Source: an optimization exercise on an open RTL-to-GDS flow (aim: small area). Production flows keep margins and buffers that such runs may drop.
The RTL was checked by simulation tests, not by an equivalence proof against the original design.
Not every run is shown, and edits may drop behaviour that the tests do not exercise.
In runs 7 to 10 the design's own scripts or RTL, not TritonCTS, make the clock network.
The clock port is modelled as an ideal driver, which makes a skipped or thinned clock tree look cheaper than it is; a real chip needs a root buffer or a tree.

### Selected gate families, run 1

Scale: 4 px per um.
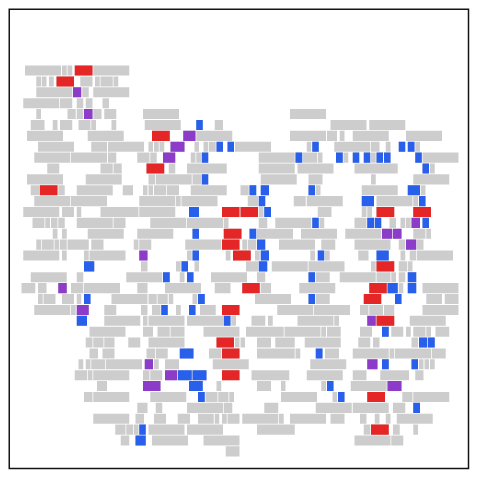
### Sequential cells grouped by signal name, run 1

Scale: 4 px per um. Other sequential cells in the stronger gray, the rest of the logic in the fainter gray.
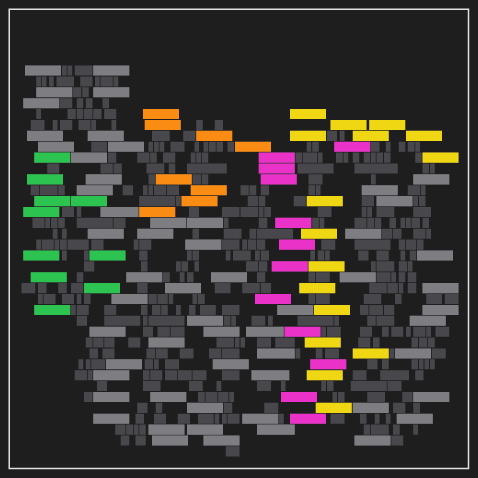
### Congestion heat map, run 1

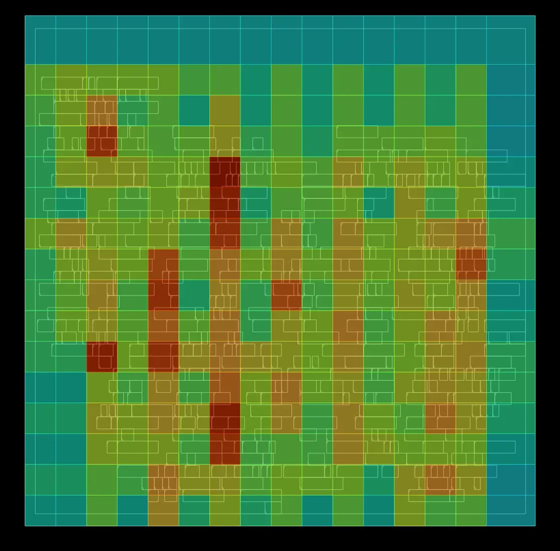
### flow/design.v
`timescale 1ns / 1ps
module alarm_module(
    input clk,
    input rst,
    input [3:0] d0,
    input [3:0] d1,
    input [3:0] d2,
    input [3:0] d3,
    output reg buzzer
    );
    wire alarm_active;
    assign alarm_active = (d1 == 4'd1);
    always @(posedge clk or posedge rst) begin
        if (rst) begin
            buzzer <= 0;
        end else begin
            if (alarm_active)
                buzzer <= 1;
            else
                buzzer <= 0;
        end
    end
endmodule
`timescale 1ns / 1ps
module button_debounce(
    input clk,
    input rst,
    input btn_in,
    output reg btn_state,
    output wire btn_down
    );
    reg [7:0] count;
    reg btn_sync_0, btn_sync_1;
    always @(posedge clk or posedge rst) begin
        if (rst) begin
            btn_sync_0 <= 0;
            btn_sync_1 <= 0;
        end else begin
        btn_sync_0 <= btn_in;
        btn_sync_1 <= btn_sync_0;
        end
    end
    always @(posedge clk or posedge rst) begin
        if (rst) begin
            btn_state <= 0;
            count <= 0;
        end else
        if (btn_state != btn_sync_1) begin
            count <= count + 1;
            if (count == 200) begin
                btn_state <= btn_sync_1;
                count <= 0;
            end
        end else begin
            count <= 0;
        end
    end
    reg btn_state_prev;
    always @(posedge clk or posedge rst) begin
        if (rst) btn_state_prev <= 0;
        else btn_state_prev <= btn_state;
    end
    assign btn_down = btn_state & ~btn_state_prev;
endmodule
`timescale 1ns / 1ps
module clock_divider(
    input clk,           
    input rst,
    output reg tick_scan,   
    output reg tick_count   
    );
    reg [7:0] cnt_scan;
    reg [9:0] cnt_timer;
    always @(posedge clk or posedge rst) begin
        if (rst) begin
            cnt_scan <= 0;
            tick_scan <= 0;
            cnt_timer <= 0;
            tick_count <= 0;
        end else begin
            if (cnt_scan == 249) begin
                cnt_scan <= 0;
                tick_scan <= 1;
            end else begin
                cnt_scan <= cnt_scan + 1;
                tick_scan <= 0;
            end
            if (cnt_timer == 999) begin
                cnt_timer <= 0;
                tick_count <= 1;
            end else begin
                cnt_timer <= cnt_timer + 1;
                tick_count <= 0;
            end
        end
    end
endmodule
`timescale 1ns / 1ps
module counter_4digit(
    input clk,
    input rst,
    input tick_count,       
    output reg [3:0] dig0,  
    output reg [3:0] dig1,  
    output reg [3:0] dig2,  
    output reg [3:0] dig3   
    );
    always @(posedge clk or posedge rst) begin
        if (rst) begin
            dig0 <= 0;
            dig1 <= 0;
            dig2 <= 0;
            dig3 <= 0;
        end else if (tick_count) begin
            if (dig0 == 9) begin
                dig0 <= 0;
                if (dig1 == 9) begin
                    dig1 <= 0;
                    if (dig2 == 9) begin
                        dig2 <= 0;
                        if (dig3 == 9) begin
                            dig3 <= 0;
                        end else begin
                            dig3 <= dig3 + 1;
                        end
                    end else begin
                        dig2 <= dig2 + 1;
                    end
                end else begin
                    dig1 <= dig1 + 1;
                end
            end else begin
                dig0 <= dig0 + 1;
            end
        end
    end
endmodule
`timescale 1ns / 1ps
module display_scanner(
    input clk,
    input rst,
    input tick_scan,         
    input [3:0] d0,          
    input [3:0] d1,          
    input [3:0] d2,          
    input [3:0] d3,          
    output reg [15:0] shift_data,  
    output reg update_req    
    );
    reg [1:0] scan_idx;      
    reg [7:0] segments;
    reg [7:0] digit_sel;
    reg [3:0] current_hex;
    always @(*) begin
        case(current_hex)
            4'h0: segments = 8'b00111111;  
            4'h1: segments = 8'b00000110;  
            4'h2: segments = 8'b01011011;  
            4'h3: segments = 8'b01001111;  
            4'h4: segments = 8'b01100110;  
            4'h5: segments = 8'b01101101;  
            4'h6: segments = 8'b01111101;  
            4'h7: segments = 8'b00000111;  
            4'h8: segments = 8'b01111111;  
            4'h9: segments = 8'b01101111;  
            default: segments = 8'b00000000;
        endcase
    end
    always @(posedge clk or posedge rst) begin
        if (rst) begin
            scan_idx <= 0;
            update_req <= 0;
            shift_data <= 0;
            current_hex <= 0;
            digit_sel <= 8'b11111111;  
        end else begin
            update_req <= 0;  
            if (tick_scan) begin
                scan_idx <= scan_idx + 1;
                update_req <= 1;  
                case (scan_idx)  
                    2'b00: begin  
                        current_hex <= d0;
                        digit_sel <= 8'b11111110;  
                    end
                    2'b01: begin  
                        current_hex <= d1;
                        digit_sel <= 8'b11111101;
                    end
                    2'b10: begin  
                        current_hex <= d2;
                        digit_sel <= 8'b11111011;
                    end
                    2'b11: begin  
                        current_hex <= d3;
                        digit_sel <= 8'b11110111;  
                    end
                endcase
            end
            shift_data <= {digit_sel, segments};
        end
    end
endmodule
module hc595_driver(
    input wire clk,              
    input wire rst,
    input wire [15:0] data_in,   
    input wire start_send,
    output reg sclk,             
    output reg rclk,             
    output reg dio,              
    output reg busy
    );
    localparam IDLE = 0;
    localparam SHIFT = 1;
    localparam LATCH = 2;
    reg [1:0] state;
    reg [4:0] bit_cnt;           
    reg [15:0] shift_reg;
    reg [3:0] clk_div;  
    always @(posedge clk or posedge rst) begin
        if (rst) begin
            state <= IDLE;
            sclk <= 0;
            rclk <= 0;
            dio <= 0;
            busy <= 0;
            bit_cnt <= 0;
            shift_reg <= 0;
            clk_div <= 0;
        end else begin
            if (state != IDLE) begin
                if (clk_div == 9) clk_div <= 0;  
                else clk_div <= clk_div + 1;
            end else begin
                clk_div <= 0;
            end
            case (state)
                IDLE: begin
                    rclk <= 0;
                    sclk <= 0;
                    busy <= 0;
                    if (start_send) begin
                        shift_reg <= data_in;
                        state <= SHIFT;
                        busy <= 1;
                        bit_cnt <= 0;
                    end
                end
                SHIFT: begin
                    if (clk_div == 5) begin
                        sclk <= 0;
                        dio <= shift_reg[15];  
                    end else if (clk_div == 9) begin
                        sclk <= 1;
                        shift_reg <= {shift_reg[14:0], 1'b0};
                        if (bit_cnt == 15) begin
                            state <= LATCH;
                        end else begin
                            bit_cnt <= bit_cnt + 1;
                        end
                    end
                end
                LATCH: begin
                    if (clk_div == 5) rclk <= 1;
                    else if (clk_div == 9) begin
                        rclk <= 0;
                        state <= IDLE;
                        busy <= 0;
                    end
                end
            endcase
        end
    end
endmodule
module top_module(
    input clk,
    input btn_rst,
    input btn_pause,
    output sclk,
    output rclk,
    output dio,
    output buzzer
    );
    wire rst;
    assign rst = btn_rst;
    wire tick_scan;
    wire tick_count;
    wire [3:0] dig0, dig1, dig2, dig3;
    wire [15:0] shift_data;
    wire update_req;
    reg update_reg_latched;
    wire driver_busy;
    reg running;
    clock_divider u_clk_div (
        .clk(clk),
        .rst(rst),
        .tick_scan(tick_scan),
        .tick_count(tick_count)
    );
    wire count_enable;
    assign count_enable = tick_count & running;
    counter_4digit u_counter (
        .clk(clk),
        .rst(rst),
        .tick_count(count_enable),
        .dig0(dig0),
        .dig1(dig1),
        .dig2(dig2),
        .dig3(dig3)
    );
    display_scanner u_scanner (
        .clk(clk),
        .rst(rst),
        .tick_scan(tick_scan),
        .d0(dig0), .d1(dig1), .d2(dig2), .d3(dig3),
        .shift_data(shift_data),
        .update_req(update_req)
    );
    wire btn_pause_clean;  
    wire btn_pause_press;
    button_debounce u_btn_pause (
        .clk(clk),
        .rst(rst),
        .btn_in(btn_pause),
        .btn_state(),  
        .btn_down(btn_pause_press)
    );
    always @(posedge clk or posedge rst) begin
        if (rst) begin
            running <= 1;  
        end else begin
            if (btn_pause_press) begin
                running <= ~running;
            end
        end
    end
    hc595_driver u_driver (
        .clk(clk),
        .rst(rst),
        .data_in(shift_data),
        .start_send(update_req),  
        .sclk(sclk),
        .rclk(rclk),
        .dio(dio),
        .busy(driver_busy)
    );
    alarm_module u_alarm (
        .clk(clk),
        .rst(rst),
        .d0(dig0), .d1(dig1), .d2(dig2), .d3(dig3),
        .buzzer(buzzer)
    );
endmodule
### flow/run.sh
#!/bin/bash
# synth_recipe.tcl (not shown) runs the flow's synth.tcl, then flattens the netlist and writes it again
# the make line also repeats each setting of config.mk as NAME=value (left out here)
make -C /OpenROAD-flow-scripts/flow DESIGN_CONFIG=/design/flow/config.mk WORK_HOME=/design/flow/orfs CLKGATE_MAP_FILE= SYNTH_SCRIPT=/design/flow/synth_recipe.tcl finish
### flow/config.mk
export PLATFORM = sky130hd
export DESIGN_NAME = top_module
export DESIGN_NICKNAME = top_module
export VERILOG_FILES = /design/flow/design.v
export SDC_FILE = /design/flow/constraint.sdc
export NUM_CORES = 4
export LEC_CHECK = 0
export CAP_MARGIN = 20
export CORE_MARGIN = 2
export CORE_UTILIZATION = 40
export SLEW_MARGIN = 20
### flow/constraint.sdc
create_clock -name core_clock -period 20.0 [get_ports {clk}]
set_input_delay 4.0000 -clock core_clock [delete_from_list [all_inputs] [get_ports {clk}]]
set_output_delay 4.0000 -clock core_clock [all_outputs]
set_load 0.01 [all_outputs]
==> impl_metrics.json, run 1 <==
{
  "core_area_um2": 12000,
  "num_antenna_cells": 0,
  "synthTopCellsByCount": "dfrtp_1, nor2_1, inv_1, nand2_1, o21ai_0",
  "finish.instance_area_um2": 5400,
  "tns_ns": 0,
  "async_flop_share_pct": 100,
  "clk_path_buf_depth": 2,
  "finalCriticalPeriod_ns": 5.27,
  "ios": 7,
  "avgSynthCellArea_um2": 10.6,
  "post_cts_buffers": 0,
  "synth.top_cell.area_share_pct": 50.3,
  "crit_slowest_cell": "clkdlybuf4s50_1",
  "antenna_found_initial": 0,
  "max_stage_delay_ns": 0.55,
  "critPathCapture": "rclk",
  "hold_class": "reg2reg",
  "start_util_pct": 40.8,
  "synth.largest_area_cell": "dfrtp_1",
  "drc_errors": 0,
  "post_route_cells_drive_above_1_share_pct": 7.89,
  "largest_register_ffs": 16,
  "ctsResizeCount": 0,
  "ys.warnings.count": 7,
  "detailed_place_hpwl_um": 5170,
  "rsz0062_at_grt": "no",
  "yosysMostFrequentCell": "dfrtp_1",
  "hold_viol_final": 0,
  "cts-buffers-inserted": 9,
  "pre_cts_slack_ns": 14.29,
  "arrival_ns": 1.27,
  "grt_pass1_wl_um": 14100,
  "met3_usage_pct": 3.55,
  "crit_chain": "clkdlybuf4s50_1",
  "reg2reg_to": "u_driver.bit_cnt[3]$_DFFE_PP0P_",
  "hold_depth": 0,
  "die_area_um2": 13100,
  "crit_buf_inv": 1,
  "ys_seq_area_share_pct": 53.0,
  "worst-path-max-fanout": 4,
  "syn_area_um2": 4880,
  "cts_tree": "built",
  "r2r_cells": 6,
  "grt_max_degree": 80,
  "cts_max_level": 3,
  "rrSetupSlack_ns": 17.94,
  "overflow": 0,
  "synth_flop_cell": "dfrtp_1",
  "end_kind": "output port",
  "die_h_um": 114,
  "cp_top_family": "buffers and inverters",
  "syn_inst": 462,
  "syn_nets": 488,
  "synth-seq-cells": 103,
  "status": "finished clean",
  "dp.cells": 599,
  "io_buffers": 6,
  "first_pass_iters": 5,
  "cp.required_ns": 16.00
}
## Picture notes: 'Selected gate families'
- aoi and oai cells: blue (cells 69; most used o21ai_0)
- and/or cells: purple (cells 18; most used and3_1)
- fa/ha/maj cells: red (cells 23; most used ha_1)
fraction of area in multi-input gates: 38.9%
fin cells: 616

## Picture notes: 'Sequential cells grouped by signal name'
- u_clk_div.cnt_timer: green (sequential cells 10; where middle left)
- u_scanner.shift_data: magenta (sequential cells 12)
- u_driver.shift_reg: yellow (sequential cells 16)
- u_clk_div.cnt_scan: orange (sequential cells 8)
Seq/total area: 47.9%
Layout Utilization: 45.1%

## Picture notes: 'Congestion heat map'
Wirelength per Cell: 12.5 um
met1 usage in global routing: 16.0%
grt peak-use layer: met2
gr usage total: 13.3%

## run 1: metal layers
layer  wire length, um  up-vias
met3               208       12
li1                  -     1592
met2              3880       32
met1              3440     1545
met5                 0        -
met4               148        0
## run 1: final cells by class
type	count	area, um2
clock buffer	10	239
fill	1117	6570
tap	147	184
timing repair buffer	10	110
inverter	28	108
multi-input combinational	312	2100
sequential	103	2580
clock inverter	6	70.1
## run 1: logic make-up (layout without fill, tap and decap cells)
kind of cell | Yosys count | in the layout | share of synthesized area, %
adder cells (fa/ha/maj) | 23 | 23 | 5.90
AND/OR/NAND/NOR | 154 | 154 | 16.8
AO/OA/AOI/OAI | 85 | 85 | 10.9
buffers and inverters | 47 | 54 | 3.95
other | 1 | 1 | 0.0769
flip-flops | 103 | 103 | 53.0
XOR/XNOR | 28 | 28 | 5.03
multiplexers | 21 | 21 | 4.44
### Clock wires, drivers and flops, run 1

Scale: 4 px per um.
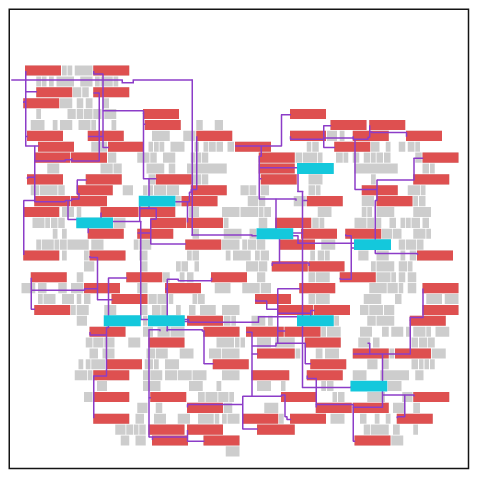

--- run 2 (diff from run 1) ---
==> flow/design.v (replaced) <==
module top_module(
    input clk,
    input btn_rst,
    input btn_pause,
    output sclk,
    output rclk,
    output dio,
    output buzzer
    );
    wire rst = btn_rst;
    reg [3:0] L;       
    reg [4:0] H;       
    reg [1:0] Q;       
    reg       F;       
    wire l9   = (L == 4'd9);
    wire h24  = (H == 5'd24);
    wire wrap = l9 & h24;
    always @(posedge clk or posedge rst) begin
        if (rst) begin
            L <= 4'd8;
            H <= 5'd24;
            Q <= 2'd3;
            F <= 1'b1;
        end else begin
            L <= l9 ? 4'd0 : L + 4'd1;
            if (l9) H <= h24 ? 5'd0 : H + 5'd1;
            if (wrap) begin
                Q <= Q + 2'd1;
                if (Q == 2'd1) F <= 1'b0;
            end
        end
    end
    wire ctick = ~F & (Q == 2'd3) & h24 & (L == 4'd8);
    wire pupd  = wrap & (Q == 2'd1);
    reg       sync0, sync1, bstate, bprev, running;
    reg [7:0] cnt;     
    wire differ = bstate ^ sync1;
    wire hit    = ~cnt[7] & cnt[4] & ~cnt[3] & cnt[2] & ~cnt[1] & ~cnt[0];
    wire fb     = ~(cnt[7] ^ cnt[4] ^ cnt[3]);
    always @(posedge clk or posedge rst) begin
        if (rst) begin
            sync0 <= 1'b0;
            sync1 <= 1'b0;
            bstate <= 1'b0;
            bprev <= 1'b0;
            running <= 1'b1;
            cnt <= 8'd0;
        end else begin
            sync0 <= btn_pause;
            sync1 <= sync0;
            bprev <= bstate;
            if (bstate & ~bprev) running <= ~running;
            if (differ & hit) bstate <= sync1;
            cnt <= (differ & ~hit) ? {cnt[6:0], fb} : 8'd0;
        end
    end
    reg [3:0] d0, d1, d2, d3;
    reg       cpend;
    wire en = ctick & running;
    wire d0_9 = (d0 == 4'd9);
    wire d1_9 = (d1 == 4'd9);
    always @(posedge clk or posedge rst) begin
        if (rst) begin
            d0 <= 4'd0; d1 <= 4'd0; d2 <= 4'd0; d3 <= 4'd0;
            cpend <= 1'b0;
        end else begin
            if (en) begin
                d0 <= d0_9 ? 4'd0 : d0 + 4'd1;
                if (d0_9) d1 <= d1_9 ? 4'd0 : d1 + 4'd1;
            end
            if (ctick) cpend <= running & d0_9 & d1_9;
            if (pupd & cpend) begin
                d2 <= (d2 == 4'd9) ? 4'd0 : d2 + 4'd1;
                if (d2 == 4'd9) d3 <= (d3 == 4'd9) ? 4'd0 : d3 + 4'd1;
            end
        end
    end
    reg buz;
    always @(posedge clk or posedge rst) begin
        if (rst) buz <= 1'b0;
        else buz <= (d1 == 4'd1);
    end
    assign buzzer = buz;
    wire       active = ~F | Q[0];
    wire [1:0] didx = {~Q[1], Q[0]};
    reg  [3:0] dv;
    always @(*) begin
        case (didx)
            2'd0: dv = d0;
            2'd1: dv = d1;
            2'd2: dv = d2;
            default: dv = d3;
        endcase
    end
    reg [6:0] seg;     
    always @(*) begin
        case (dv)
            4'h0: seg = 7'b0111111;
            4'h1: seg = 7'b0000110;
            4'h2: seg = 7'b1011011;
            4'h3: seg = 7'b1001111;
            4'h4: seg = 7'b1100110;
            4'h5: seg = 7'b1101101;
            4'h6: seg = 7'b1111101;
            4'h7: seg = 7'b0000111;
            4'h8: seg = 7'b1111111;
            4'h9: seg = 7'b1101111;
            default: seg = 7'b0000000;
        endcase
    end
    reg bitv;
    always @(*) begin
        case (H[3:2])
            2'd0: bitv = 1'b1;
            2'd1: bitv = F | (didx != ~H[1:0]);
            2'd2: bitv = (H[1:0] == 2'd0) ? 1'b0 : seg[3'd7 - {1'b0, H[1:0]}];
            default: bitv = seg[3'd3 - {1'b0, H[1:0]}];
        endcase
    end
    reg dio_r;
    always @(posedge clk or posedge rst) begin
        if (rst) dio_r <= 1'b0;
        else if (active & ~H[4] & (L == 4'd5)) dio_r <= bitv;
    end
    assign dio = dio_r;
    assign sclk = active & (((H != 5'd0) & ~H[4] & (L <= 4'd5)) | (H == 5'd16) | ((H == 5'd17) & (L == 4'd0)));
    assign rclk = active & (H == 5'd16) & (L >= 4'd6);
endmodule
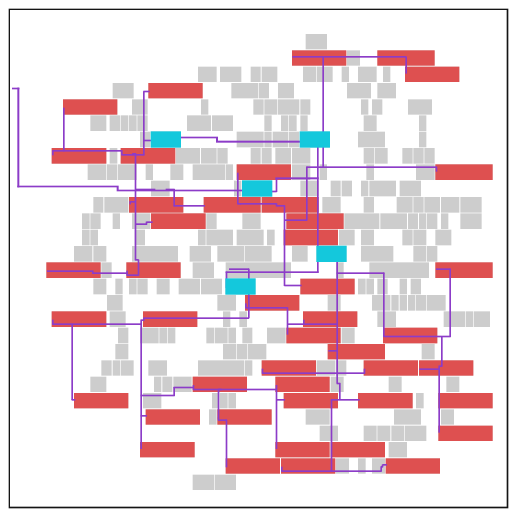
*Clock wires, drivers and flops, run 2*
Scale: 6 px per um.
- flip-flops: red (count 44)
- clock wires: purple (length 631 um)
- clock drivers: cyan (count 5)
- flops lie: widely spread
- routed clock nets: 6

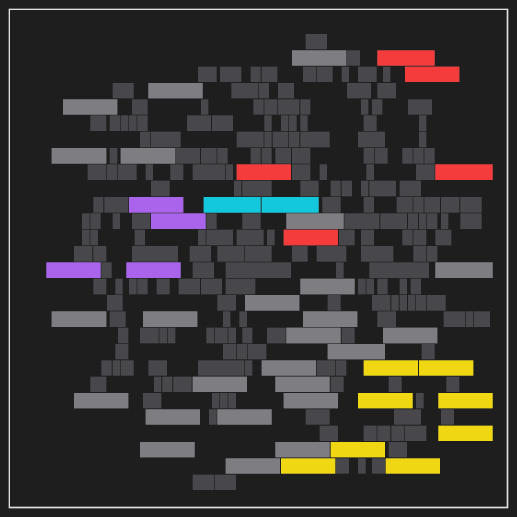
*Sequential cells grouped by signal name, run 2*
Scale: 6 px per um. Other sequential cells in the stronger gray, the rest of the logic in the fainter gray.
- cnt: yellow (sequential cells 8; where lower right)
- d2: purple (sequential cells 4)
- Q: cyan (sequential cells 2)
- H: red (sequential cells 5)

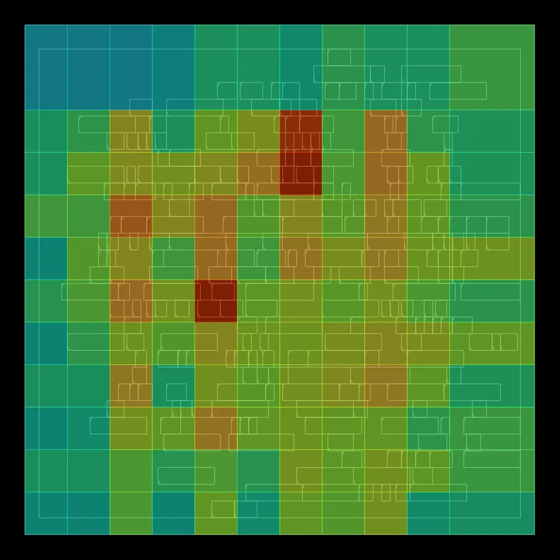
*Congestion heat map, run 2*
Wirelength per Cell: 13.8 um
met1 usage in global routing: 21.7%

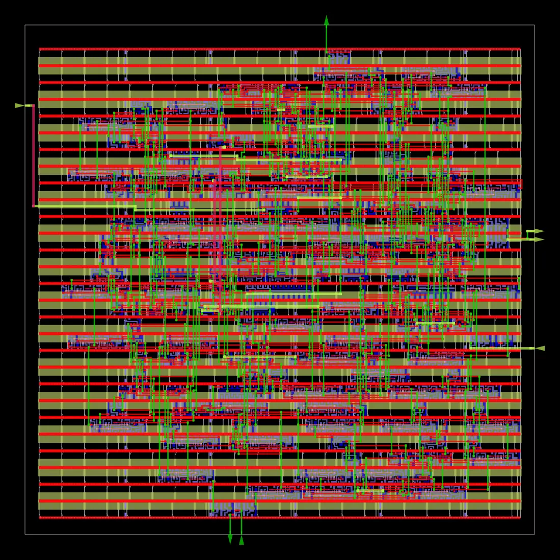
*The routed nets, run 2*
DR WL met3: 159 um
gr usage total: 15.0%

==> run 2 against run 1 <==
Compared with the run above:
- synthesized cell count shrank 47%
- area after synthesis fell by 49%
- worst hold slack better by 0.0041 ns
- wire length down 41%
- highest routed layer unchanged
- sequential share of layout area shrank 7.1 points
- flip-flop and latch count is 59 lower
- still clean
==> impl_metrics.json, run 2 <==
{
  "multi_input_area_um2": 1260,
  "min-delay-start": "sync0$_DFF_PP0_",
  "die_w_um": 82.8,
  "setup_slack_ns": 13.72,
  "routed-wl-met2_um": 1990,
  "synth_edf_count": 0,
  "cts_tree": "built",
  "avgSynthCellArea_um2": 10.1,
  "hold_depth": 0,
  "post_route_cells_drive_above_1_share_pct": 11.8,
  "cts.sinks": 44,
  "drtIter0Drc": 110,
  "start_kind": "flip-flop",
  "ctsResizeCount": 0,
  "max_stage_delay_ns": 0.58,
  "worst_pin_slew_ns": 0.557,
  "cp_top_family": "buffers and inverters",
  "fillers": 565,
  "crit_slowest_cell": "clkdlybuf4s50_1",
  "final_cell_mix": "dfrtp_1, nand2_1, inv_1, o21ai_0, xnor2_1",
  "arrival_ns": 2.28,
  "clkTransAtPathRegs_ns": 0.09,
  "synth_flop_cell": "dfrtp_1",
  "grt_pass1_wl_um": 7870,
  "die_area_um2": 6860,
  "finalMaxSlewViolations": 0,
  "start_util_pct": 41.7,
  "wl_met1_um": 2330,
  "syn_inst": 247,
  "drc_errors": 0,
  "async_flop_share_pct": 100,
  "antenna_left": 0,
  "place.gp.congestion": 0.786,
  "tns_ns": 0,
  "syn_nets": 260,
  "worst-path-max-fanout": 10,
  "critical_path_depth": 5,
  "final_common_cell": "dfrtp_1",
  "largest_register_ffs": 8,
  "crit_buf_inv": 2,
  "first_pass_iters": 5,
  "worstHoldEndpoint": "sync1$_DFF_PP0_",
  "r2r_cells": 8,
  "ys_seq_area_share_pct": 44.7,
  "syn_area_um2": 2480,
  "clk_path_buf_depth": 2,
  "grtUsageMet2_pct": 21.9,
  "synth-seq-cells": 44,
  "antenna_found_initial": 0,
  "pre_cts_slack_ns": 14.06,
  "synth.largest_area_cell": "dfrtp_1",
  "ys_types": 57,
  "top_layer": "met4",
  "yosysMostFrequentCell": "dfrtp_1",
  "post_cts_buffers": 0,
  "cp.required_ns": 16.00,
  "via_per_inst": 5.37,
  "instances_no_fill": 329,
  "io_buffers": 6,
  "route.vias.total": 1767,
  "synth.top_cell.area_share_pct": 37.3,
  "crit_chain": "inv_1 > ha_1 > nor3b_1 > nor4b_1 > clkdlybuf4s50_1",
  "die_h_um": 82.8,
  "ios": 7,
  "grt_busiest_layer": "met2",
  "setup_viol": 0,
  "overflow": 0,
  "finClkSkew_ns": 0.0158,
  "ctsHoldBuffers": 0,
  "ys.warnings.count": 1,
  "seqCellArea_um2": 1110,
  "r2r_start": "Q[0]$_DFFE_PP1P_",
  "reg2reg_to": "dio_r$_DFFE_PP0P_",
  "clock_latency_ns": 0.31,
  "cts-buffers-inserted": 5,
  "drt-total-wl_um": 4530,
  "critPathCapture": "rclk",
  "hold_class": "reg2reg",
  "status": "finished clean",
  "num_antenna_cells": 0,
  "cts_max_level": 2,
  "end_kind": "output port",
  "fp-row-count": 28,
  "dp.cells": 321,
  "syn_to_final_growth_pct": 9.47,
  "detailed_place_hpwl_um": 3120,
  "met3_usage_pct": 3.90,
  "nNetsFinal": 266,
  "synth_area_leaders": "dfrtp_1, dfstp_2, ha_1",
  "drv_cap": 0,
  "crit_path_start": "H[0]$_DFFE_PP0N_",
  "finalCritPeriodShare_pct": 31.4,
  "rrSetupSlack_ns": 17.28,
  "final_core_util_pct": 45.7,
  "grt_max_degree": 45,
  "finalCriticalPeriod_ns": 6.28,
  "synthTopCellsByCount": "dfrtp_1, nand2_1, inv_1, o21ai_0, xnor2_1",
  "rsz0062_at_grt": "no",
  "path_class": "reg2out",
  "hold_viol_final": 0,
  "max_freq_mhz": 159,
  "grt_pass1_vias": 1615,
  "clock_tree.root_cell": "clkbuf_8",
  "relSlewSlack_pct": 62.8,
  "core_area_um2": 5960
}
-- run 2: cell types whose count changed in the layout (fill, tap and decap cells not counted), sizes merged, moves of 11 or more --
cell	change
nor2	-34
inv	-11
nand3	-12
mux2i	-14
a21oi	-17
dfrtp	-61
ha	-13
-- run 2: cell families (layout without fill, tap and decap cells) --
logic type	after synthesis	after routing	share of synthesized area (%)
AOI/OAI and AO/OA	52	52	14.2
xor gates and xnor gates	16	16	5.64
adders and majority gates	10	10	5.04
buffers and inverters	26	33	4.43
DFF	44	44	44.7
muxes	7	7	3.22
and+or+nand+nor	92	92	22.8
-- run 2: layout make-up --
type                            instances  area share, %
Clock inverter                          3           1.75
Tap cell                               75           3.45
Timing Repair Buffer                    7           2.49
Sequential cell                        44           40.8
Clock buffer                            5           2.53
Inverter                               18           2.49
Multi-Input combinational cell        177           46.5
-- run 2: per-stage QoR --
step / area, um2 / hold WS, ns
4_1_cts: 2720 / 0.360
6_report: 2720 / 0.356
2_1_floorplan: 2480 / 0.331
3_5_place_dp: 2600 / 0.337
5_1_grt: 2720 / 0.372
3_3_place_gp: 2600 / 0.332
### Metal layers overlaid, run 2

Scale: 6 px per um. Two of the layers only.
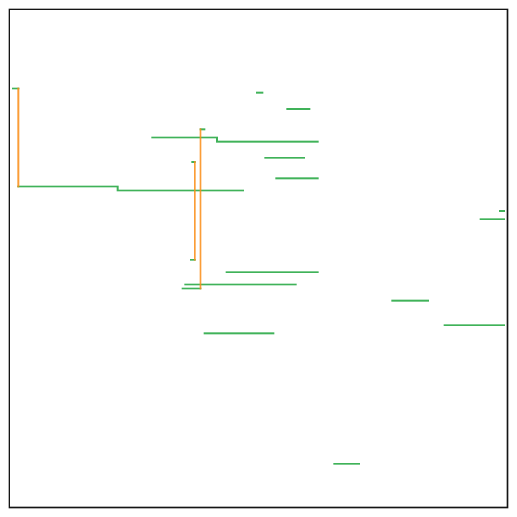

--- run 3 (diff from run 2) ---
--- a/flow/design.v
+++ b/flow/design.v
@@ -10,3 +10,3 @@
     wire rst = btn_rst;
-    reg [3:0] L;       
+    reg [4:0] J;       
     reg [4:0] H;       
@@ -14,3 +14,8 @@
     reg       F;       
-    wire l9   = (L == 4'd9);
+    wire l5   = J[4] & J[0];
+    wire l8   = J[4] & J[3] & ~J[2];
+    wire l9   = J[4] & ~J[3];
+    wire l01  = ~J[4] & ~J[1];
+    wire lle5 = ~J[4] | J[0];    
+    wire l0   = ~J[4] & ~J[0];
     wire h24  = (H == 5'd24);
@@ -19,3 +24,3 @@
         if (rst) begin
-            L <= 4'd8;
+            J <= 5'b11000;   
             H <= 5'd24;
@@ -24,3 +29,3 @@
         end else begin
-            L <= l9 ? 4'd0 : L + 4'd1;
+            J <= {J[3:0], ~J[4]};
             if (l9) H <= h24 ? 5'd0 : H + 5'd1;
@@ -32,4 +37,5 @@
     end
-    wire ctick = ~F & (Q == 2'd3) & h24 & (L == 4'd8);
-    wire pupd  = wrap & (Q == 2'd1);
+    wire ctick = ~F & (Q == 2'd3) & h24 & l8;
+    wire t1    = (Q == 2'd3) & h24 & l9;
+    wire tp    = (Q == 2'd2) & (H == 5'd0) & l01;
     reg       sync0, sync1, bstate, bprev, running;
@@ -56,21 +62,14 @@
     end
-    reg [3:0] d0, d1, d2, d3;
-    reg       cpend;
-    wire en = ctick & running;
-    wire d0_9 = (d0 == 4'd9);
-    wire d1_9 = (d1 == 4'd9);
+    reg [3:0] r0, r1, r2, r3;
+    reg       c;       
+    wire      nine = (r0 == 4'd9);
+    wire      inc  = ctick ? running : ((t1 | tp) & c);
+    wire [3:0] g   = inc ? (nine ? 4'd0 : r0 + 4'd1) : r0;
     always @(posedge clk or posedge rst) begin
         if (rst) begin
-            d0 <= 4'd0; d1 <= 4'd0; d2 <= 4'd0; d3 <= 4'd0;
-            cpend <= 1'b0;
+            r0 <= 4'd0; r1 <= 4'd0; r2 <= 4'd0; r3 <= 4'd0;
+            c <= 1'b0;
         end else begin
-            if (en) begin
-                d0 <= d0_9 ? 4'd0 : d0 + 4'd1;
-                if (d0_9) d1 <= d1_9 ? 4'd0 : d1 + 4'd1;
-            end
-            if (ctick) cpend <= running & d0_9 & d1_9;
-            if (pupd & cpend) begin
-                d2 <= (d2 == 4'd9) ? 4'd0 : d2 + 4'd1;
-                if (d2 == 4'd9) d3 <= (d3 == 4'd9) ? 4'd0 : d3 + 4'd1;
-            end
+            r0 <= r1; r1 <= r2; r2 <= r3; r3 <= g;
+            if (ctick | t1 | tp) c <= inc & nine;
         end
@@ -80,3 +79,3 @@
         if (rst) buz <= 1'b0;
-        else buz <= (d1 == 4'd1);
+        else if (t1) buz <= (g == 4'd1);
     end
@@ -84,10 +83,11 @@
     wire       active = ~F | Q[0];
-    wire [1:0] didx = {~Q[1], Q[0]};
+    wire [1:0] didx = {~Q[1], Q[0]};           
+    wire [1:0] pos  = {~Q[1] ^ H[0], ~Q[0]};   
     reg  [3:0] dv;
     always @(*) begin
-        case (didx)
-            2'd0: dv = d0;
-            2'd1: dv = d1;
-            2'd2: dv = d2;
-            default: dv = d3;
+        case (pos)
+            2'd0: dv = r0;
+            2'd1: dv = r1;
+            2'd2: dv = r2;
+            default: dv = r3;
         endcase
@@ -122,7 +122,7 @@
         if (rst) dio_r <= 1'b0;
-        else if (active & ~H[4] & (L == 4'd5)) dio_r <= bitv;
+        else if (active & ~H[4] & l5) dio_r <= bitv;
     end
     assign dio = dio_r;
-    assign sclk = active & (((H != 5'd0) & ~H[4] & (L <= 4'd5)) | (H == 5'd16) | ((H == 5'd17) & (L == 4'd0)));
-    assign rclk = active & (H == 5'd16) & (L >= 4'd6);
+    assign sclk = active & (((H != 5'd0) & ~H[4] & lle5) | (H == 5'd16) | ((H == 5'd17) & l0));
+    assign rclk = active & (H == 5'd16) & ~lle5;
 endmodule
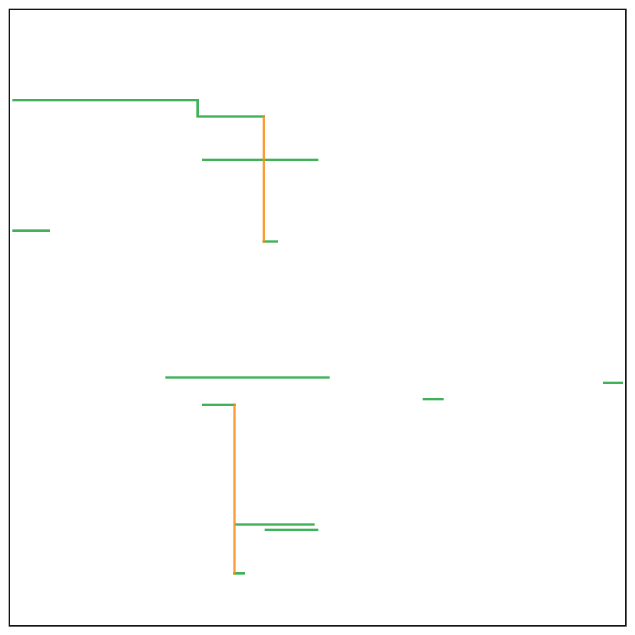
*Metal layers overlaid, run 3*
Scale: 8 px per um. Two of the layers only.
- metal 4: orange (wire length 36.7 um)
- metal 3: green (wire length 99.5 um)

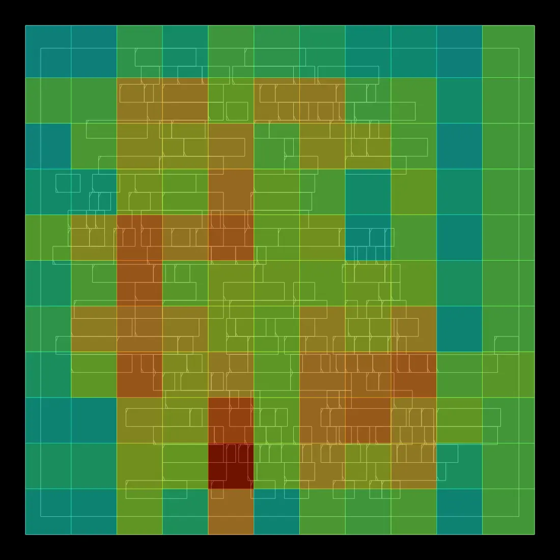
*Congestion heat map, run 3*
met3 GRT Util: 3.29%
gr usage total: 13.8%
Wirelength per Cell: 13.7 um
met2 Resource Use GR: 20.0%
met1 usage in global routing: 19.9%

==> run 3 against run 2 <==
Compared with the run above:
- clock-buffer cell count increased by 1
- cell count fell by 19%
- die area shrank 14%
- first-iteration DRC count fell by 25%
==> impl_metrics.json, run 3 <==
{
  "synth_flop_cell": "dfrtp_1",
  "die_w_um": 76.9,
  "min-delay-start": "sync0$_DFF_PP0_",
  "drtIter0Drc": 82,
  "drt-total-wl_um": 3670,
  "critical_path_depth": 6,
  "r2r_cells": 9,
  "fp-row-count": 26,
  "drc_errors": 0,
  "setup_viol": 0,
  "relSlewSlack_pct": 63.3,
  "path_class": "reg2out",
  "status": "finished clean",
  "setup_slack_ns": 13.74,
  "worstHoldEndpoint": "sync1$_DFF_PP0_",
  "overflow": 0,
  "critPathCapture": "sclk",
  "arrival_ns": 2.26,
  "tns_ns": 0,
  "synth.top_cell.area_share_pct": 43.6,
  "clkTransAtPathRegs_ns": 0.08,
  "synth_edf_count": 0,
  "ctsHoldBuffers": 0,
  "r2r_start": "H[0]$_DFFE_PP0P_",
  "die_area_um2": 5910,
  "cts_max_level": 2,
  "ys_seq_area_share_pct": 53.5,
  "via_per_inst": 5.19,
  "cp.required_ns": 16.00,
  "pre_cts_slack_ns": 14.08,
  "worst_pin_slew_ns": 0.550,
  "syn_inst": 188,
  "start_util_pct": 41.6,
  "finalCritPeriodShare_pct": 31.3,
  "rrSetupSlack_ns": 16.99,
  "rsz0062_at_grt": "no",
  "crit_chain": "inv_1 > ha_1 > a21o_1 > a32oi_1 > a21oi_1 > clkdlybuf4s50_1",
  "end_kind": "output port",
  "cts-buffers-inserted": 5,
  "ios": 7,
  "antenna_found_initial": 0,
  "nNetsFinal": 208,
  "hold_slack_ns": 0.354,
  "crit_slowest_cell": "dfrtp_1",
  "ys.warnings.count": 1,
  "place.gp.congestion": 0.800,
  "ys_types": 45,
  "crit_buf_inv": 2,
  "cts.sinks": 45,
  "largest_register_ffs": 8,
  "start_kind": "flip-flop",
  "detailed_place_hpwl_um": 2650,
  "syn_nets": 200,
  "clk_path_buf_depth": 2,
  "reg2reg_to": "dio_r$_DFFE_PP0P_",
  "post_cts_buffers": 0,
  "syn_to_final_growth_pct": 9.25,
  "finClkSkew_ns": 0.00507,
  "die_h_um": 76.9,
  "dp.cells": 259,
  "cp_top_family": "buffers and inverters",
  "ctsResizeCount": 0,
  "crit_path_start": "H[0]$_DFFE_PP0P_",
  "num_antenna_cells": 0,
  "grt_max_degree": 46,
  "hold_class": "reg2reg",
  "final_cell_mix": "dfrtp_1, nor2_1, nand2_1, o21ai_0, inv_1",
  "worst-path-max-fanout": 11,
  "io_buffers": 6,
  "core_area_um2": 5110,
  "finalCriticalPeriod_ns": 6.26,
  "synth_area_leaders": "dfrtp_1, dfstp_2, ha_1",
  "cts_tree": "built",
  "grt_pass1_wl_um": 6510,
  "hold_depth": 0,
  "final_core_util_pct": 45.4,
  "antenna_left": 0,
  "first_pass_iters": 4,
  "synth.largest_area_cell": "dfrtp_1",
  "hold_viol_final": 0,
  "syn_area_um2": 2120,
  "avgSynthCellArea_um2": 11.3,
  "max_freq_mhz": 160,
  "max_stage_delay_ns": 0.60,
  "route.vias.total": 1385,
  "finalMaxSlewViolations": 0,
  "async_flop_share_pct": 100,
  "clock_tree.root_cell": "clkbuf_8",
  "grt_pass1_vias": 1358,
  "synthTopCellsByCount": "dfrtp_1, nor2_1, nand2_1, o21ai_0, inv_1",
  "clock_latency_ns": 0.29,
  "post_route_cells_drive_above_1_share_pct": 12.7,
  "synth-seq-cells": 45,
  "yosysMostFrequentCell": "dfrtp_1",
  "drv_cap": 0
}
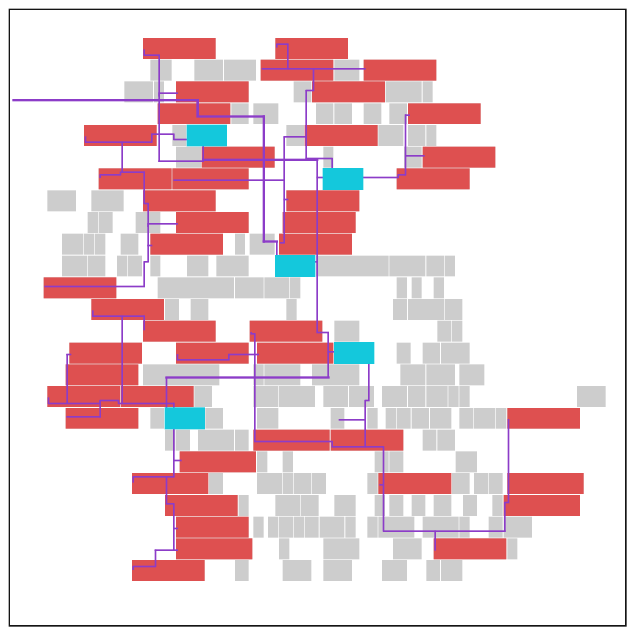
*Clock wires, drivers and flops, run 3*
Scale: 8 px per um.
- clock drivers: cyan (count 5)
- flip-flops: red (count 45)
- clock wires: purple (length 487 um)
- routed clock nets: 6

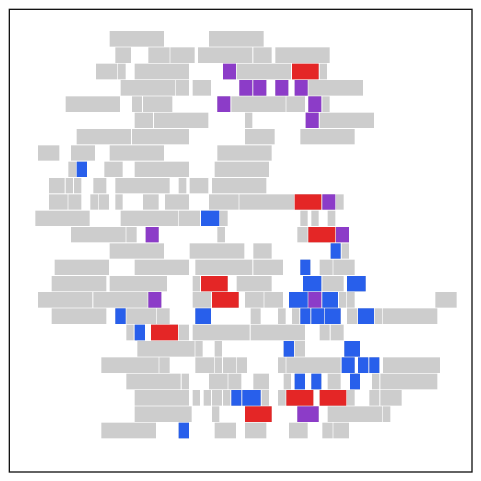
*Selected gate families, run 3*
Scale: 6 px per um.
- and/or cells: purple (cells 14)
- fa/ha/maj cells: red (cells 9; most used ha_1)
- aoi and oai cells: blue (cells 26; most used o21ai_0)
fraction of area in multi-input gates: 38.9%
commonest non-fill, non-tap cell in the layout: dfrtp_1
fin cells: 267

==> run 3: cell count changes in the layout (fill, tap and decap cells not counted), moves of 4 or more <==
cell / delta
o21ai_0: -4
xnor2_1: -8
a21oi_1: -5
a222oi_1: -4
nand2_1: -12
nor2b_1: -5
inv_1: -5
and3_1: +5
==> run 3: per-stage QoR <==
step                area, um2
global route             2320
CTS                      2320
finish                   2320
global placement         2240
floorplan                2120
detailed placement       2240
==> run 3: kinds of logic after synthesis <==
family          share of synthesized area, %
compound gates                          10.9
xor+xnor                                3.65
fa+ha+maj                               5.30
buf+inv                                 4.06
flops                                   53.5
mux                                     6.18
simple gates                            16.4
==> run 3: final cells by class <==
| type | count | area, um2 |
|---|---|---|
| repair buffers | 7 | 67.6 |
| multi-input cells | 125 | 902 |
| clock inverters | 2 | 10.0 |
| fillers | 464 | 2790 |
| clock buffers | 6 | 72.6 |
| inverters | 12 | 45.0 |
| flip-flops and latches | 45 | 1140 |
| well taps | 70 | 87.6 |
==> run 3: layer usage <==
metal	wire (um)	up-vias	GRT usage, %
li1	-	678	-
met1	1880	687	19.9
met2	1650	16	20.0
met3	99	4	3.29
met4	36	0	5.27
met5	0	-	0
### The routed nets, run 3

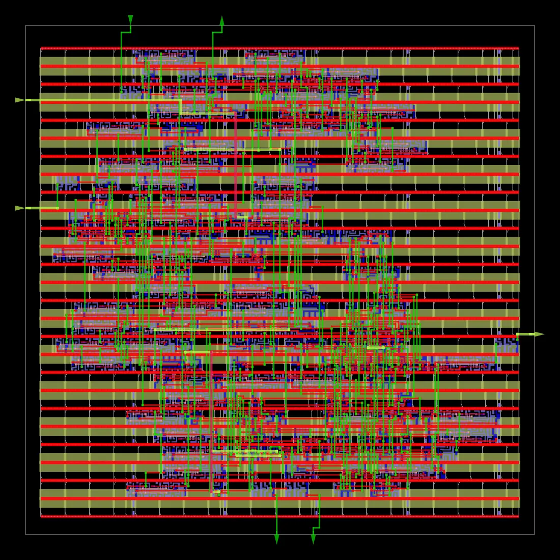

--- run 4 (diff from run 3) ---
--- a/flow/design.v
+++ b/flow/design.v
@@ -20,3 +20,3 @@
     wire l0   = ~J[4] & ~J[0];
-    wire h24  = (H == 5'd24);
+    wire h24  = H[4] & H[3];     
     wire wrap = l9 & h24;
@@ -30,7 +30,10 @@
             J <= {J[3:0], ~J[4]};
-            if (l9) H <= h24 ? 5'd0 : H + 5'd1;
-            if (wrap) begin
-                Q <= Q + 2'd1;
-                if (Q == 2'd1) F <= 1'b0;
-            end
+            H[0] <= H[0] ^ (l9 & ~h24);
+            H[1] <= H[1] ^ (l9 & H[0]);
+            H[2] <= H[2] ^ (l9 & H[0] & H[1]);
+            H[3] <= H[3] ^ (l9 & ((H[0] & H[1] & H[2]) | h24));
+            H[4] <= H[4] ^ (l9 & ((H[0] & H[1] & H[2] & H[3]) | h24));
+            Q[0] <= Q[0] ^ wrap;
+            Q[1] <= Q[1] ^ (wrap & Q[0]);
+            if (wrap & (Q == 2'd1)) F <= 1'b0;
         end
@@ -64,5 +67,9 @@
     reg       c;       
-    wire      nine = (r0 == 4'd9);
+    wire      nine = r0[3] & r0[0];    
     wire      inc  = ctick ? running : ((t1 | tp) & c);
-    wire [3:0] g   = inc ? (nine ? 4'd0 : r0 + 4'd1) : r0;
+    wire [3:0] g;
+    assign g[0] = r0[0] ^ inc;
+    assign g[1] = r0[1] ^ (inc & r0[0] & ~r0[3]);
+    assign g[2] = r0[2] ^ (inc & r0[0] & r0[1]);
+    assign g[3] = r0[3] ^ (inc & r0[0] & (r0[3] | (r0[2] & r0[1])));
     always @(posedge clk or posedge rst) begin
--- a/flow/config.mk
+++ b/flow/config.mk
@@ -10,2 +10,4 @@
 export CORE_UTILIZATION = 40
+export CTS_CLUSTER_DIAMETER = 500
+export CTS_CLUSTER_SIZE = 50
 export SLEW_MARGIN = 20
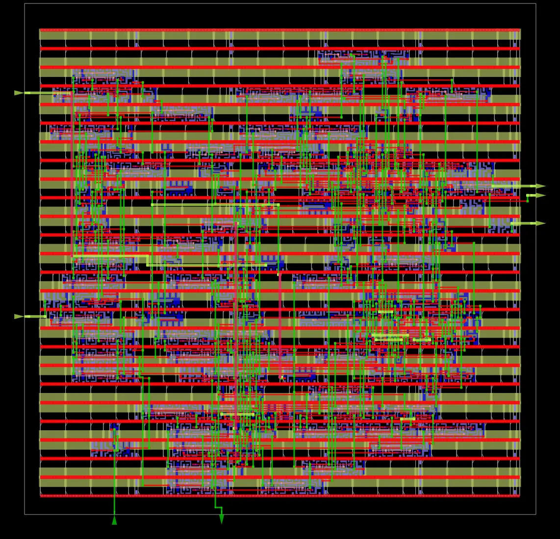
*The routed nets, run 4*
Top Metal Used: met4
DR WL met3: 86 um

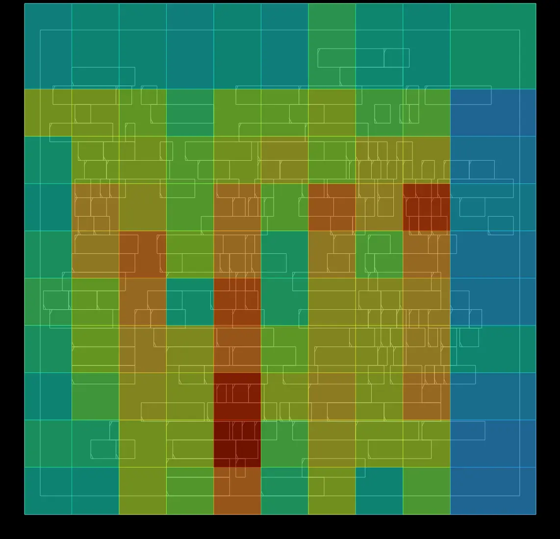
*Congestion heat map, run 4*
met3 GRT Util: 2.98%
met2 Resource Use GR: 21.2%
Wirelength per Cell: 13.6 um
Layout Utilization: 46.7%
met1 usage in global routing: 18.8%

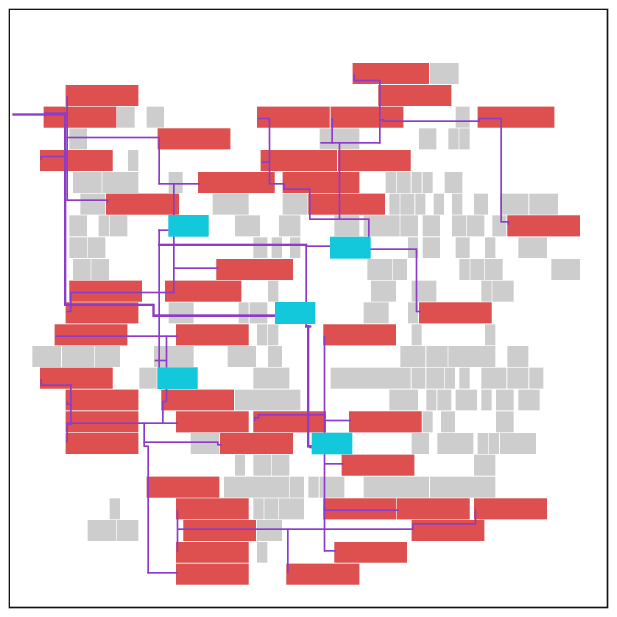
*Clock wires, drivers and flops, run 4*
Scale: 8 px per um.
- clock wires: purple (length 518 um)
- flip-flops: red (count 45)
- clock drivers: cyan (count 5)
- routed clock nets: 6
clk_skew: 0.00806 ns
Clock Latency Late Sink: 0.29 ns

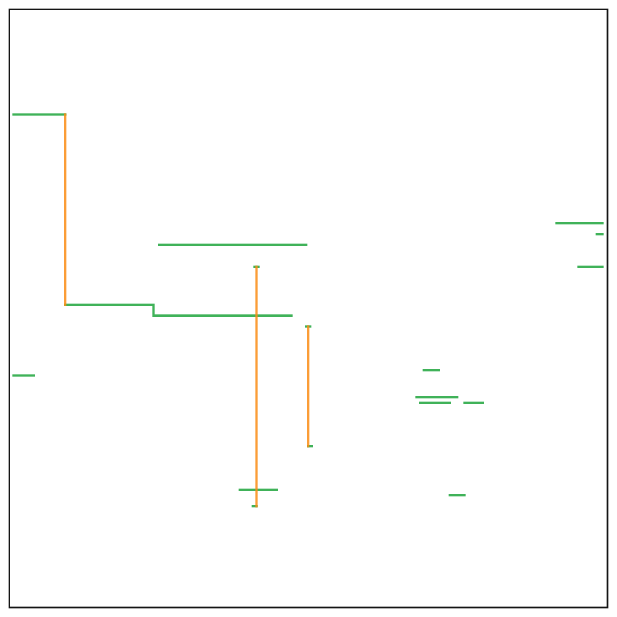
*Metal layers overlaid, run 4*
Scale: 8 px per um. Two of the layers only.
- metal 4: orange (wire length 68.7 um)
- metal 3: green (wire length 86.7 um)
total routed wirelength: 3340 um
Via Count: 1,250
gr usage total: 13.9%

==> run 4 against run 3 <==
Compared with the run above:
- still clean
- cell count is 8.2% lower
- wire length shrank 8.9%
- register-to-register slack better by 0.29 ns
- final area fell by 4.3%
- non-clock buffer count stayed put
- first-iteration DRC count shrank 38%
==> impl_metrics.json, run 4 <==
{
  "status": "finished clean",
  "cts.sinks": 45,
  "syn_nets": 176,
  "reg2reg_to": "buz$_DFFE_PP0P_",
  "grt_pass1_wl_um": 5760,
  "syn_to_final_growth_pct": 11.4,
  "ctsResizeCount": 0,
  "clock_tree.root_cell": "clkbuf_8",
  "async_flop_share_pct": 100,
  "routed-wl-met2_um": 1560,
  "io_buffers": 6,
  "avgSynthCellArea_um2": 11.9,
  "synth_compound_area_share_pct": 8.16,
  "setup_viol": 0,
  "syn_inst": 167,
  "clkTransAtPathRegs_ns": 0.08,
  "finish.instance_area_um2": 2220,
  "path_class": "reg2out",
  "synth_flop_cell": "dfrtp_1",
  "grt_pass1_vias": 1201,
  "seqCellArea_um2": 1140,
  "core_area_um2": 4750,
  "rrSetupSlack_ns": 17.28,
  "synth_edf_count": 0,
  "die_h_um": 74.6,
  "ys_seq_area_share_pct": 57.0,
  "finalMaxSlewViolations": 0,
  "worstHoldEndpoint": "sync1$_DFF_PP0_",
  "min-delay-start": "sync0$_DFF_PP0_",
  "ios": 7,
  "placed_area_um2": 2120,
  "post_route_cells_drive_above_1_share_pct": 14.6,
  "antenna_found_initial": 0,
  "synthMuxAreaShare_pct": 5.59,
  "crit_slowest_cell": "dfrtp_1",
  "drc_errors": 0,
  "nNetsFinal": 186,
  "fp-row-count": 25,
  "wl_met1_um": 1620,
  "r2r_start": "H[3]$_DFF_PP1_",
  "via_per_inst": 5.10,
  "worst-path-max-fanout": 11,
  "hold_depth": 0,
  "post_cts_buffers": 0,
  "grt_busiest_layer": "met2",
  "synthXorXnorAreaFrac_pct": 5.78,
  "drv_cap": 0,
  "max_stage_delay_ns": 0.55,
  "first_pass_iters": 4,
  "hold_viol_final": 0,
  "r2r_cells": 11,
  "cp.required_ns": 16.00,
  "rsz0062_at_grt": "no",
  "hold_slack_ns": 0.357,
  "ys.warnings.count": 1,
  "num_antenna_cells": 0,
  "cts_tree": "built",
  "synth-seq-cells": 45,
  "fillers": 450,
  "pre_cts_slack_ns": 14.18,
  "final_common_cell": "dfrtp_1",
  "synthTopCellsByCount": "dfrtp_1, nand2_1, inv_1, and2_1, dfstp_2",
  "cts-buffers-inserted": 5,
  "cp_top_family": "simple AND/OR/NAND/NOR gates",
  "final_cell_mix": "dfrtp_1, nand2_1, inv_1, and2_1, dfstp_2",
  "clk_path_buf_depth": 2,
  "crit_buf_inv": 1,
  "crit_chain": "nor4_1 > and4b_1 > clkdlybuf4s50_1",
  "synth_area_leaders": "dfrtp_1, dfstp_2, mux4_2",
  "die_area_um2": 5560,
  "end_kind": "output port",
  "dp.cells": 237,
  "finalCriticalPeriod_ns": 6.15,
  "overflow": 0,
  "ctsHoldBuffers": 0,
  "largest_register_ffs": 8,
  "synth_simple_gate_area_share_pct": 16.4,
  "start_kind": "flip-flop",
  "die_w_um": 74.6,
  "synth.largest_area_cell": "dfrtp_1",
  "ys_types": 40,
  "finalCritPeriodShare_pct": 30.7,
  "syn_area_um2": 1990,
  "tns_ns": 0,
  "max_freq_mhz": 163,
  "arrival_ns": 2.15,
  "relSlewSlack_pct": 63.4,
  "worst_pin_slew_ns": 0.548,
  "place.gp.congestion": 0.785,
  "detailed_place_hpwl_um": 2420,
  "drtIter0Drc": 51,
  "antenna_left": 0,
  "start_util_pct": 41.9,
  "multi_input_area_um2": 791,
  "instances_no_fill": 245,
  "hold_class": "reg2reg",
  "synth.top_cell.area_share_pct": 46.5,
  "cts_max_level": 2,
  "setup_slack_ns": 13.85,
  "synth_top_family_by_area": "simple AND/OR/NAND/NOR gates",
  "yosysMostFrequentCell": "dfrtp_1",
  "grt_max_degree": 46,
  "synth_fa_ha_area_share_pct": 3.77
}
## run 4: changes by cell type in the layout (fill, tap and decap cells not counted), moves of 3 or more
cell | previous run | this run
mux4_2 | 0 | 4
nor2_1 | 14 | 6
nand3_1 | 8 | 3
nand2_1 | 12 | 19
nor3_1 | 4 | 7
o21ai_0 | 12 | 6
a21o_1 | 3 | 0
ha_1 | 9 | 6
and2_1 | 5 | 9
and3_1 | 5 | 1
xor2_1 | 3 | 6
## run 4: how the worst max path moves through the flow
stage / from / endpoint / slack (ns) / cells after the start
floorplan: H[0]$_DFF_PP0_ / sclk / 14.68 / 5
global placement: H[0]$_DFF_PP0_ / rclk / 14.23 / 3
detailed placement: H[0]$_DFF_PP0_ / rclk / 14.18 / 3
CTS: H[0]$_DFF_PP0_ / rclk / 13.85 / 3
global route: H[0]$_DFF_PP0_ / rclk / 13.70 / 3
finish: H[0]$_DFF_PP0_ / rclk / 13.85 / 3
## run 4: final cells by class
type	count	share of cell area, %
Clock buffer	7	4.34
Clock inverter	1	0.225
Inverter	11	1.86
Multi-Input combinational cell	107	35.6
Sequential cell	45	51.2
Tap cell	67	3.77
Timing Repair Buffer	7	3.04
--- run 5 (diff from run 4) ---
--- a/flow/config.mk
+++ b/flow/config.mk
@@ -10,4 +10,2 @@
 export CORE_UTILIZATION = 40
-export CTS_CLUSTER_DIAMETER = 500
-export CTS_CLUSTER_SIZE = 50
 export SLEW_MARGIN = 20
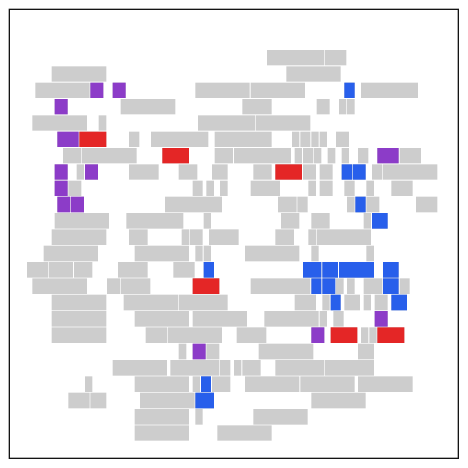
*Selected gate families, run 5*
Scale: 6 px per um.
- aoi and oai cells: blue (cells 17; most used o21ai_0)
- fa/ha/maj cells: red (cells 6; most used ha_1)
- and/or cells: purple (cells 13; most used and2_1)
fraction of area in multi-input gates: 35.6%
fin cells: 245

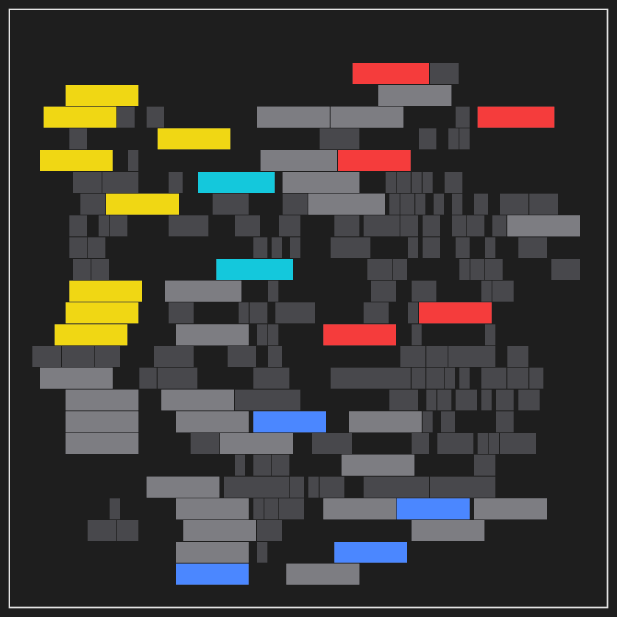
*Sequential cells grouped by signal name, run 5*
Scale: 8 px per um. Other sequential cells in the stronger gray, the rest of the logic in the fainter gray.
- Q: cyan (sequential cells 2)
- r0: blue (sequential cells 4; where bottom center)
- H: red (sequential cells 5)
- cnt: yellow (sequential cells 8)
- not colored: 26
Reg area: 1140 um2
Seq/total area: 51.2%

==> run 5 against run 4 <==
Compared with the run above:
- flip-flop and latch count did not move
- sequential share of layout area did not move
- core utilization did not move
- area after synthesis did not move
- register-to-register slack barely moved
- critical path depth did not move
- die area did not move
- final area did not move
- clock skew did not move
- cell count did not move
- critical endpoint unchanged
==> impl_metrics.json, run 5 <==
{
  "dp.cells": 237,
  "drt-total-wl_um": 3340,
  "hold_class": "reg2reg",
  "ys_types": 40,
  "yosysMostFrequentCell": "dfrtp_1",
  "synth_area_leaders": "dfrtp_1, dfstp_2, mux4_2",
  "rsz0062_at_grt": "no",
  "synth.top_cell.area_share_pct": 46.5,
  "path_class": "reg2out",
  "route.vias.total": 1250,
  "ios": 7,
  "hold_viol_final": 0,
  "r2r_cells": 11,
  "first_pass_iters": 4,
  "clock_tree.root_cell": "clkbuf_8",
  "syn_inst": 167,
  "post_cts_buffers": 0,
  "start_kind": "flip-flop",
  "finClkSkew_ns": 0.00806,
  "relSlewSlack_pct": 63.4,
  "final_cell_mix": "dfrtp_1, nand2_1, inv_1, and2_1, dfstp_2",
  "drc_errors": 0,
  "grt_pass1_wl_um": 5760,
  "nNetsFinal": 186,
  "syn_to_final_growth_pct": 11.4,
  "clock_latency_ns": 0.29,
  "clkTransAtPathRegs_ns": 0.08,
  "cp_top_family": "simple AND/OR/NAND/NOR gates",
  "synthMuxAreaShare_pct": 5.59,
  "ys.warnings.count": 1,
  "core_area_um2": 4750,
  "num_antenna_cells": 0,
  "async_flop_share_pct": 100,
  "io_buffers": 6,
  "grt_pass1_vias": 1201,
  "end_kind": "output port",
  "crit_path_start": "H[0]$_DFF_PP0_",
  "status": "finished clean",
  "reg2reg_to": "buz$_DFFE_PP0P_",
  "tns_ns": 0,
  "largest_register_ffs": 8,
  "finalMaxSlewViolations": 0,
  "crit_buf_inv": 1,
  "drtIter0Drc": 51,
  "worst_pin_slew_ns": 0.548,
  "clk_path_buf_depth": 2,
  "synth.largest_area_cell": "dfrtp_1",
  "min-delay-start": "sync0$_DFF_PP0_",
  "synthXorXnorAreaFrac_pct": 5.78,
  "cp.required_ns": 16.00,
  "synth_edf_count": 0,
  "finalCritPeriodShare_pct": 30.7,
  "cts.sinks": 45,
  "wl_per_cell_um": 13.6,
  "crit_slowest_cell": "dfrtp_1",
  "place.gp.congestion": 0.785,
  "cts_tree": "built",
  "r2r_start": "H[3]$_DFF_PP1_",
  "final_common_cell": "dfrtp_1",
  "synth_simple_gate_area_share_pct": 16.4,
  "synth-seq-cells": 45,
  "crit_chain": "nor4_1 > and4b_1 > clkdlybuf4s50_1",
  "setup_viol": 0,
  "die_h_um": 74.6,
  "die_area_um2": 5560,
  "drv_cap": 0,
  "rrSetupSlack_ns": 17.28,
  "arrival_ns": 2.15,
  "ctsResizeCount": 0,
  "synth_fa_ha_area_share_pct": 3.77,
  "ctsHoldBuffers": 0,
  "antenna_found_initial": 0,
  "fillers": 450,
  "max_freq_mhz": 163,
  "hold_slack_ns": 0.357,
  "antenna_left": 0,
  "die_w_um": 74.6,
  "fp-row-count": 25,
  "cts-buffers-inserted": 5,
  "ys_seq_area_share_pct": 57.0,
  "start_util_pct": 41.9,
  "max_stage_delay_ns": 0.55
}
run 5: final cells by class:
type                       instances  area, um2  area share (%)
clock buffer                       7       96.3            4.34
clock inverter                     1       5.00           0.225
inverter                          11       41.3            1.86
multi-input combinational        107        791            35.6
sequential                        45       1140            51.2
tap                               67       83.8            3.77
timing repair buffer               7       67.6            3.04
run 5: metrics by stage:
stage	instance area, um2	util (%)	setup slack, ns
after floorplan	1990	-	14.68
after global placement	2120	44.6	14.23
after detailed placement	2120	44.6	14.18
after CTS	2220	46.7	13.85
after global routing	2220	46.7	13.70
final	2220	46.7	13.85
run 5: how the worst max path moves through the flow:
stage            to  slack, ns  cells after the start
6_report       rclk      13.85                      3
5_1_grt        rclk      13.70                      3
4_1_cts        rclk      13.85                      3
3_5_place_dp   rclk      14.18                      3
3_3_place_gp   rclk      14.23                      3
2_1_floorplan  sclk      14.68                      5
run 5: per-layer routing:
metal	part of all wire, %	GRT usage [%]
met1	48	18.8
met2	47	21.2
met3	2.6	2.98
met4	2.0	6.75
met5	0	0
--- run 6 (diff from run 5) ---
--- a/flow/config.mk
+++ b/flow/config.mk
@@ -9,3 +9,4 @@
 export CORE_MARGIN = 2
-export CORE_UTILIZATION = 40
+export CORE_UTILIZATION = 70
+export CTS_BUF_LIST = sky130_fd_sc_hd__clkbuf_8
 export SLEW_MARGIN = 20
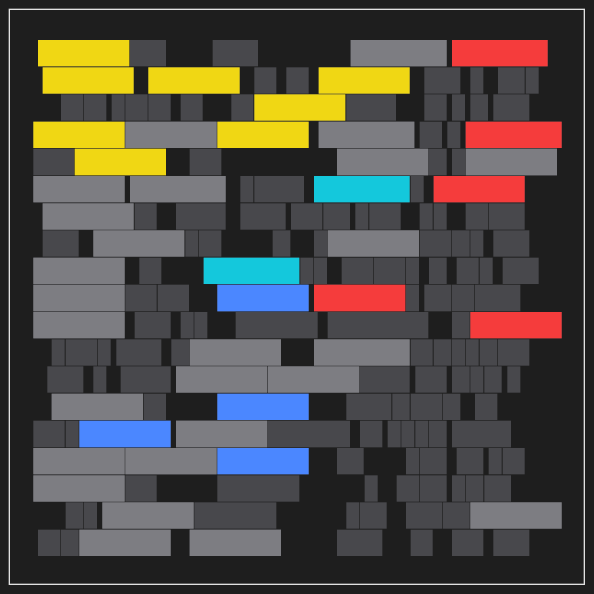
*Sequential cells grouped by signal name, run 6*
Scale: 10 px per um. Other sequential cells in the stronger gray, the rest of the logic in the fainter gray.
- Q: cyan (sequential cells 2)
- H: red (sequential cells 5)
- cnt: yellow (sequential cells 8)
- r0: blue (sequential cells 4)
Seq/total area: 52.6%
Layout Utilization: 78.9%

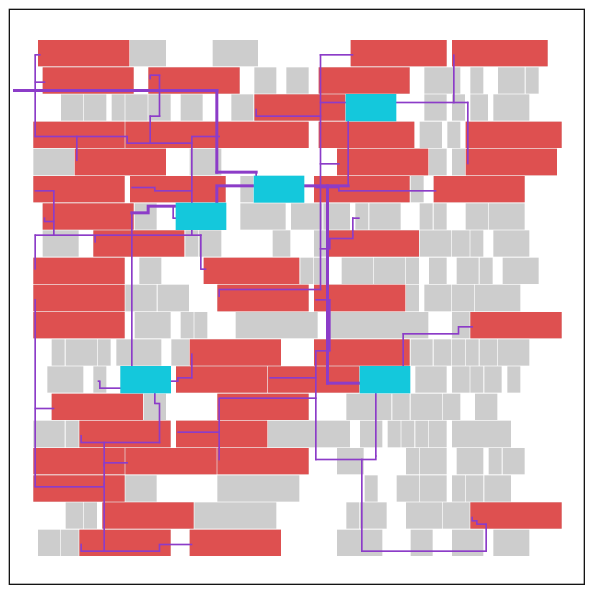
*Clock wires, drivers and flops, run 6*
Scale: 10 px per um.
- clock wires: purple (length 470 um)
- flip-flops: red (count 45)
- clock drivers: cyan (count 5)
- flops lie: widely spread

==> run 6 against run 5 <==
Compared with the run above:
- first-iteration DRC count up 69%
- critical path depth unchanged
- area after synthesis unchanged
- still clean
- global-route usage up 11 points
- clock-buffer cell count down 2
- synthesized cell count unchanged
- critical path type unchanged
- via count up 0.88%
- maximum frequency down 1.2%
==> impl_metrics.json, run 6 <==
{
  "relSlewSlack_pct": 63.9,
  "ys_types": 40,
  "worst_pin_slew_ns": 0.536,
  "drv_cap": 0,
  "largest_class": "sequential cells",
  "finalCriticalPeriod_ns": 6.22,
  "synth-seq-cells": 45,
  "status": "finished clean",
  "synth_simple_gate_area_share_pct": 16.4,
  "clock_tree.root_cell": "clkbuf_8",
  "multi_input_area_um2": 791,
  "cts-buffers-inserted": 5,
  "synthMuxAreaShare_pct": 5.59,
  "synth_edf_count": 0,
  "cts.sinks": 45,
  "avgSynthCellArea_um2": 11.9,
  "synth.largest_area_cell": "dfrtp_1",
  "grt_pass1_vias": 1319,
  "n_all_buffers": 7,
  "drtIter0Drc": 86,
  "die_h_um": 57.4,
  "synth_compound_area_share_pct": 8.16,
  "pre_cts_slack_ns": 14.13,
  "ys.warnings.count": 1,
  "syn_to_final_growth_pct": 8.29,
  "final_cell_mix": "dfrtp_1, nand2_1, inv_1, and2_1, dfstp_2",
  "r2r_start": "Q[0]$_DFF_PP1_",
  "setup_viol": 0,
  "worst-path-max-fanout": 11,
  "hold_slack_ns": 0.370,
  "post_route_cells_drive_above_1_share_pct": 13.5,
  "placed_area_um2": 2070,
  "finalMaxSlewViolations": 0,
  "final_common_cell": "dfrtp_1",
  "detailed_place_hpwl_um": 2540,
  "grt_max_degree": 46,
  "num_antenna_cells": 0,
  "bufAreaShareNonClock_pct": 3.13,
  "min-delay-start": "sync0$_DFF_PP0_",
  "end_kind": "output port",
  "nMultiInputCombCells": 107,
  "finish.instance_area_um2": 2160,
  "synth_area_leaders": "dfrtp_1, dfstp_2, mux4_2",
  "synthTopCellsByCount": "dfrtp_1, nand2_1, inv_1, and2_1, dfstp_2",
  "seq_cell_count": 45,
  "finClkSkew_ns": 0.00511,
  "start_kind": "flip-flop",
  "path_class": "reg2out",
  "synth_fa_ha_area_share_pct": 3.77,
  "hold_viol_final": 0,
  "ctsHoldBuffers": 0,
  "synth.top_cell.area_share_pct": 46.5,
  "syn_inst": 167,
  "antenna_found_initial": 0,
  "num-clock-buffers": 5,
  "largest_register_ffs": 8,
  "rsz0062_at_grt": "no",
  "post_cts_buffers": 0,
  "cts_tree": "built",
  "yosysMostFrequentCell": "dfrtp_1",
  "grt_pass1_wl_um": 6120,
  "syn_nets": 176,
  "syn_area_um2": 1990,
  "io_buffers": 6,
  "antenna_left": 0,
  "start_util_pct": 72.9,
  "dp.cells": 201,
  "synth_flop_cell": "dfrtp_1",
  "cp.required_ns": 16.00,
  "finalCritPeriodShare_pct": 31.1,
  "die_area_um2": 3290,
  "place.gp.congestion": 0.927,
  "core_area_um2": 2730,
  "arrival_ns": 2.22,
  "hold_class": "reg2reg",
  "nNetsFinal": 186,
  "clkTransAtPathRegs_ns": 0.08,
  "n_tap_cell": 31,
  "synthXorXnorAreaFrac_pct": 5.78,
  "ios": 7,
  "via_per_inst": 6.03,
  "drc_errors": 0,
  "tns_ns": 0,
  "max_freq_mhz": 161,
  "async_flop_share_pct": 100,
  "clk_path_buf_depth": 2,
  "synth_top_family_by_area": "simple AND/OR/NAND/NOR gates",
  "clk_share_pct": 3.88,
  "ys_seq_area_share_pct": 57.0,
  "die_w_um": 57.4,
  "clock_latency_ns": 0.29,
  "setup_slack_ns": 13.78,
  "cts_max_level": 2,
  "crit_path_start": "H[0]$_DFF_PP0_",
  "ctsResizeCount": 0,
  "overflow": 0,
  "seqCellArea_um2": 1140,
  "fillers": 177,
  "first_pass_iters": 5,
  "fp-row-count": 19,
  "num-nonclk-inverters": 11
}
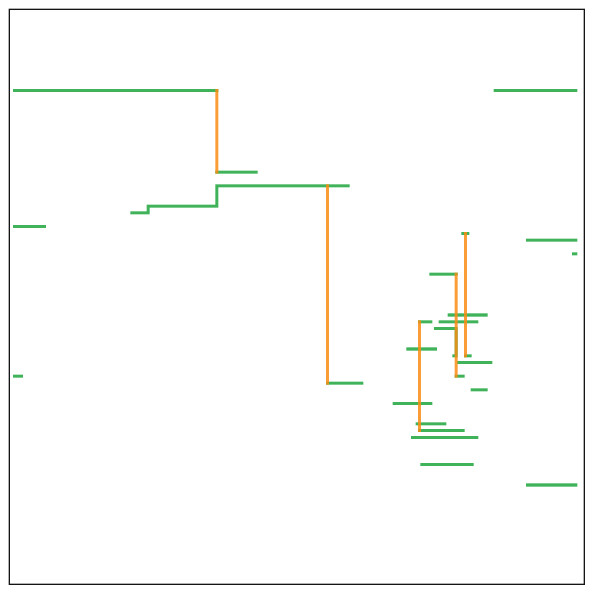
*Metal layers overlaid, run 6*
Scale: 10 px per um. Two of the layers only.
- metal 4: orange (wire length 61.2 um)
- metal 3: green (wire length 120 um)
Via Count: 1,261
Wirelength per Cell: 16.9 um
total routed wirelength: 3530 um
gr usage total: 24.7%

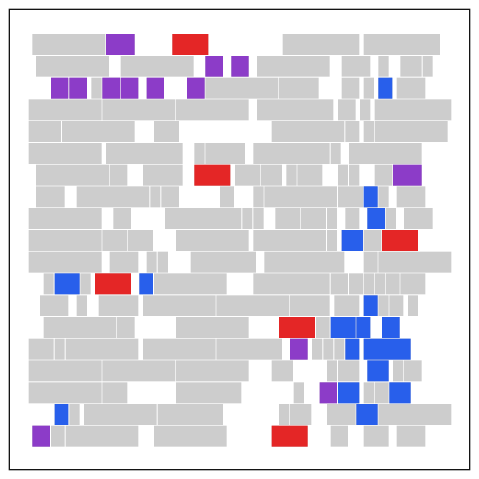
*Selected gate families, run 6*
Scale: 8 px per um.
- fa/ha/maj cells: red (cells 6; most used ha_1)
- and/or cells: purple (cells 13; most used and2_1)
- aoi and oai cells: blue (cells 17; most used o21ai_0)
fraction of area in multi-input gates: 36.6%
fin cells: 209

-- run 6: worst max-delay path, cell delays in order (launching register included) --
cell             delay, ns
dfrtp_1               0.55
nor4_1                0.57
and4b_1               0.28
clkdlybuf4s50_1       0.53
-- run 6: final timing paths --
path / end / slack [ns] / depth (start not counted)
max in group asynchronous: running$_DFFE_PP1P_ / 15.49 / 3
worst max register to register: buz$_DFFE_PP0P_ / 17.27 / 10
min in group asynchronous: H[1]$_DFF_PP0_ / 4.14 / 3
worst min-delay path: sync1$_DFF_PP0_ / 0.37 / 0
worst max-delay path: rclk / 13.78 / 3
worst min register to register: sync1$_DFF_PP0_ / 0.37 / 0
-- run 6: per-layer routing --
| metal | vias to the layer above | GRT usage (%) | part of all wire [%] |
|---|---|---|---|
| met5 | - | 0 | 0 |
| met1 | 616 | 33.9 | 45 |
| met4 | 0 | 8.31 | 1.7 |
| met2 | 39 | 39.3 | 49 |
| met3 | 10 | 6.12 | 3.4 |
| li1 | 596 | - | - |
--- run 7 (diff from run 6) ---
==> flow/flow/run.sh (new file) <==
#!/bin/bash
# Layout flow: the standard flow (standard.sh) with three changes.
#  1. After the standard synthesis, the same synthesis is run again with an
#     area-oriented ABC script (flow/abc_area.script) in place of ORFS's
#     abc_speed.script. Only the combinational mapping changes; its netlist
#     is used only if it has exactly the standard synthesis's registers
#     (same names, same cell types).
#  2. Ports are buffered with buf_1 cells.
#  3. The clock tree is one level of buffers: flow/manual_cts.tcl, sourced
#     as ORFS's PRE_CTS hook, replaces clock_tree_synthesis so that the clock
#     port drives 3 buf_6 cells, each driving a third of the registers.
# Each tool's output goes to a log_*.txt file in the work folder.
set -euo pipefail
W=$(pwd)
R=$W/orfs/results/$FLOW_PLATFORM/top_module/base

bash standard.sh synth > $W/log_1_synth_standard.txt 2>&1

# 1. area-oriented synthesis in a separate ORFS work folder
rm -rf $W/scripts_area
cp -r $FLOW_HOME/scripts $W/scripts_area
cp $W/flow/abc_area.script $W/scripts_area/abc_speed.script
A=$W/orfs_area/results/$FLOW_PLATFORM/top_module/base
if make -C $FLOW_HOME DESIGN_CONFIG=$W/config.mk WORK_HOME=$W/orfs_area \
        CLKGATE_MAP_FILE= SYNTH_SCRIPT=$W/synth_recipe.tcl \
        SCRIPTS_DIR=$W/scripts_area $A/1_2_yosys.v > $W/log_1_synth_area.txt 2>&1; then
    regs() { grep -oE '^\s*sky130_fd_sc_hd__(df|sdf|edf|dl)[a-z0-9_]+\s+\S+' "$1" | sed -E 's/_[0-9]+\s+/ /' | sort; }
    if [[ -s $A/1_2_yosys.v ]] && diff <(regs $R/1_2_yosys.v) <(regs $A/1_2_yosys.v) > $W/log_1_regs_diff.txt; then
        echo "using the area-oriented netlist ($(regs $A/1_2_yosys.v | wc -l) registers match)" | tee -a $W/log_1_regs_diff.txt
        cp $A/1_2_yosys.v $R/1_2_yosys.v
        touch $R/1_2_yosys.v
    else
        echo "registers differ: keeping the standard netlist" | tee -a $W/log_1_regs_diff.txt
    fi
fi

# 2., 3. the rest of the standard flow
export BUFFER_PORTS_ARGS="-buffer_cell sky130_fd_sc_hd__buf_1"
export PRE_CTS_TCL=$W/flow/manual_cts.tcl
export MANUAL_CTS_PORT=clk
export MANUAL_CTS_NB=3
export MANUAL_CTS_BUF=sky130_fd_sc_hd__buf_6
bash standard.sh finish > $W/log_2_finish.txt 2>&1
==> flow/flow/abc_area.script (new file) <==
strash
&get -n
&deepsyn -T 10
&put
&get -n
&dch -f
&nf -R 1000
&put
&get -n
&dch -f
&nf -R 1000
&put
topo
dnsize
==> flow/flow/manual_cts.tcl (new file) <==
# PRE_CTS hook: replaces the clock tree that CTS would build with one level of
# clock buffers. The clock port drives MANUAL_CTS_NB buffers of type
# MANUAL_CTS_BUF; each drives the clock pins of one group of registers. The
# groups split the registers into equal parts by recursive bisection of their
# placement, and each buffer is placed at its group's centre. Every register
# gets its clock through one buffer of the same type, as in a balanced tree.
rename clock_tree_synthesis orfs_clock_tree_synthesis

proc mcts_split { items k } {
  if { $k <= 1 } { return [list $items] }
  set xs {}; set ys {}
  foreach it $items { lappend xs [lindex $it 1]; lappend ys [lindex $it 2] }
  set dx [expr { [tcl::mathfunc::max {*}$xs] - [tcl::mathfunc::min {*}$xs] }]
  set dy [expr { [tcl::mathfunc::max {*}$ys] - [tcl::mathfunc::min {*}$ys] }]
  set idx [expr { $dx >= $dy ? 1 : 2 }]
  set sorted [lsort -integer -index $idx $items]
  set k1 [expr { $k / 2 }]
  set n1 [expr { ([llength $items] * $k1 + $k / 2) / $k }]
  return [concat [mcts_split [lrange $sorted 0 [expr { $n1 - 1 }]] $k1] \
                 [mcts_split [lrange $sorted $n1 end] [expr { $k - $k1 }]]]
}

proc clock_tree_synthesis { args } {
  set nb $::env(MANUAL_CTS_NB)
  set db [ord::get_db]
  set block [ord::get_db_block]
  set master [$db findMaster $::env(MANUAL_CTS_BUF)]
  set clk [[$block findBTerm $::env(MANUAL_CTS_PORT)] getNet]
  $clk setSigType CLOCK
  set items {}
  foreach it [$clk getITerms] {
    set box [[$it getInst] getBBox]
    lappend items [list $it [expr { ([$box xMin] + [$box xMax]) / 2 }] [expr { ([$box yMin] + [$box yMax]) / 2 }]]
  }
  puts "manual CTS: [llength $items] clock pins, $nb x $::env(MANUAL_CTS_BUF)"
  set g 0
  foreach group [mcts_split $items $nb] {
    set net [odb::dbNet_create $block "clknet_$g"]
    $net setSigType CLOCK
    set inst [odb::dbInst_create $block $master "clkbuf_$g"]
    [$inst findITerm A] connect $clk
    [$inst findITerm X] connect $net
    set sx 0; set sy 0
    foreach item $group {
      set it [lindex $item 0]
      $it disconnect
      $it connect $net
      incr sx [lindex $item 1]; incr sy [lindex $item 2]
    }
    set n [llength $group]
    $inst setLocation [expr { $sx / $n }] [expr { $sy / $n }]
    $inst setPlacementStatus PLACED
    puts "manual CTS: clkbuf_$g drives $n clock pins"
    incr g
  }
  set_propagated_clock [all_clocks]
}
==> flow/standard.sh (new file) <==
#!/bin/bash
# synth_recipe.tcl (not shown) runs the flow's synth.tcl, then flattens the netlist and writes it again
# the make line also repeats each setting of config.mk as NAME=value (left out here)
make -C /OpenROAD-flow-scripts/flow DESIGN_CONFIG=/design/flow/config.mk WORK_HOME=/design/flow/orfs CLKGATE_MAP_FILE= SYNTH_SCRIPT=/design/flow/synth_recipe.tcl "${@:-finish}"
--- a/flow/config.mk
+++ b/flow/config.mk
@@ -10,3 +10,2 @@
 export CORE_UTILIZATION = 70
-export CTS_BUF_LIST = sky130_fd_sc_hd__clkbuf_8
 export SLEW_MARGIN = 20
removed: flow/run.sh
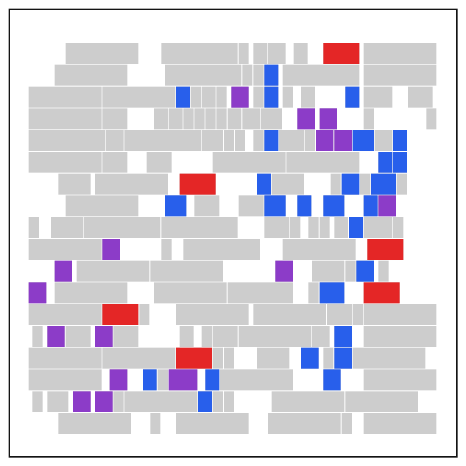
*Selected gate families, run 7*
Scale: 8 px per um.
- and/or cells: purple (cells 16; most used and3_1; where widely spread)
- aoi and oai cells: blue (cells 27; most used a21oi_1)
- fa/ha/maj cells: red (cells 6; most used ha_1)

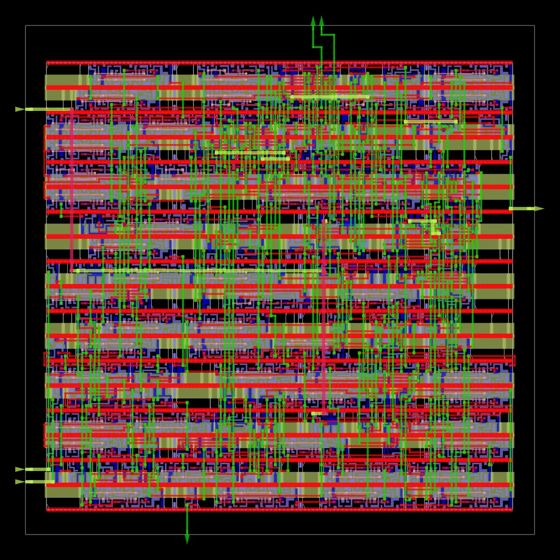
*The routed nets, run 7*
DR WL met3: 69 um
total routed wirelength: 3220 um
met2 wire length: 1630 um
Wirelength per Cell: 15.8 um

==> run 7 against run 6 <==
Compared with the run above:
- still clean
- flip-flop and latch count is the same
- wire length fell by 8.9%
- global-route usage fell by 2.1 points
- synthesized cell count fell by 1.8%
- register-to-register slack lost 0.59 ns
- critical path depth up 2
- setup slack improved by 0.65 ns
- area after synthesis shrank 5.9%
- clock skew rose by 0.0074 ns
- critical path type unchanged
- largest cell class unchanged
==> impl_metrics.json, run 7 <==
{
  "clock_latency_ns": 0.13,
  "overflow": 0,
  "syn_nets": 173,
  "cp.required_ns": 16.00,
  "die_w_um": 55.8,
  "ios": 7,
  "max_freq_mhz": 179,
  "grt_pass1_vias": 1268,
  "hold_class": "reg2reg",
  "syn_area_um2": 1880,
  "instances_no_fill": 204,
  "placed_area_um2": 1940,
  "rrSetupSlack_ns": 16.68,
  "first_pass_iters": 4,
  "num_antenna_cells": 0,
  "crit_slowest_cell": "dfrtp_1",
  "dp.cells": 201,
  "place.gp.congestion": 0.851,
  "end_kind": "output port",
  "largest_class": "sequential cells",
  "tns_ns": 0,
  "fillers": 154,
  "hold_viol_final": 0,
  "syn_to_final_growth_pct": 5.40,
  "n_tap_cell": 30,
  "crit_chain": "nor3_1 > nor3b_1 > nor3_1 > and3_1 > buf_1",
  "start_util_pct": 75.0,
  "grt_use_total_pct": 22.6,
  "final_core_util_pct": 79.1,
  "detailed_place_hpwl_um": 2340,
  "crit_path_start": "H[1]$_DFF_PP0_",
  "status": "finished clean",
  "num-nonclk-inverters": 11,
  "nMultiInputCombCells": 108,
  "crit_buf_inv": 1,
  "path_class": "reg2out",
  "clkTransAtPathRegs_ns": 0.10,
  "seqCellArea_um2": 1140,
  "ctsResizeCount": 0,
  "critical_path_depth": 5,
  "post_route_cells_drive_above_1_share_pct": 7.47,
  "critPathCapture": "rclk",
  "drtIter0Drc": 65,
  "ctsHoldBuffers": 0,
  "setup_viol": 0,
  "relSlewSlack_pct": 64.6,
  "drc_errors": 0,
  "ys.warnings.count": 1,
  "core_area_um2": 2500,
  "multi_input_area_share_pct": 35.3,
  "die_area_um2": 3110,
  "multi_input_area_um2": 698,
  "route.vias.total": 1245,
  "max_stage_delay_ns": 0.47,
  "via_per_inst": 6.10
}
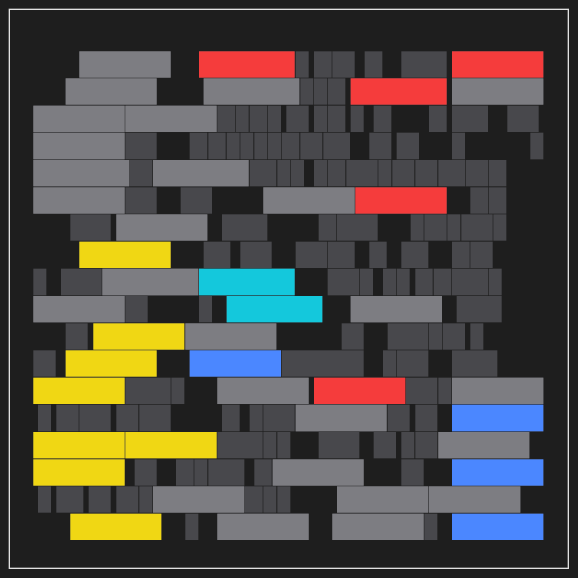
*Sequential cells grouped by signal name, run 7*
Scale: 10 px per um. Other sequential cells in the stronger gray, the rest of the logic in the fainter gray.
- Q: cyan (sequential cells 2)
- cnt: yellow (sequential cells 8)
- r0: blue (sequential cells 4; where lower right)
- H: red (sequential cells 5)
- not colored: 26

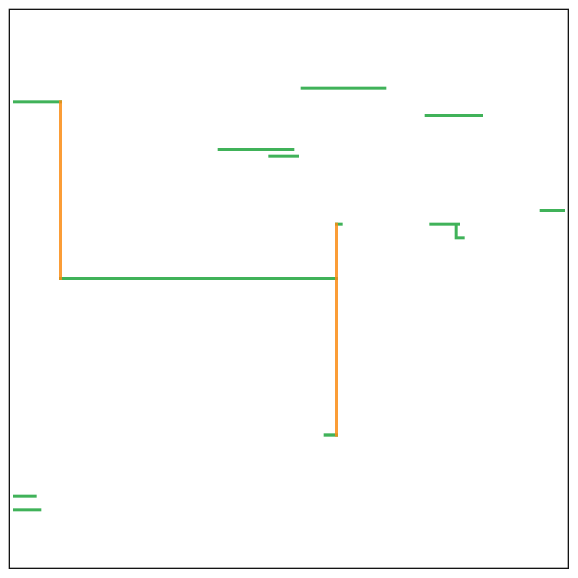
*Metal layers overlaid, run 7*
Scale: 10 px per um. Two of the layers only.
- metal 3: green (wire length 69.1 um)
- metal 4: orange (wire length 38.8 um)

run 7: layer usage:
metal / vias to the layer above / track usage (%) / wire length [um]
met1: 625 / 30.8 / 1480
li1: 598 / - / -
met2: 17 / 41.8 / 1630
met3: 5 / 0.930 / 69
met4: 0 / 2.44 / 38
met5: - / 0 / 0
run 7: worst min path at each step:
stage	from	end	slack (ns)	cells after the start
after floorplan	sync0$_DFF_PP0_	sync1$_DFF_PP0_	0.33	0
after global placement	sync0$_DFF_PP0_	sync1$_DFF_PP0_	0.34	0
after detailed placement	sync0$_DFF_PP0_	sync1$_DFF_PP0_	0.35	0
after CTS	sync0$_DFF_PP0_	sync1$_DFF_PP0_	0.37	0
after global routing	sync0$_DFF_PP0_	sync1$_DFF_PP0_	0.37	0
final	sync0$_DFF_PP0_	sync1$_DFF_PP0_	0.37	0
### Congestion heat map, run 7

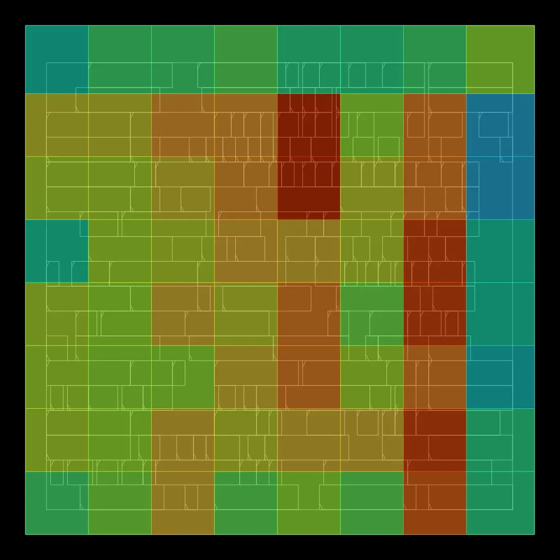

--- run 8 (diff from run 7) ---
==> flow/flow/run.sh (replaced) <==
#!/bin/bash
# Layout flow: the standard flow (standard.sh) with three changes.
#  1. After the standard synthesis, the same synthesis is run again with
#     area-oriented ABC scripts (flow/abc_N.script, in parallel) in place of
#     ORFS's abc_speed.script. Only the combinational mapping changes. The
#     smallest of those netlists that has exactly the standard synthesis's
#     registers (same names, same cell types) replaces the standard one.
#  2. Ports are buffered with buf_1 cells.
#  3. The clock tree is one level of buffers: flow/manual_cts.tcl, sourced
#     as ORFS's PRE_CTS hook, replaces clock_tree_synthesis so that the clock
#     port drives 3 buf_6 cells, each driving a third of the registers.
# Each tool's output goes to a log_*.txt file in the work folder.
set -euo pipefail
W=$(pwd)
R=$W/orfs/results/$FLOW_PLATFORM/top_module/base

bash standard.sh synth > $W/log_1_synth_standard.txt 2>&1

regs() { grep -oE '^\s*sky130_fd_sc_hd__(df|sdf|edf|dl)[a-z0-9_]+\s+\S+' "$1" | sed -E 's/_[0-9]+\s+/ /' | sort; }
area() { grep -oE 'Chip area for module .*: [0-9.]+' "$1" | awk '{print $NF}'; }

# 1. area-oriented syntheses, each in its own ORFS work folder
for s in $W/flow/abc_*.script; do
    n=$(basename $s .script)
    (
        rm -rf $W/scripts_$n
        cp -r $FLOW_HOME/scripts $W/scripts_$n
        cp $s $W/scripts_$n/abc_speed.script
        make -C $FLOW_HOME DESIGN_CONFIG=$W/config.mk WORK_HOME=$W/orfs_$n \
            CLKGATE_MAP_FILE= SYNTH_SCRIPT=$W/synth_recipe.tcl \
            SCRIPTS_DIR=$W/scripts_$n \
            $W/orfs_$n/results/$FLOW_PLATFORM/top_module/base/1_2_yosys.v > $W/log_1_synth_$n.txt 2>&1 || true
    ) &
done
wait

best=""; best_area=$(area $W/orfs/reports/$FLOW_PLATFORM/top_module/base/synth_stat.txt)
echo "standard: $best_area" > $W/log_1_choice.txt
for s in $W/flow/abc_*.script; do
    n=$(basename $s .script)
    A=$W/orfs_$n/results/$FLOW_PLATFORM/top_module/base/1_2_yosys.v
    S=$W/orfs_$n/reports/$FLOW_PLATFORM/top_module/base/synth_stat.txt
    [[ -s $A && -s $S ]] || { echo "$n: failed" >> $W/log_1_choice.txt; continue; }
    if ! diff <(regs $R/1_2_yosys.v) <(regs $A) > /dev/null; then
        echo "$n: registers differ" >> $W/log_1_choice.txt; continue
    fi
    a=$(area $S)
    echo "$n: $a" >> $W/log_1_choice.txt
    if awk -v a=$a -v b=$best_area 'BEGIN { exit !(a < b) }'; then best=$n; best_area=$a; fi
done
if [[ -n $best ]]; then
    echo "using $best ($best_area)" >> $W/log_1_choice.txt
    cp $W/orfs_$best/results/$FLOW_PLATFORM/top_module/base/1_2_yosys.v $R/1_2_yosys.v
    touch $R/1_2_yosys.v
else
    echo "using the standard netlist" >> $W/log_1_choice.txt
fi

# 2., 3. the rest of the standard flow
export BUFFER_PORTS_ARGS="-buffer_cell sky130_fd_sc_hd__buf_1"
export PRE_CTS_TCL=$W/flow/manual_cts.tcl
export MANUAL_CTS_PORT=clk
export MANUAL_CTS_NB=3
export MANUAL_CTS_BUF=sky130_fd_sc_hd__buf_6
bash standard.sh finish > $W/log_2_finish.txt 2>&1
==> flow/flow/abc_1.script (new file) <==
strash
&get -n
&deepsyn -T 20 -S 1
&put
&get -n
&dch -f
&nf -R 1000
&put
&get -n
&dch -f
&nf -R 1000
&put
topo
dnsize
==> flow/flow/abc_2.script (new file) <==
strash
&get -n
&deepsyn -T 20 -S 2
&put
&get -n
&dch -f
&nf -R 1000
&put
&get -n
&dch -f
&nf -R 1000
&put
topo
dnsize
==> flow/flow/abc_3.script (new file) <==
strash
&get -n
&deepsyn -T 20 -S 3
&put
&get -n
&dch -f
&nf -R 1000
&put
&get -n
&dch -f
&nf -R 1000
&put
topo
dnsize
==> flow/flow/abc_4.script (new file) <==
strash
dc2
&get -n
&dch -f
&nf -R 1000
&put
&get -n
&dch -f
&nf -R 1000
&put
topo
dnsize
--- a/flow/config.mk
+++ b/flow/config.mk
@@ -8,4 +8,4 @@
 export CAP_MARGIN = 20
-export CORE_MARGIN = 2
-export CORE_UTILIZATION = 70
+export CORE_AREA = 2 2 64 64
+export DIE_AREA = 0 0 66 66
 export SLEW_MARGIN = 20
removed: flow/flow/abc_area.script
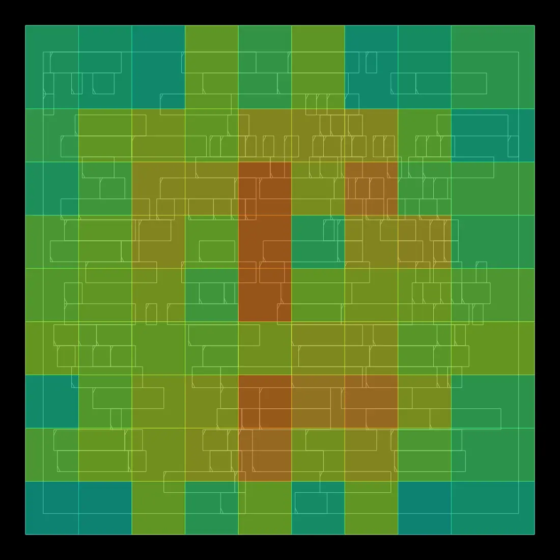
*Congestion heat map, run 8*
met2 Resource Use GR: 28.3%
met3 GRT Util: 0.852%
gr usage total: 15.7%
Layout Utilization: 53.6%
Wirelength per Cell: 14.5 um

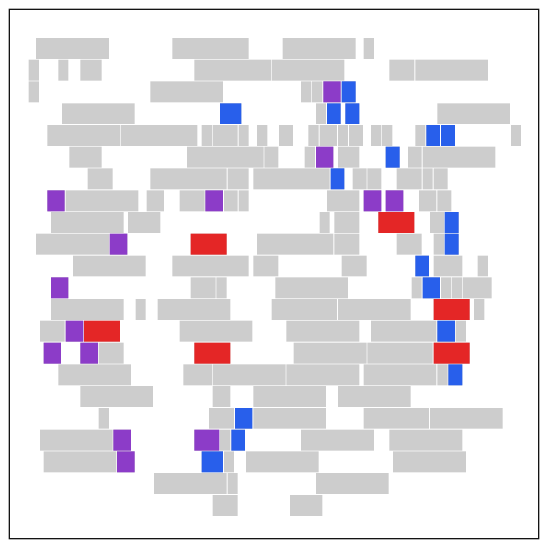
*Selected gate families, run 8*
Scale: 8 px per um.
- aoi and oai cells: blue (cells 17; most used a21oi_1)
- and/or cells: purple (cells 14; most used and3_1)
- fa/ha/maj cells: red (cells 6; most used ha_1)
fraction of area in multi-input gates: 34.7%
fin cells: 207

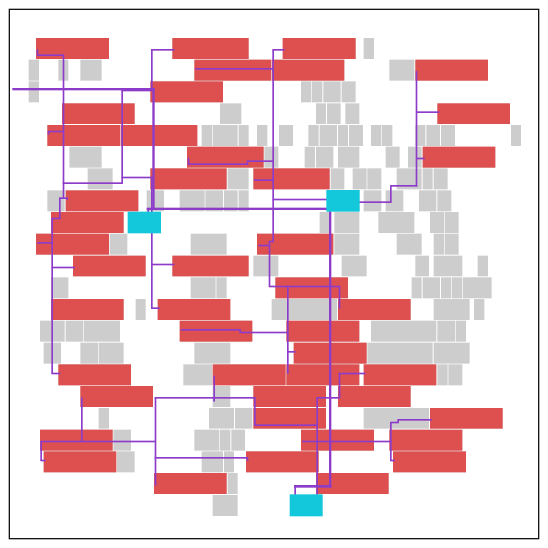
*Clock wires, drivers and flops, run 8*
Scale: 8 px per um.
- flip-flops: red (count 45)
- clock wires: purple (length 458 um)
- clock drivers: cyan (count 3)
- routed clock nets: 4
Clock Latency Late Sink: 0.13 ns
clk_skew: 0.00733 ns

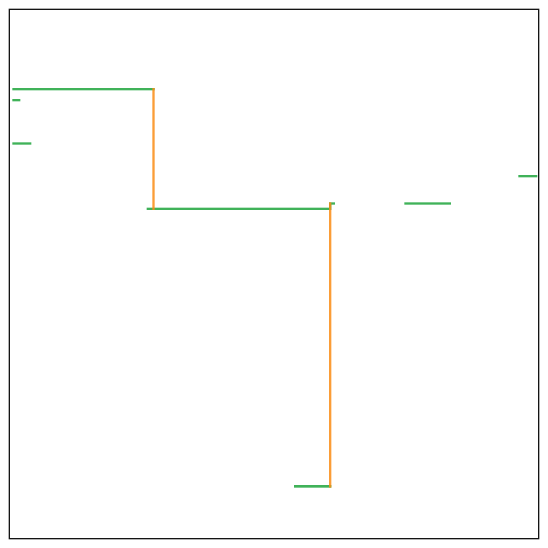
*Metal layers overlaid, run 8*
Scale: 8 px per um. Two of the layers only.
- metal 3: green (wire length 55.9 um)
- metal 4: orange (wire length 50.3 um)

==> run 8 against run 7 <==
Compared with the run above:
- still clean on timing, DRC and antenna
- wire length decreased by 6.4%
- critical path depth is the same
- highest routed layer unchanged
- largest cell class unchanged
- register-to-register slack better by 0.52 ns
- flip-flop and latch count unchanged
- final area unchanged
- first-iteration DRC count decreased by 23%
- via count decreased by 9.8%
==> impl_metrics.json, run 8 <==
{
  "critical_path_depth": 5,
  "crit_chain": "nor3_1 > a21oi_1 > nor3_1 > and3_1 > buf_1",
  "num_antenna_cells": 0,
  "final_cell_mix": "dfrtp_1, nand2_1, nor2_1, and3_1",
  "largest_register_ffs": 8,
  "post_cts_buffers": 0,
  "setup_viol": 0,
  "max_freq_mhz": 178,
  "die_w_um": 66,
  "start_util_pct": 50.2,
  "rrSetupSlack_ns": 17.20,
  "wl_met1_um": 1420,
  "rsz0062_at_grt": "no",
  "max_stage_delay_ns": 0.49,
  "fillers": 327,
  "drtIter0Drc": 50,
  "syn_to_final_growth_pct": 6.68,
  "fp-row-count": 22,
  "hold_viol_final": 0,
  "hold_depth": 0,
  "grt_busiest_layer": "met2",
  "nNetsFinal": 170,
  "syn_inst": 149,
  "routed-wl-met2_um": 1480,
  "cp_top_family": "simple AND/OR/NAND/NOR gates",
  "start_kind": "flip-flop",
  "overflow": 0,
  "worst_pin_slew_ns": 0.529,
  "detailed_place_hpwl_um": 2120,
  "post_route_cells_drive_above_1_share_pct": 10.1,
  "final_common_cell": "dfrtp_1",
  "antenna_left": 0,
  "drc_errors": 0,
  "finalCritPeriodShare_pct": 28.1,
  "first_pass_iters": 4,
  "ctsResizeCount": 0,
  "arrival_ns": 1.61,
  "grt_pass1_wl_um": 5420,
  "die_h_um": 66,
  "wl_met3_um": 55,
  "worst-path-max-fanout": 8,
  "avgSynthCellArea_um2": 12.4,
  "r2r_start": "H[1]$_DFF_PP0_",
  "status": "finished clean",
  "ys.warnings.count": 1,
  "reg2reg_to": "buz$_DFFE_PP0P_",
  "crit_slowest_cell": "dfrtp_1",
  "place.gp.congestion": 0.805,
  "antenna_found_initial": 0,
  "path_class": "reg2out",
  "min-delay-start": "sync0$_DFF_PP0_",
  "syn_nets": 158,
  "end_kind": "output port",
  "worstHoldEndpoint": "sync1$_DFF_PP0_",
  "top_layer": "met4",
  "finalMaxSlewViolations": 0,
  "io_buffers": 6,
  "die_area_um2": 4360,
  "drv_cap": 0,
  "syn_area_um2": 1850,
  "route.vias.total": 1123,
  "relSlewSlack_pct": 64.7,
  "cp.required_ns": 16.00,
  "clkTransAtPathRegs_ns": 0.10,
  "drt-total-wl_um": 3010,
  "via_per_inst": 5.43,
  "r2r_cells": 10,
  "grtUsageMet1_pct": 21.6,
  "core_area_um2": 3690,
  "ctsHoldBuffers": 0,
  "hold_class": "reg2reg",
  "ios": 7,
  "grt_pass1_vias": 1193,
  "crit_buf_inv": 1,
  "finalCriticalPeriod_ns": 5.61,
  "cp_common_cell": "nor3_1",
  "tns_ns": 0,
  "grt_max_degree": 46
}
==> run 8: cell type report <==
cell class | count | area [um2] | share of cell area [%]
Buffer | 3 | 33.8 | 1.71
Multi-Input combinational cell | 96 | 687 | 34.7
Tap cell | 48 | 60.1 | 3.04
Timing Repair Buffer | 7 | 30.0 | 1.52
Sequential cell | 45 | 1140 | 57.5
Inverter | 8 | 30.0 | 1.52
==> run 8: metrics by stage <==
step,hold WS [ns],setup slack [ns],area (um2),instances,utilization [%]
finish,0.367,14.39,1980,207,53.6
global placement,0.338,14.65,1940,204,52.7
detailed placement,0.348,14.57,1940,204,52.7
CTS,0.374,14.40,1980,207,53.6
floorplan,0.331,14.64,1850,149,-
global route,0.377,14.26,1980,207,53.6
==> run 8: worst max path at each step <==
| stage | endpoint | slack (ns) | from |
|---|---|---|---|
| after floorplan | rclk | 14.64 | H[1]$_DFF_PP0_ |
| after global placement | rclk | 14.65 | H[1]$_DFF_PP0_ |
| after detailed placement | rclk | 14.57 | H[1]$_DFF_PP0_ |
| after CTS | rclk | 14.40 | H[1]$_DFF_PP0_ |
| after global routing | rclk | 14.26 | H[1]$_DFF_PP0_ |
| final | rclk | 14.39 | H[1]$_DFF_PP0_ |
### The routed nets, run 8

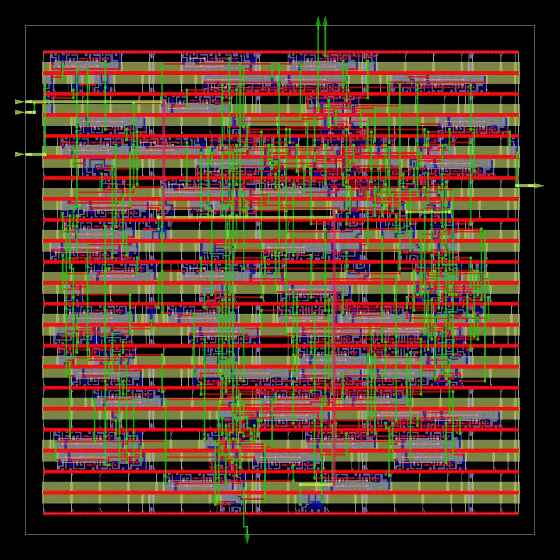

--- run 9 (diff from run 8) ---
--- a/flow/design.v
+++ b/flow/design.v
@@ -44,6 +44,7 @@
     reg       sync0, sync1, bstate, bprev, running;
-    reg [7:0] cnt;     
+    reg [7:0] cnt;
+    wire [7:0] s = cnt ^ 8'h55;
     wire differ = bstate ^ sync1;
-    wire hit    = ~cnt[7] & cnt[4] & ~cnt[3] & cnt[2] & ~cnt[1] & ~cnt[0];
-    wire fb     = ~(cnt[7] ^ cnt[4] ^ cnt[3]);
+    wire hit    = (s & 8'hf7) == 8'hd4;
+    wire fb     = s[7] ^ s[2];
     always @(posedge clk or posedge rst) begin
@@ -62,3 +63,3 @@
             if (differ & hit) bstate <= sync1;
-            cnt <= (differ & ~hit) ? {cnt[6:0], fb} : 8'd0;
+            cnt <= (differ & ~hit) ? ({s[6:0], fb} ^ 8'h55) : 8'd0;
         end
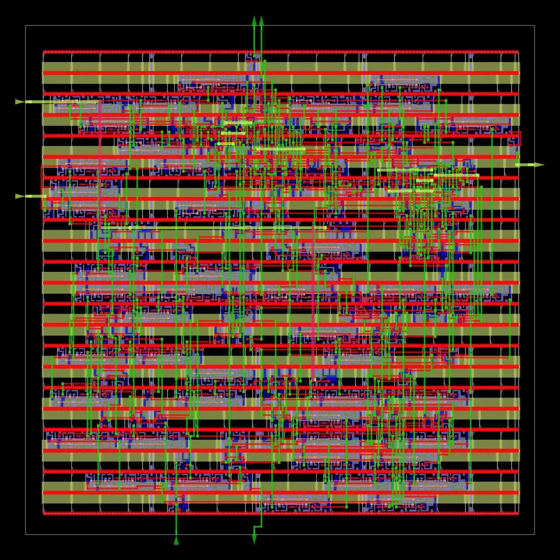
*The routed nets, run 9*
total routed wirelength: 3140 um
Wirelength per Cell: 14.2 um

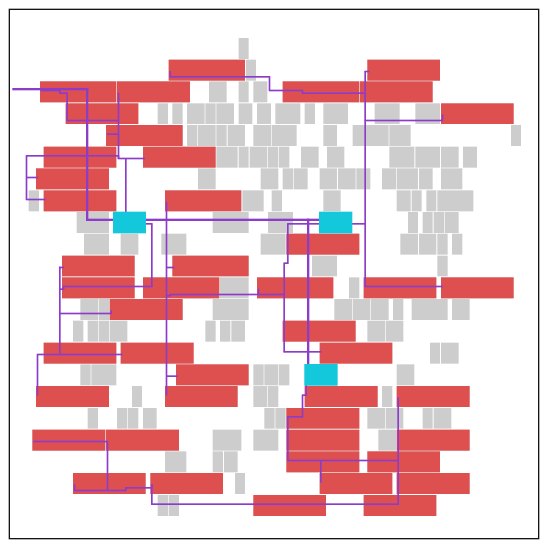
*Clock wires, drivers and flops, run 9*
Scale: 8 px per um.
- clock drivers: cyan (count 3)
- flip-flops: red (count 45)
- clock wires: purple (length 436 um)
- flops lie: widely spread
- routed clock nets: 4
clk_skew: 0.0101 ns

==> run 9 against run 8 <==
Compared with the run above:
- global-route usage is 0.13 points lower
- largest cell class unchanged
- still clean
- worst hold slack got worse by 0.0059 ns
- cell count is 6.8% higher
- core utilization is 0.58 points lower
- final area is 1.1% lower
==> impl_metrics.json, run 9 <==
{
  "ios": 7,
  "post_route_cells_drive_above_1_share_pct": 6.94,
  "start_kind": "flip-flop",
  "tns_ns": 0,
  "fp-row-count": 22,
  "grt_pass1_wl_um": 5460,
  "finalMaxSlewViolations": 0,
  "fillers": 342,
  "hold_slack_ns": 0.361,
  "syn_inst": 163,
  "grt_max_degree": 46,
  "route.vias.total": 1224,
  "reg2reg_to": "dio_r$_DFFE_PP0P_",
  "hold_viol_final": 0,
  "syn_to_final_growth_pct": 6.76,
  "finish.instance_area_um2": 1960,
  "clock_latency_ns": 0.13,
  "worstHoldEndpoint": "sync1$_DFF_PP0_",
  "grtUsageMet1_pct": 22.5,
  "end_kind": "output port",
  "met3_usage_pct": 0.852,
  "grt_pass1_vias": 1196,
  "clkTransAtPathRegs_ns": 0.10,
  "final_cell_mix": "dfrtp_1, nor2_1, o22ai_1, nand2_1",
  "finalCritPeriodShare_pct": 28.4,
  "r2r_start": "H[0]$_DFF_PP0_",
  "place.gp.congestion": 0.871,
  "grt_busiest_layer": "met2",
  "final_common_cell": "dfrtp_1",
  "start_util_pct": 49.7,
  "syn_nets": 171,
  "arrival_ns": 1.68,
  "overflow": 0,
  "min-delay-start": "sync0$_DFF_PP0_",
  "detailed_place_hpwl_um": 2310,
  "setup_viol": 0,
  "grtUsageMet2_pct": 27.1,
  "wl_met3_um": 75,
  "drtIter0Drc": 156,
  "finalCriticalPeriod_ns": 5.68,
  "hold_class": "reg2reg",
  "ctsHoldBuffers": 0,
  "dp.cells": 218,
  "seqCellArea_um2": 1140,
  "avgSynthCellArea_um2": 11.2,
  "wl_met1_um": 1530,
  "io_buffers": 6,
  "ctsResizeCount": 0,
  "final_core_util_pct": 53.0,
  "placed_area_um2": 1920,
  "routed-wl-met2_um": 1500,
  "top_layer": "met4",
  "die_area_um2": 4360,
  "drv_cap": 0,
  "max_freq_mhz": 176,
  "multi_input_area_um2": 666,
  "die_w_um": 66,
  "cp.required_ns": 16.00,
  "r2r_cells": 12,
  "num_antenna_cells": 0,
  "ys.warnings.count": 1,
  "die_h_um": 66,
  "antenna_found_initial": 0,
  "antenna_left": 0,
  "post_cts_buffers": 0,
  "rsz0062_at_grt": "no",
  "core_area_um2": 3690,
  "first_pass_iters": 4,
  "pre_cts_slack_ns": 14.52,
  "largest_register_ffs": 8,
  "drc_errors": 0,
  "relSlewSlack_pct": 64.2,
  "worst-path-max-fanout": 12,
  "syn_area_um2": 1830,
  "worst_pin_slew_ns": 0.537,
  "path_class": "reg2out",
  "hold_depth": 0,
  "rrSetupSlack_ns": 17.12,
  "via_per_inst": 5.54,
  "nNetsFinal": 183,
  "setup_slack_ns": 14.32,
  "grt_use_total_pct": 15.6,
  "status": "finished clean"
}
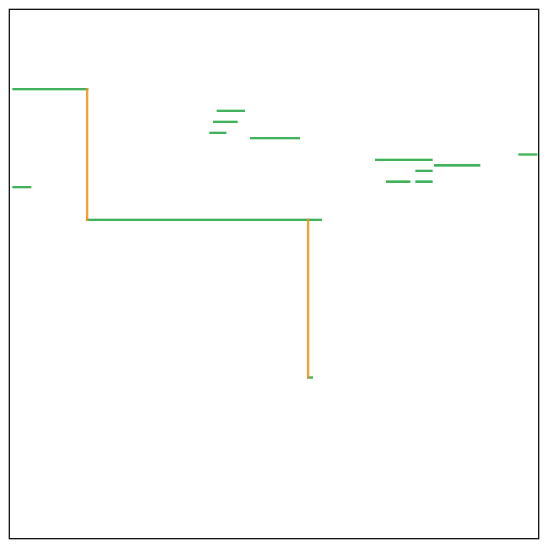
*Metal layers overlaid, run 9*
Scale: 8 px per um. Two of the layers only.
- metal 4: orange (wire length 36.0 um)
- metal 3: green (wire length 75.4 um)

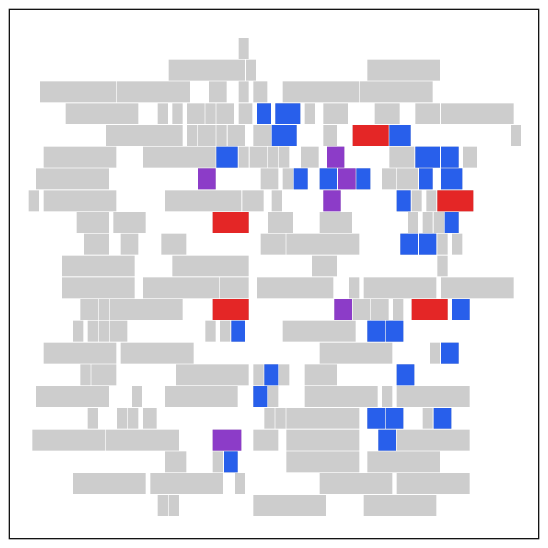
*Selected gate families, run 9*
Scale: 8 px per um.
- aoi and oai cells: blue (cells 29; most used o22ai_1)
- and/or cells: purple (cells 6)
- fa/ha/maj cells: red (cells 5; most used ha_1)
fraction of area in multi-input gates: 34.0%
fin cells: 221

==> run 9: worst max path at each step <==
stage                              start  endpoint  slack [ns]  cells past startpoint
final                     H[0]$_DFF_PP0_      rclk       14.32                      4
after global routing      H[0]$_DFF_PP0_      rclk       14.24                      4
after CTS                 H[0]$_DFF_PP0_      rclk       14.33                      4
after detailed placement  H[0]$_DFF_PP0_      rclk       14.52                      4
after global placement    H[1]$_DFF_PP0_      rclk       14.58                      4
after floorplan           H[1]$_DFF_PP0_      rclk       14.63                      3
==> run 9: cell type report <==
cell class / count / share of cell area [%]
Sequential cell: 45 / 58.1
Buffer: 3 / 1.73
Multi-Input combinational cell: 110 / 34.0
Tap cell: 48 / 3.07
Timing Repair Buffer: 7 / 1.54
Inverter: 8 / 1.54
==> run 9: critical path, cell delays in order (launching register included) <==
cell     delay, ns
dfrtp_1       0.53
nor4_1        0.41
a21oi_1       0.10
nor4_1        0.32
buf_1         0.19
### Congestion heat map, run 9

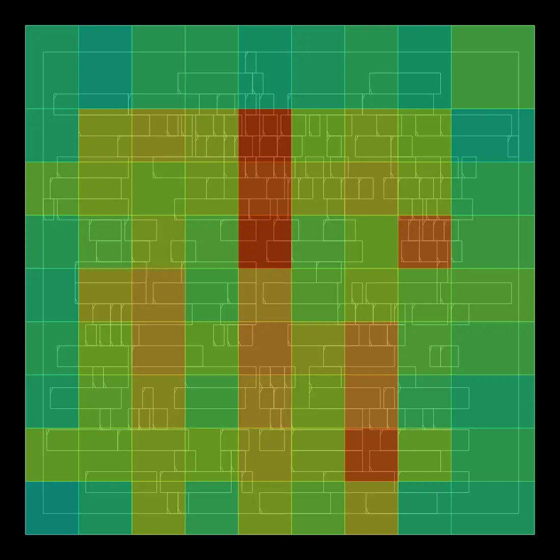

--- run 10 (diff from run 9) ---
--- a/flow/flow/run.sh
+++ b/flow/flow/run.sh
@@ -3,3 +3,3 @@
 #  1. After the standard synthesis, the same synthesis is run again with
-#     area-oriented ABC scripts (flow/abc_N.script, in parallel) in place of
+#     area-oriented ABC scripts (flow/abc_N.script, NUM_CORES at a time) in place of
 #     ORFS's abc_speed.script. Only the combinational mapping changes. The
@@ -10,3 +10,3 @@
 #     as ORFS's PRE_CTS hook, replaces clock_tree_synthesis so that the clock
-#     port drives 3 buf_6 cells, each driving a third of the registers.
+#     port drives 4 buf_4 cells, each driving a quarter of the registers.
 # Each tool's output goes to a log_*.txt file in the work folder.
@@ -22,15 +22,16 @@
 # 1. area-oriented syntheses, each in its own ORFS work folder
-for s in $W/flow/abc_*.script; do
+synth_one() {
+    local s=$1 n
     n=$(basename $s .script)
-    (
-        rm -rf $W/scripts_$n
-        cp -r $FLOW_HOME/scripts $W/scripts_$n
-        cp $s $W/scripts_$n/abc_speed.script
-        make -C $FLOW_HOME DESIGN_CONFIG=$W/config.mk WORK_HOME=$W/orfs_$n \
-            CLKGATE_MAP_FILE= SYNTH_SCRIPT=$W/synth_recipe.tcl \
-            SCRIPTS_DIR=$W/scripts_$n \
-            $W/orfs_$n/results/$FLOW_PLATFORM/top_module/base/1_2_yosys.v > $W/log_1_synth_$n.txt 2>&1 || true
-    ) &
-done
-wait
+    rm -rf $W/scripts_$n
+    cp -r $FLOW_HOME/scripts $W/scripts_$n
+    cp $s $W/scripts_$n/abc_speed.script
+    make -C $FLOW_HOME DESIGN_CONFIG=$W/config.mk WORK_HOME=$W/orfs_$n \
+        CLKGATE_MAP_FILE= SYNTH_SCRIPT=$W/synth_recipe.tcl \
+        SCRIPTS_DIR=$W/scripts_$n \
+        $W/orfs_$n/results/$FLOW_PLATFORM/top_module/base/1_2_yosys.v > $W/log_1_synth_$n.txt 2>&1 || true
+}
+export -f synth_one
+export W
+ls $W/flow/abc_*.script | xargs -P ${NUM_CORES:-4} -I{} bash -c 'synth_one {}'
 
@@ -62,4 +63,4 @@
 export MANUAL_CTS_PORT=clk
-export MANUAL_CTS_NB=3
-export MANUAL_CTS_BUF=sky130_fd_sc_hd__buf_6
+export MANUAL_CTS_NB=4
+export MANUAL_CTS_BUF=sky130_fd_sc_hd__buf_4
 bash standard.sh finish > $W/log_2_finish.txt 2>&1
==> flow/flow/abc_4.script (replaced) <==
strash
&get -n
&deepsyn -T 20 -S 4
&put
&get -n
&dch -f
&nf -R 1000
&put
&get -n
&dch -f
&nf -R 1000
&put
topo
dnsize
==> flow/flow/abc_5.script (new file) <==
strash
&get -n
&deepsyn -T 20 -S 5
&put
&get -n
&dch -f
&nf -R 1000
&put
&get -n
&dch -f
&nf -R 1000
&put
topo
dnsize
==> flow/flow/abc_6.script (new file) <==
strash
&get -n
&deepsyn -T 20 -S 6
&put
&get -n
&dch -f
&nf -R 1000
&put
&get -n
&dch -f
&nf -R 1000
&put
topo
dnsize
==> flow/flow/abc_7.script (new file) <==
strash
&get -n
&deepsyn -T 20 -S 7
&put
&get -n
&dch -f
&nf -R 1000
&put
&get -n
&dch -f
&nf -R 1000
&put
topo
dnsize
==> flow/flow/abc_8.script (new file) <==
strash
dc2
&get -n
&dch -f
&nf -R 1000
&put
&get -n
&dch -f
&nf -R 1000
&put
topo
dnsize
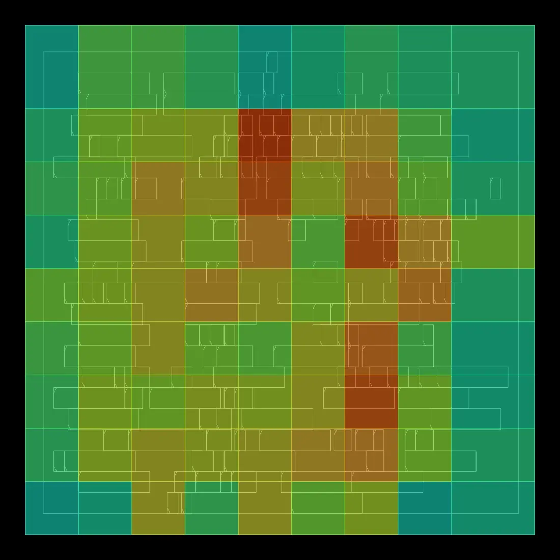
*Congestion heat map, run 10*
Layout Utilization: 52.6%
gr usage total: 16.2%
met2 Resource Use GR: 28.5%
met3 GRT Util: 1.70%
met1 usage in global routing: 22.3%

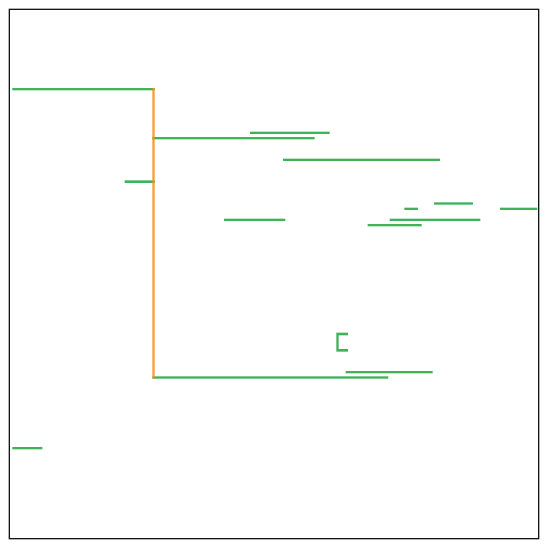
*Metal layers overlaid, run 10*
Scale: 8 px per um. Two of the layers only.
- metal 4: orange (wire length 36.0 um)
- metal 3: green (wire length 153 um)
Via Count: 1,207

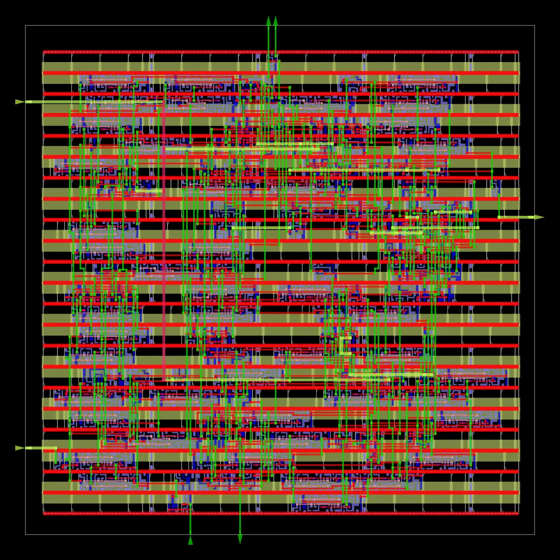
*The routed nets, run 10*
DR WL met3: 152 um
Metal-1 WL: 1410 um
met2 wire length: 1540 um

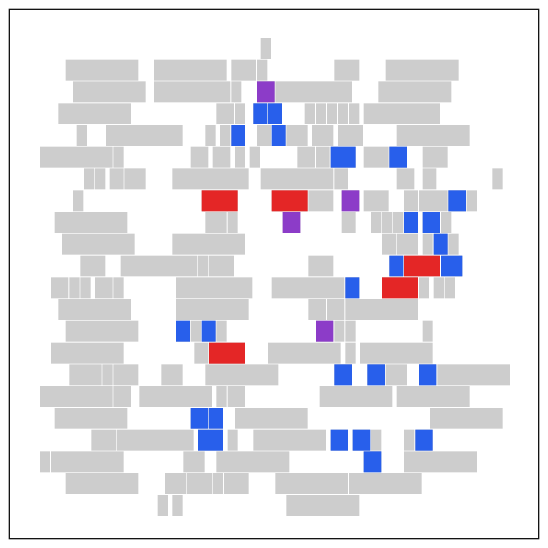
*Selected gate families, run 10*
Scale: 8 px per um.
- fa/ha/maj cells: red (cells 5; most used ha_1; where center)
- and/or cells: purple (cells 4; most used and2_0)
- aoi and oai cells: blue (cells 25; most used o22ai_1)

==> run 10 against run 9 <==
Compared with the run above:
- final area down 0.70%
- register-to-register slack better by 0.19 ns
- worst hold slack better by 0.0046 ns
- maximum frequency up 2.3%
- core utilization down 0.37 points
- via count down 1.4%
- highest routed layer unchanged
==> impl_metrics.json, run 10 <==
{
  "post_cts_buffers": 0,
  "rsz0062_at_grt": "no",
  "grt_pass1_vias": 1201,
  "syn_nets": 170,
  "multi_input_area_share_pct": 34.0,
  "largest_register_ffs": 8,
  "multi_input_area_um2": 659,
  "max_freq_mhz": 180,
  "final_common_cell": "dfrtp_1",
  "crit_chain": "nor3_1 > nor3b_1 > nor3_1 > and3_1 > buf_1",
  "nMultiInputCombCells": 110,
  "worst_pin_slew_ns": 0.535,
  "end_kind": "output port",
  "detailed_place_hpwl_um": 2310,
  "finClkSkew_ns": 0.00633,
  "arrival_ns": 1.55,
  "seqAreaFraction_pct": 58.5,
  "first_pass_iters": 4,
  "overflow": 0,
  "clkTransAtPathRegs_ns": 0.10,
  "syn_to_final_growth_pct": 6.59,
  "start_util_pct": 49.4,
  "ctsResizeCount": 0,
  "status": "finished clean",
  "syn_inst": 162,
  "ys.warnings.count": 1,
  "cp_top_family": "simple AND/OR/NAND/NOR gates",
  "crit_buf_inv": 1,
  "n_tap_cell": 48,
  "nNetsFinal": 183,
  "place.gp.congestion": 0.920,
  "antenna_left": 0,
  "path_class": "reg2out",
  "cp.required_ns": 16.00,
  "crit_slowest_cell": "dfrtp_1",
  "tns_ns": 0,
  "drt-total-wl_um": 3140,
  "fp-row-count": 22,
  "finalCriticalPeriod_ns": 5.55,
  "start_kind": "flip-flop",
  "drtIter0Drc": 64,
  "syn_area_um2": 1820,
  "wl_per_cell_um": 14.2,
  "finalCritPeriodShare_pct": 27.8,
  "num_antenna_cells": 0,
  "die_area_um2": 4360,
  "seq_cell_count": 45,
  "grt_pass1_wl_um": 5580,
  "drv_cap": 0,
  "setup_viol": 0,
  "grt_max_degree": 46,
  "core_area_um2": 3690,
  "hold_depth": 0,
  "finalMaxSlewViolations": 0,
  "final_cell_mix": "dfrtp_1, nor2_1, nand2_1, o22ai_1, dfstp_2",
  "worst-path-max-fanout": 8,
  "top_layer": "met4",
  "die_w_um": 66,
  "avgSynthCellArea_um2": 11.2,
  "via_per_inst": 5.46,
  "hold_viol_final": 0,
  "seqCellArea_um2": 1140,
  "hold_class": "reg2reg",
  "r2r_cells": 11,
  "clock_latency_ns": 0.14
}
## run 10: metal layers
| layer | vias up | track usage, % |
|---|---|---|
| li1 | 582 | - |
| met1 | 593 | 22.3 |
| met2 | 28 | 28.5 |
| met3 | 4 | 1.70 |
| met4 | 0 | 2.30 |
| met5 | - | 0 |
## run 10: through the flow
stage                     cells  hold slack (ns)  area, um2  setup WS [ns]
final                       221            0.366       1940          14.45
after floorplan             162            0.331       1820          14.66
after detailed placement    217            0.336       1910          14.63
after CTS                   221            0.369       1940          14.45
after global routing        221            0.389       1940          14.29
after global placement      217            0.339       1910          14.65
## run 10: worst paths after layout
kind / end / slack, ns / startpoint
max in group asynchronous: J[3]$_DFF_PP1_ / 15.67 / btn_rst
min: sync1$_DFF_PP0_ / 0.37 / sync0$_DFF_PP0_
max reg2reg: dio_r$_DFFE_PP0P_ / 17.31 / H[0]$_DFF_PP0_
min in group asynchronous: sync1$_DFF_PP0_ / 3.95 / btn_rst
min reg2reg: sync1$_DFF_PP0_ / 0.37 / sync0$_DFF_PP0_
max: rclk / 14.45 / H[1]$_DFF_PP0_

separate check: timing with driven ports:
The flow's constraints put no driver on any port. The routed layouts listed below were extracted and timed again, unchanged, in two steps. Step 1: set_driving_cell puts a clkbuf_16 on clk and a buf_2 on each other input, an assumption about the parent block. Step 2 adds t to the input delays and takes it off the output delays; t is the mean of the earliest and latest rising clock arrival at the registers after step 1. Input paths then give back, and output paths get back, about the clock's delay inside the block. a / b / c = ideal / step 1 / step 2; a / b = the first two.
run	t (ns)	setup WS [ns]	slew at the worst register clock pin (ns)	cell pins on the clock port's net
run 1	0.376	14.725 / 14.686 / 14.659	0.07 / 0.07	1
run 2	0.323	13.720 / 13.696 / 14.019	0.10 / 0.10	1
run 3	0.311	13.743 / 13.718 / 14.029	0.08 / 0.08	1
run 4	0.311	13.850 / 13.823 / 14.134	0.08 / 0.08	1
run 5	0.311	13.850 / 13.823 / 14.134	0.08 / 0.08	1
run 6	0.310	13.775 / 13.753 / 14.063	0.08 / 0.08	1
run 7	0.165	14.423 / 14.380 / 14.546	0.10 / 0.10	3
run 8	0.171	14.387 / 14.339 / 14.511	0.10 / 0.10	3
run 9	0.166	14.320 / 14.278 / 14.444	0.10 / 0.10	3
run 10	0.183	14.446 / 14.399 / 14.582	0.10 / 0.10	4
After both steps every run listed still meets setup and hold. For run 1, which loses most, drivers alone change the setup slack by -0.039 ns; drivers and shift together by -0.066 ns. The worst setup slack also covers recovery checks on asynchronous resets.
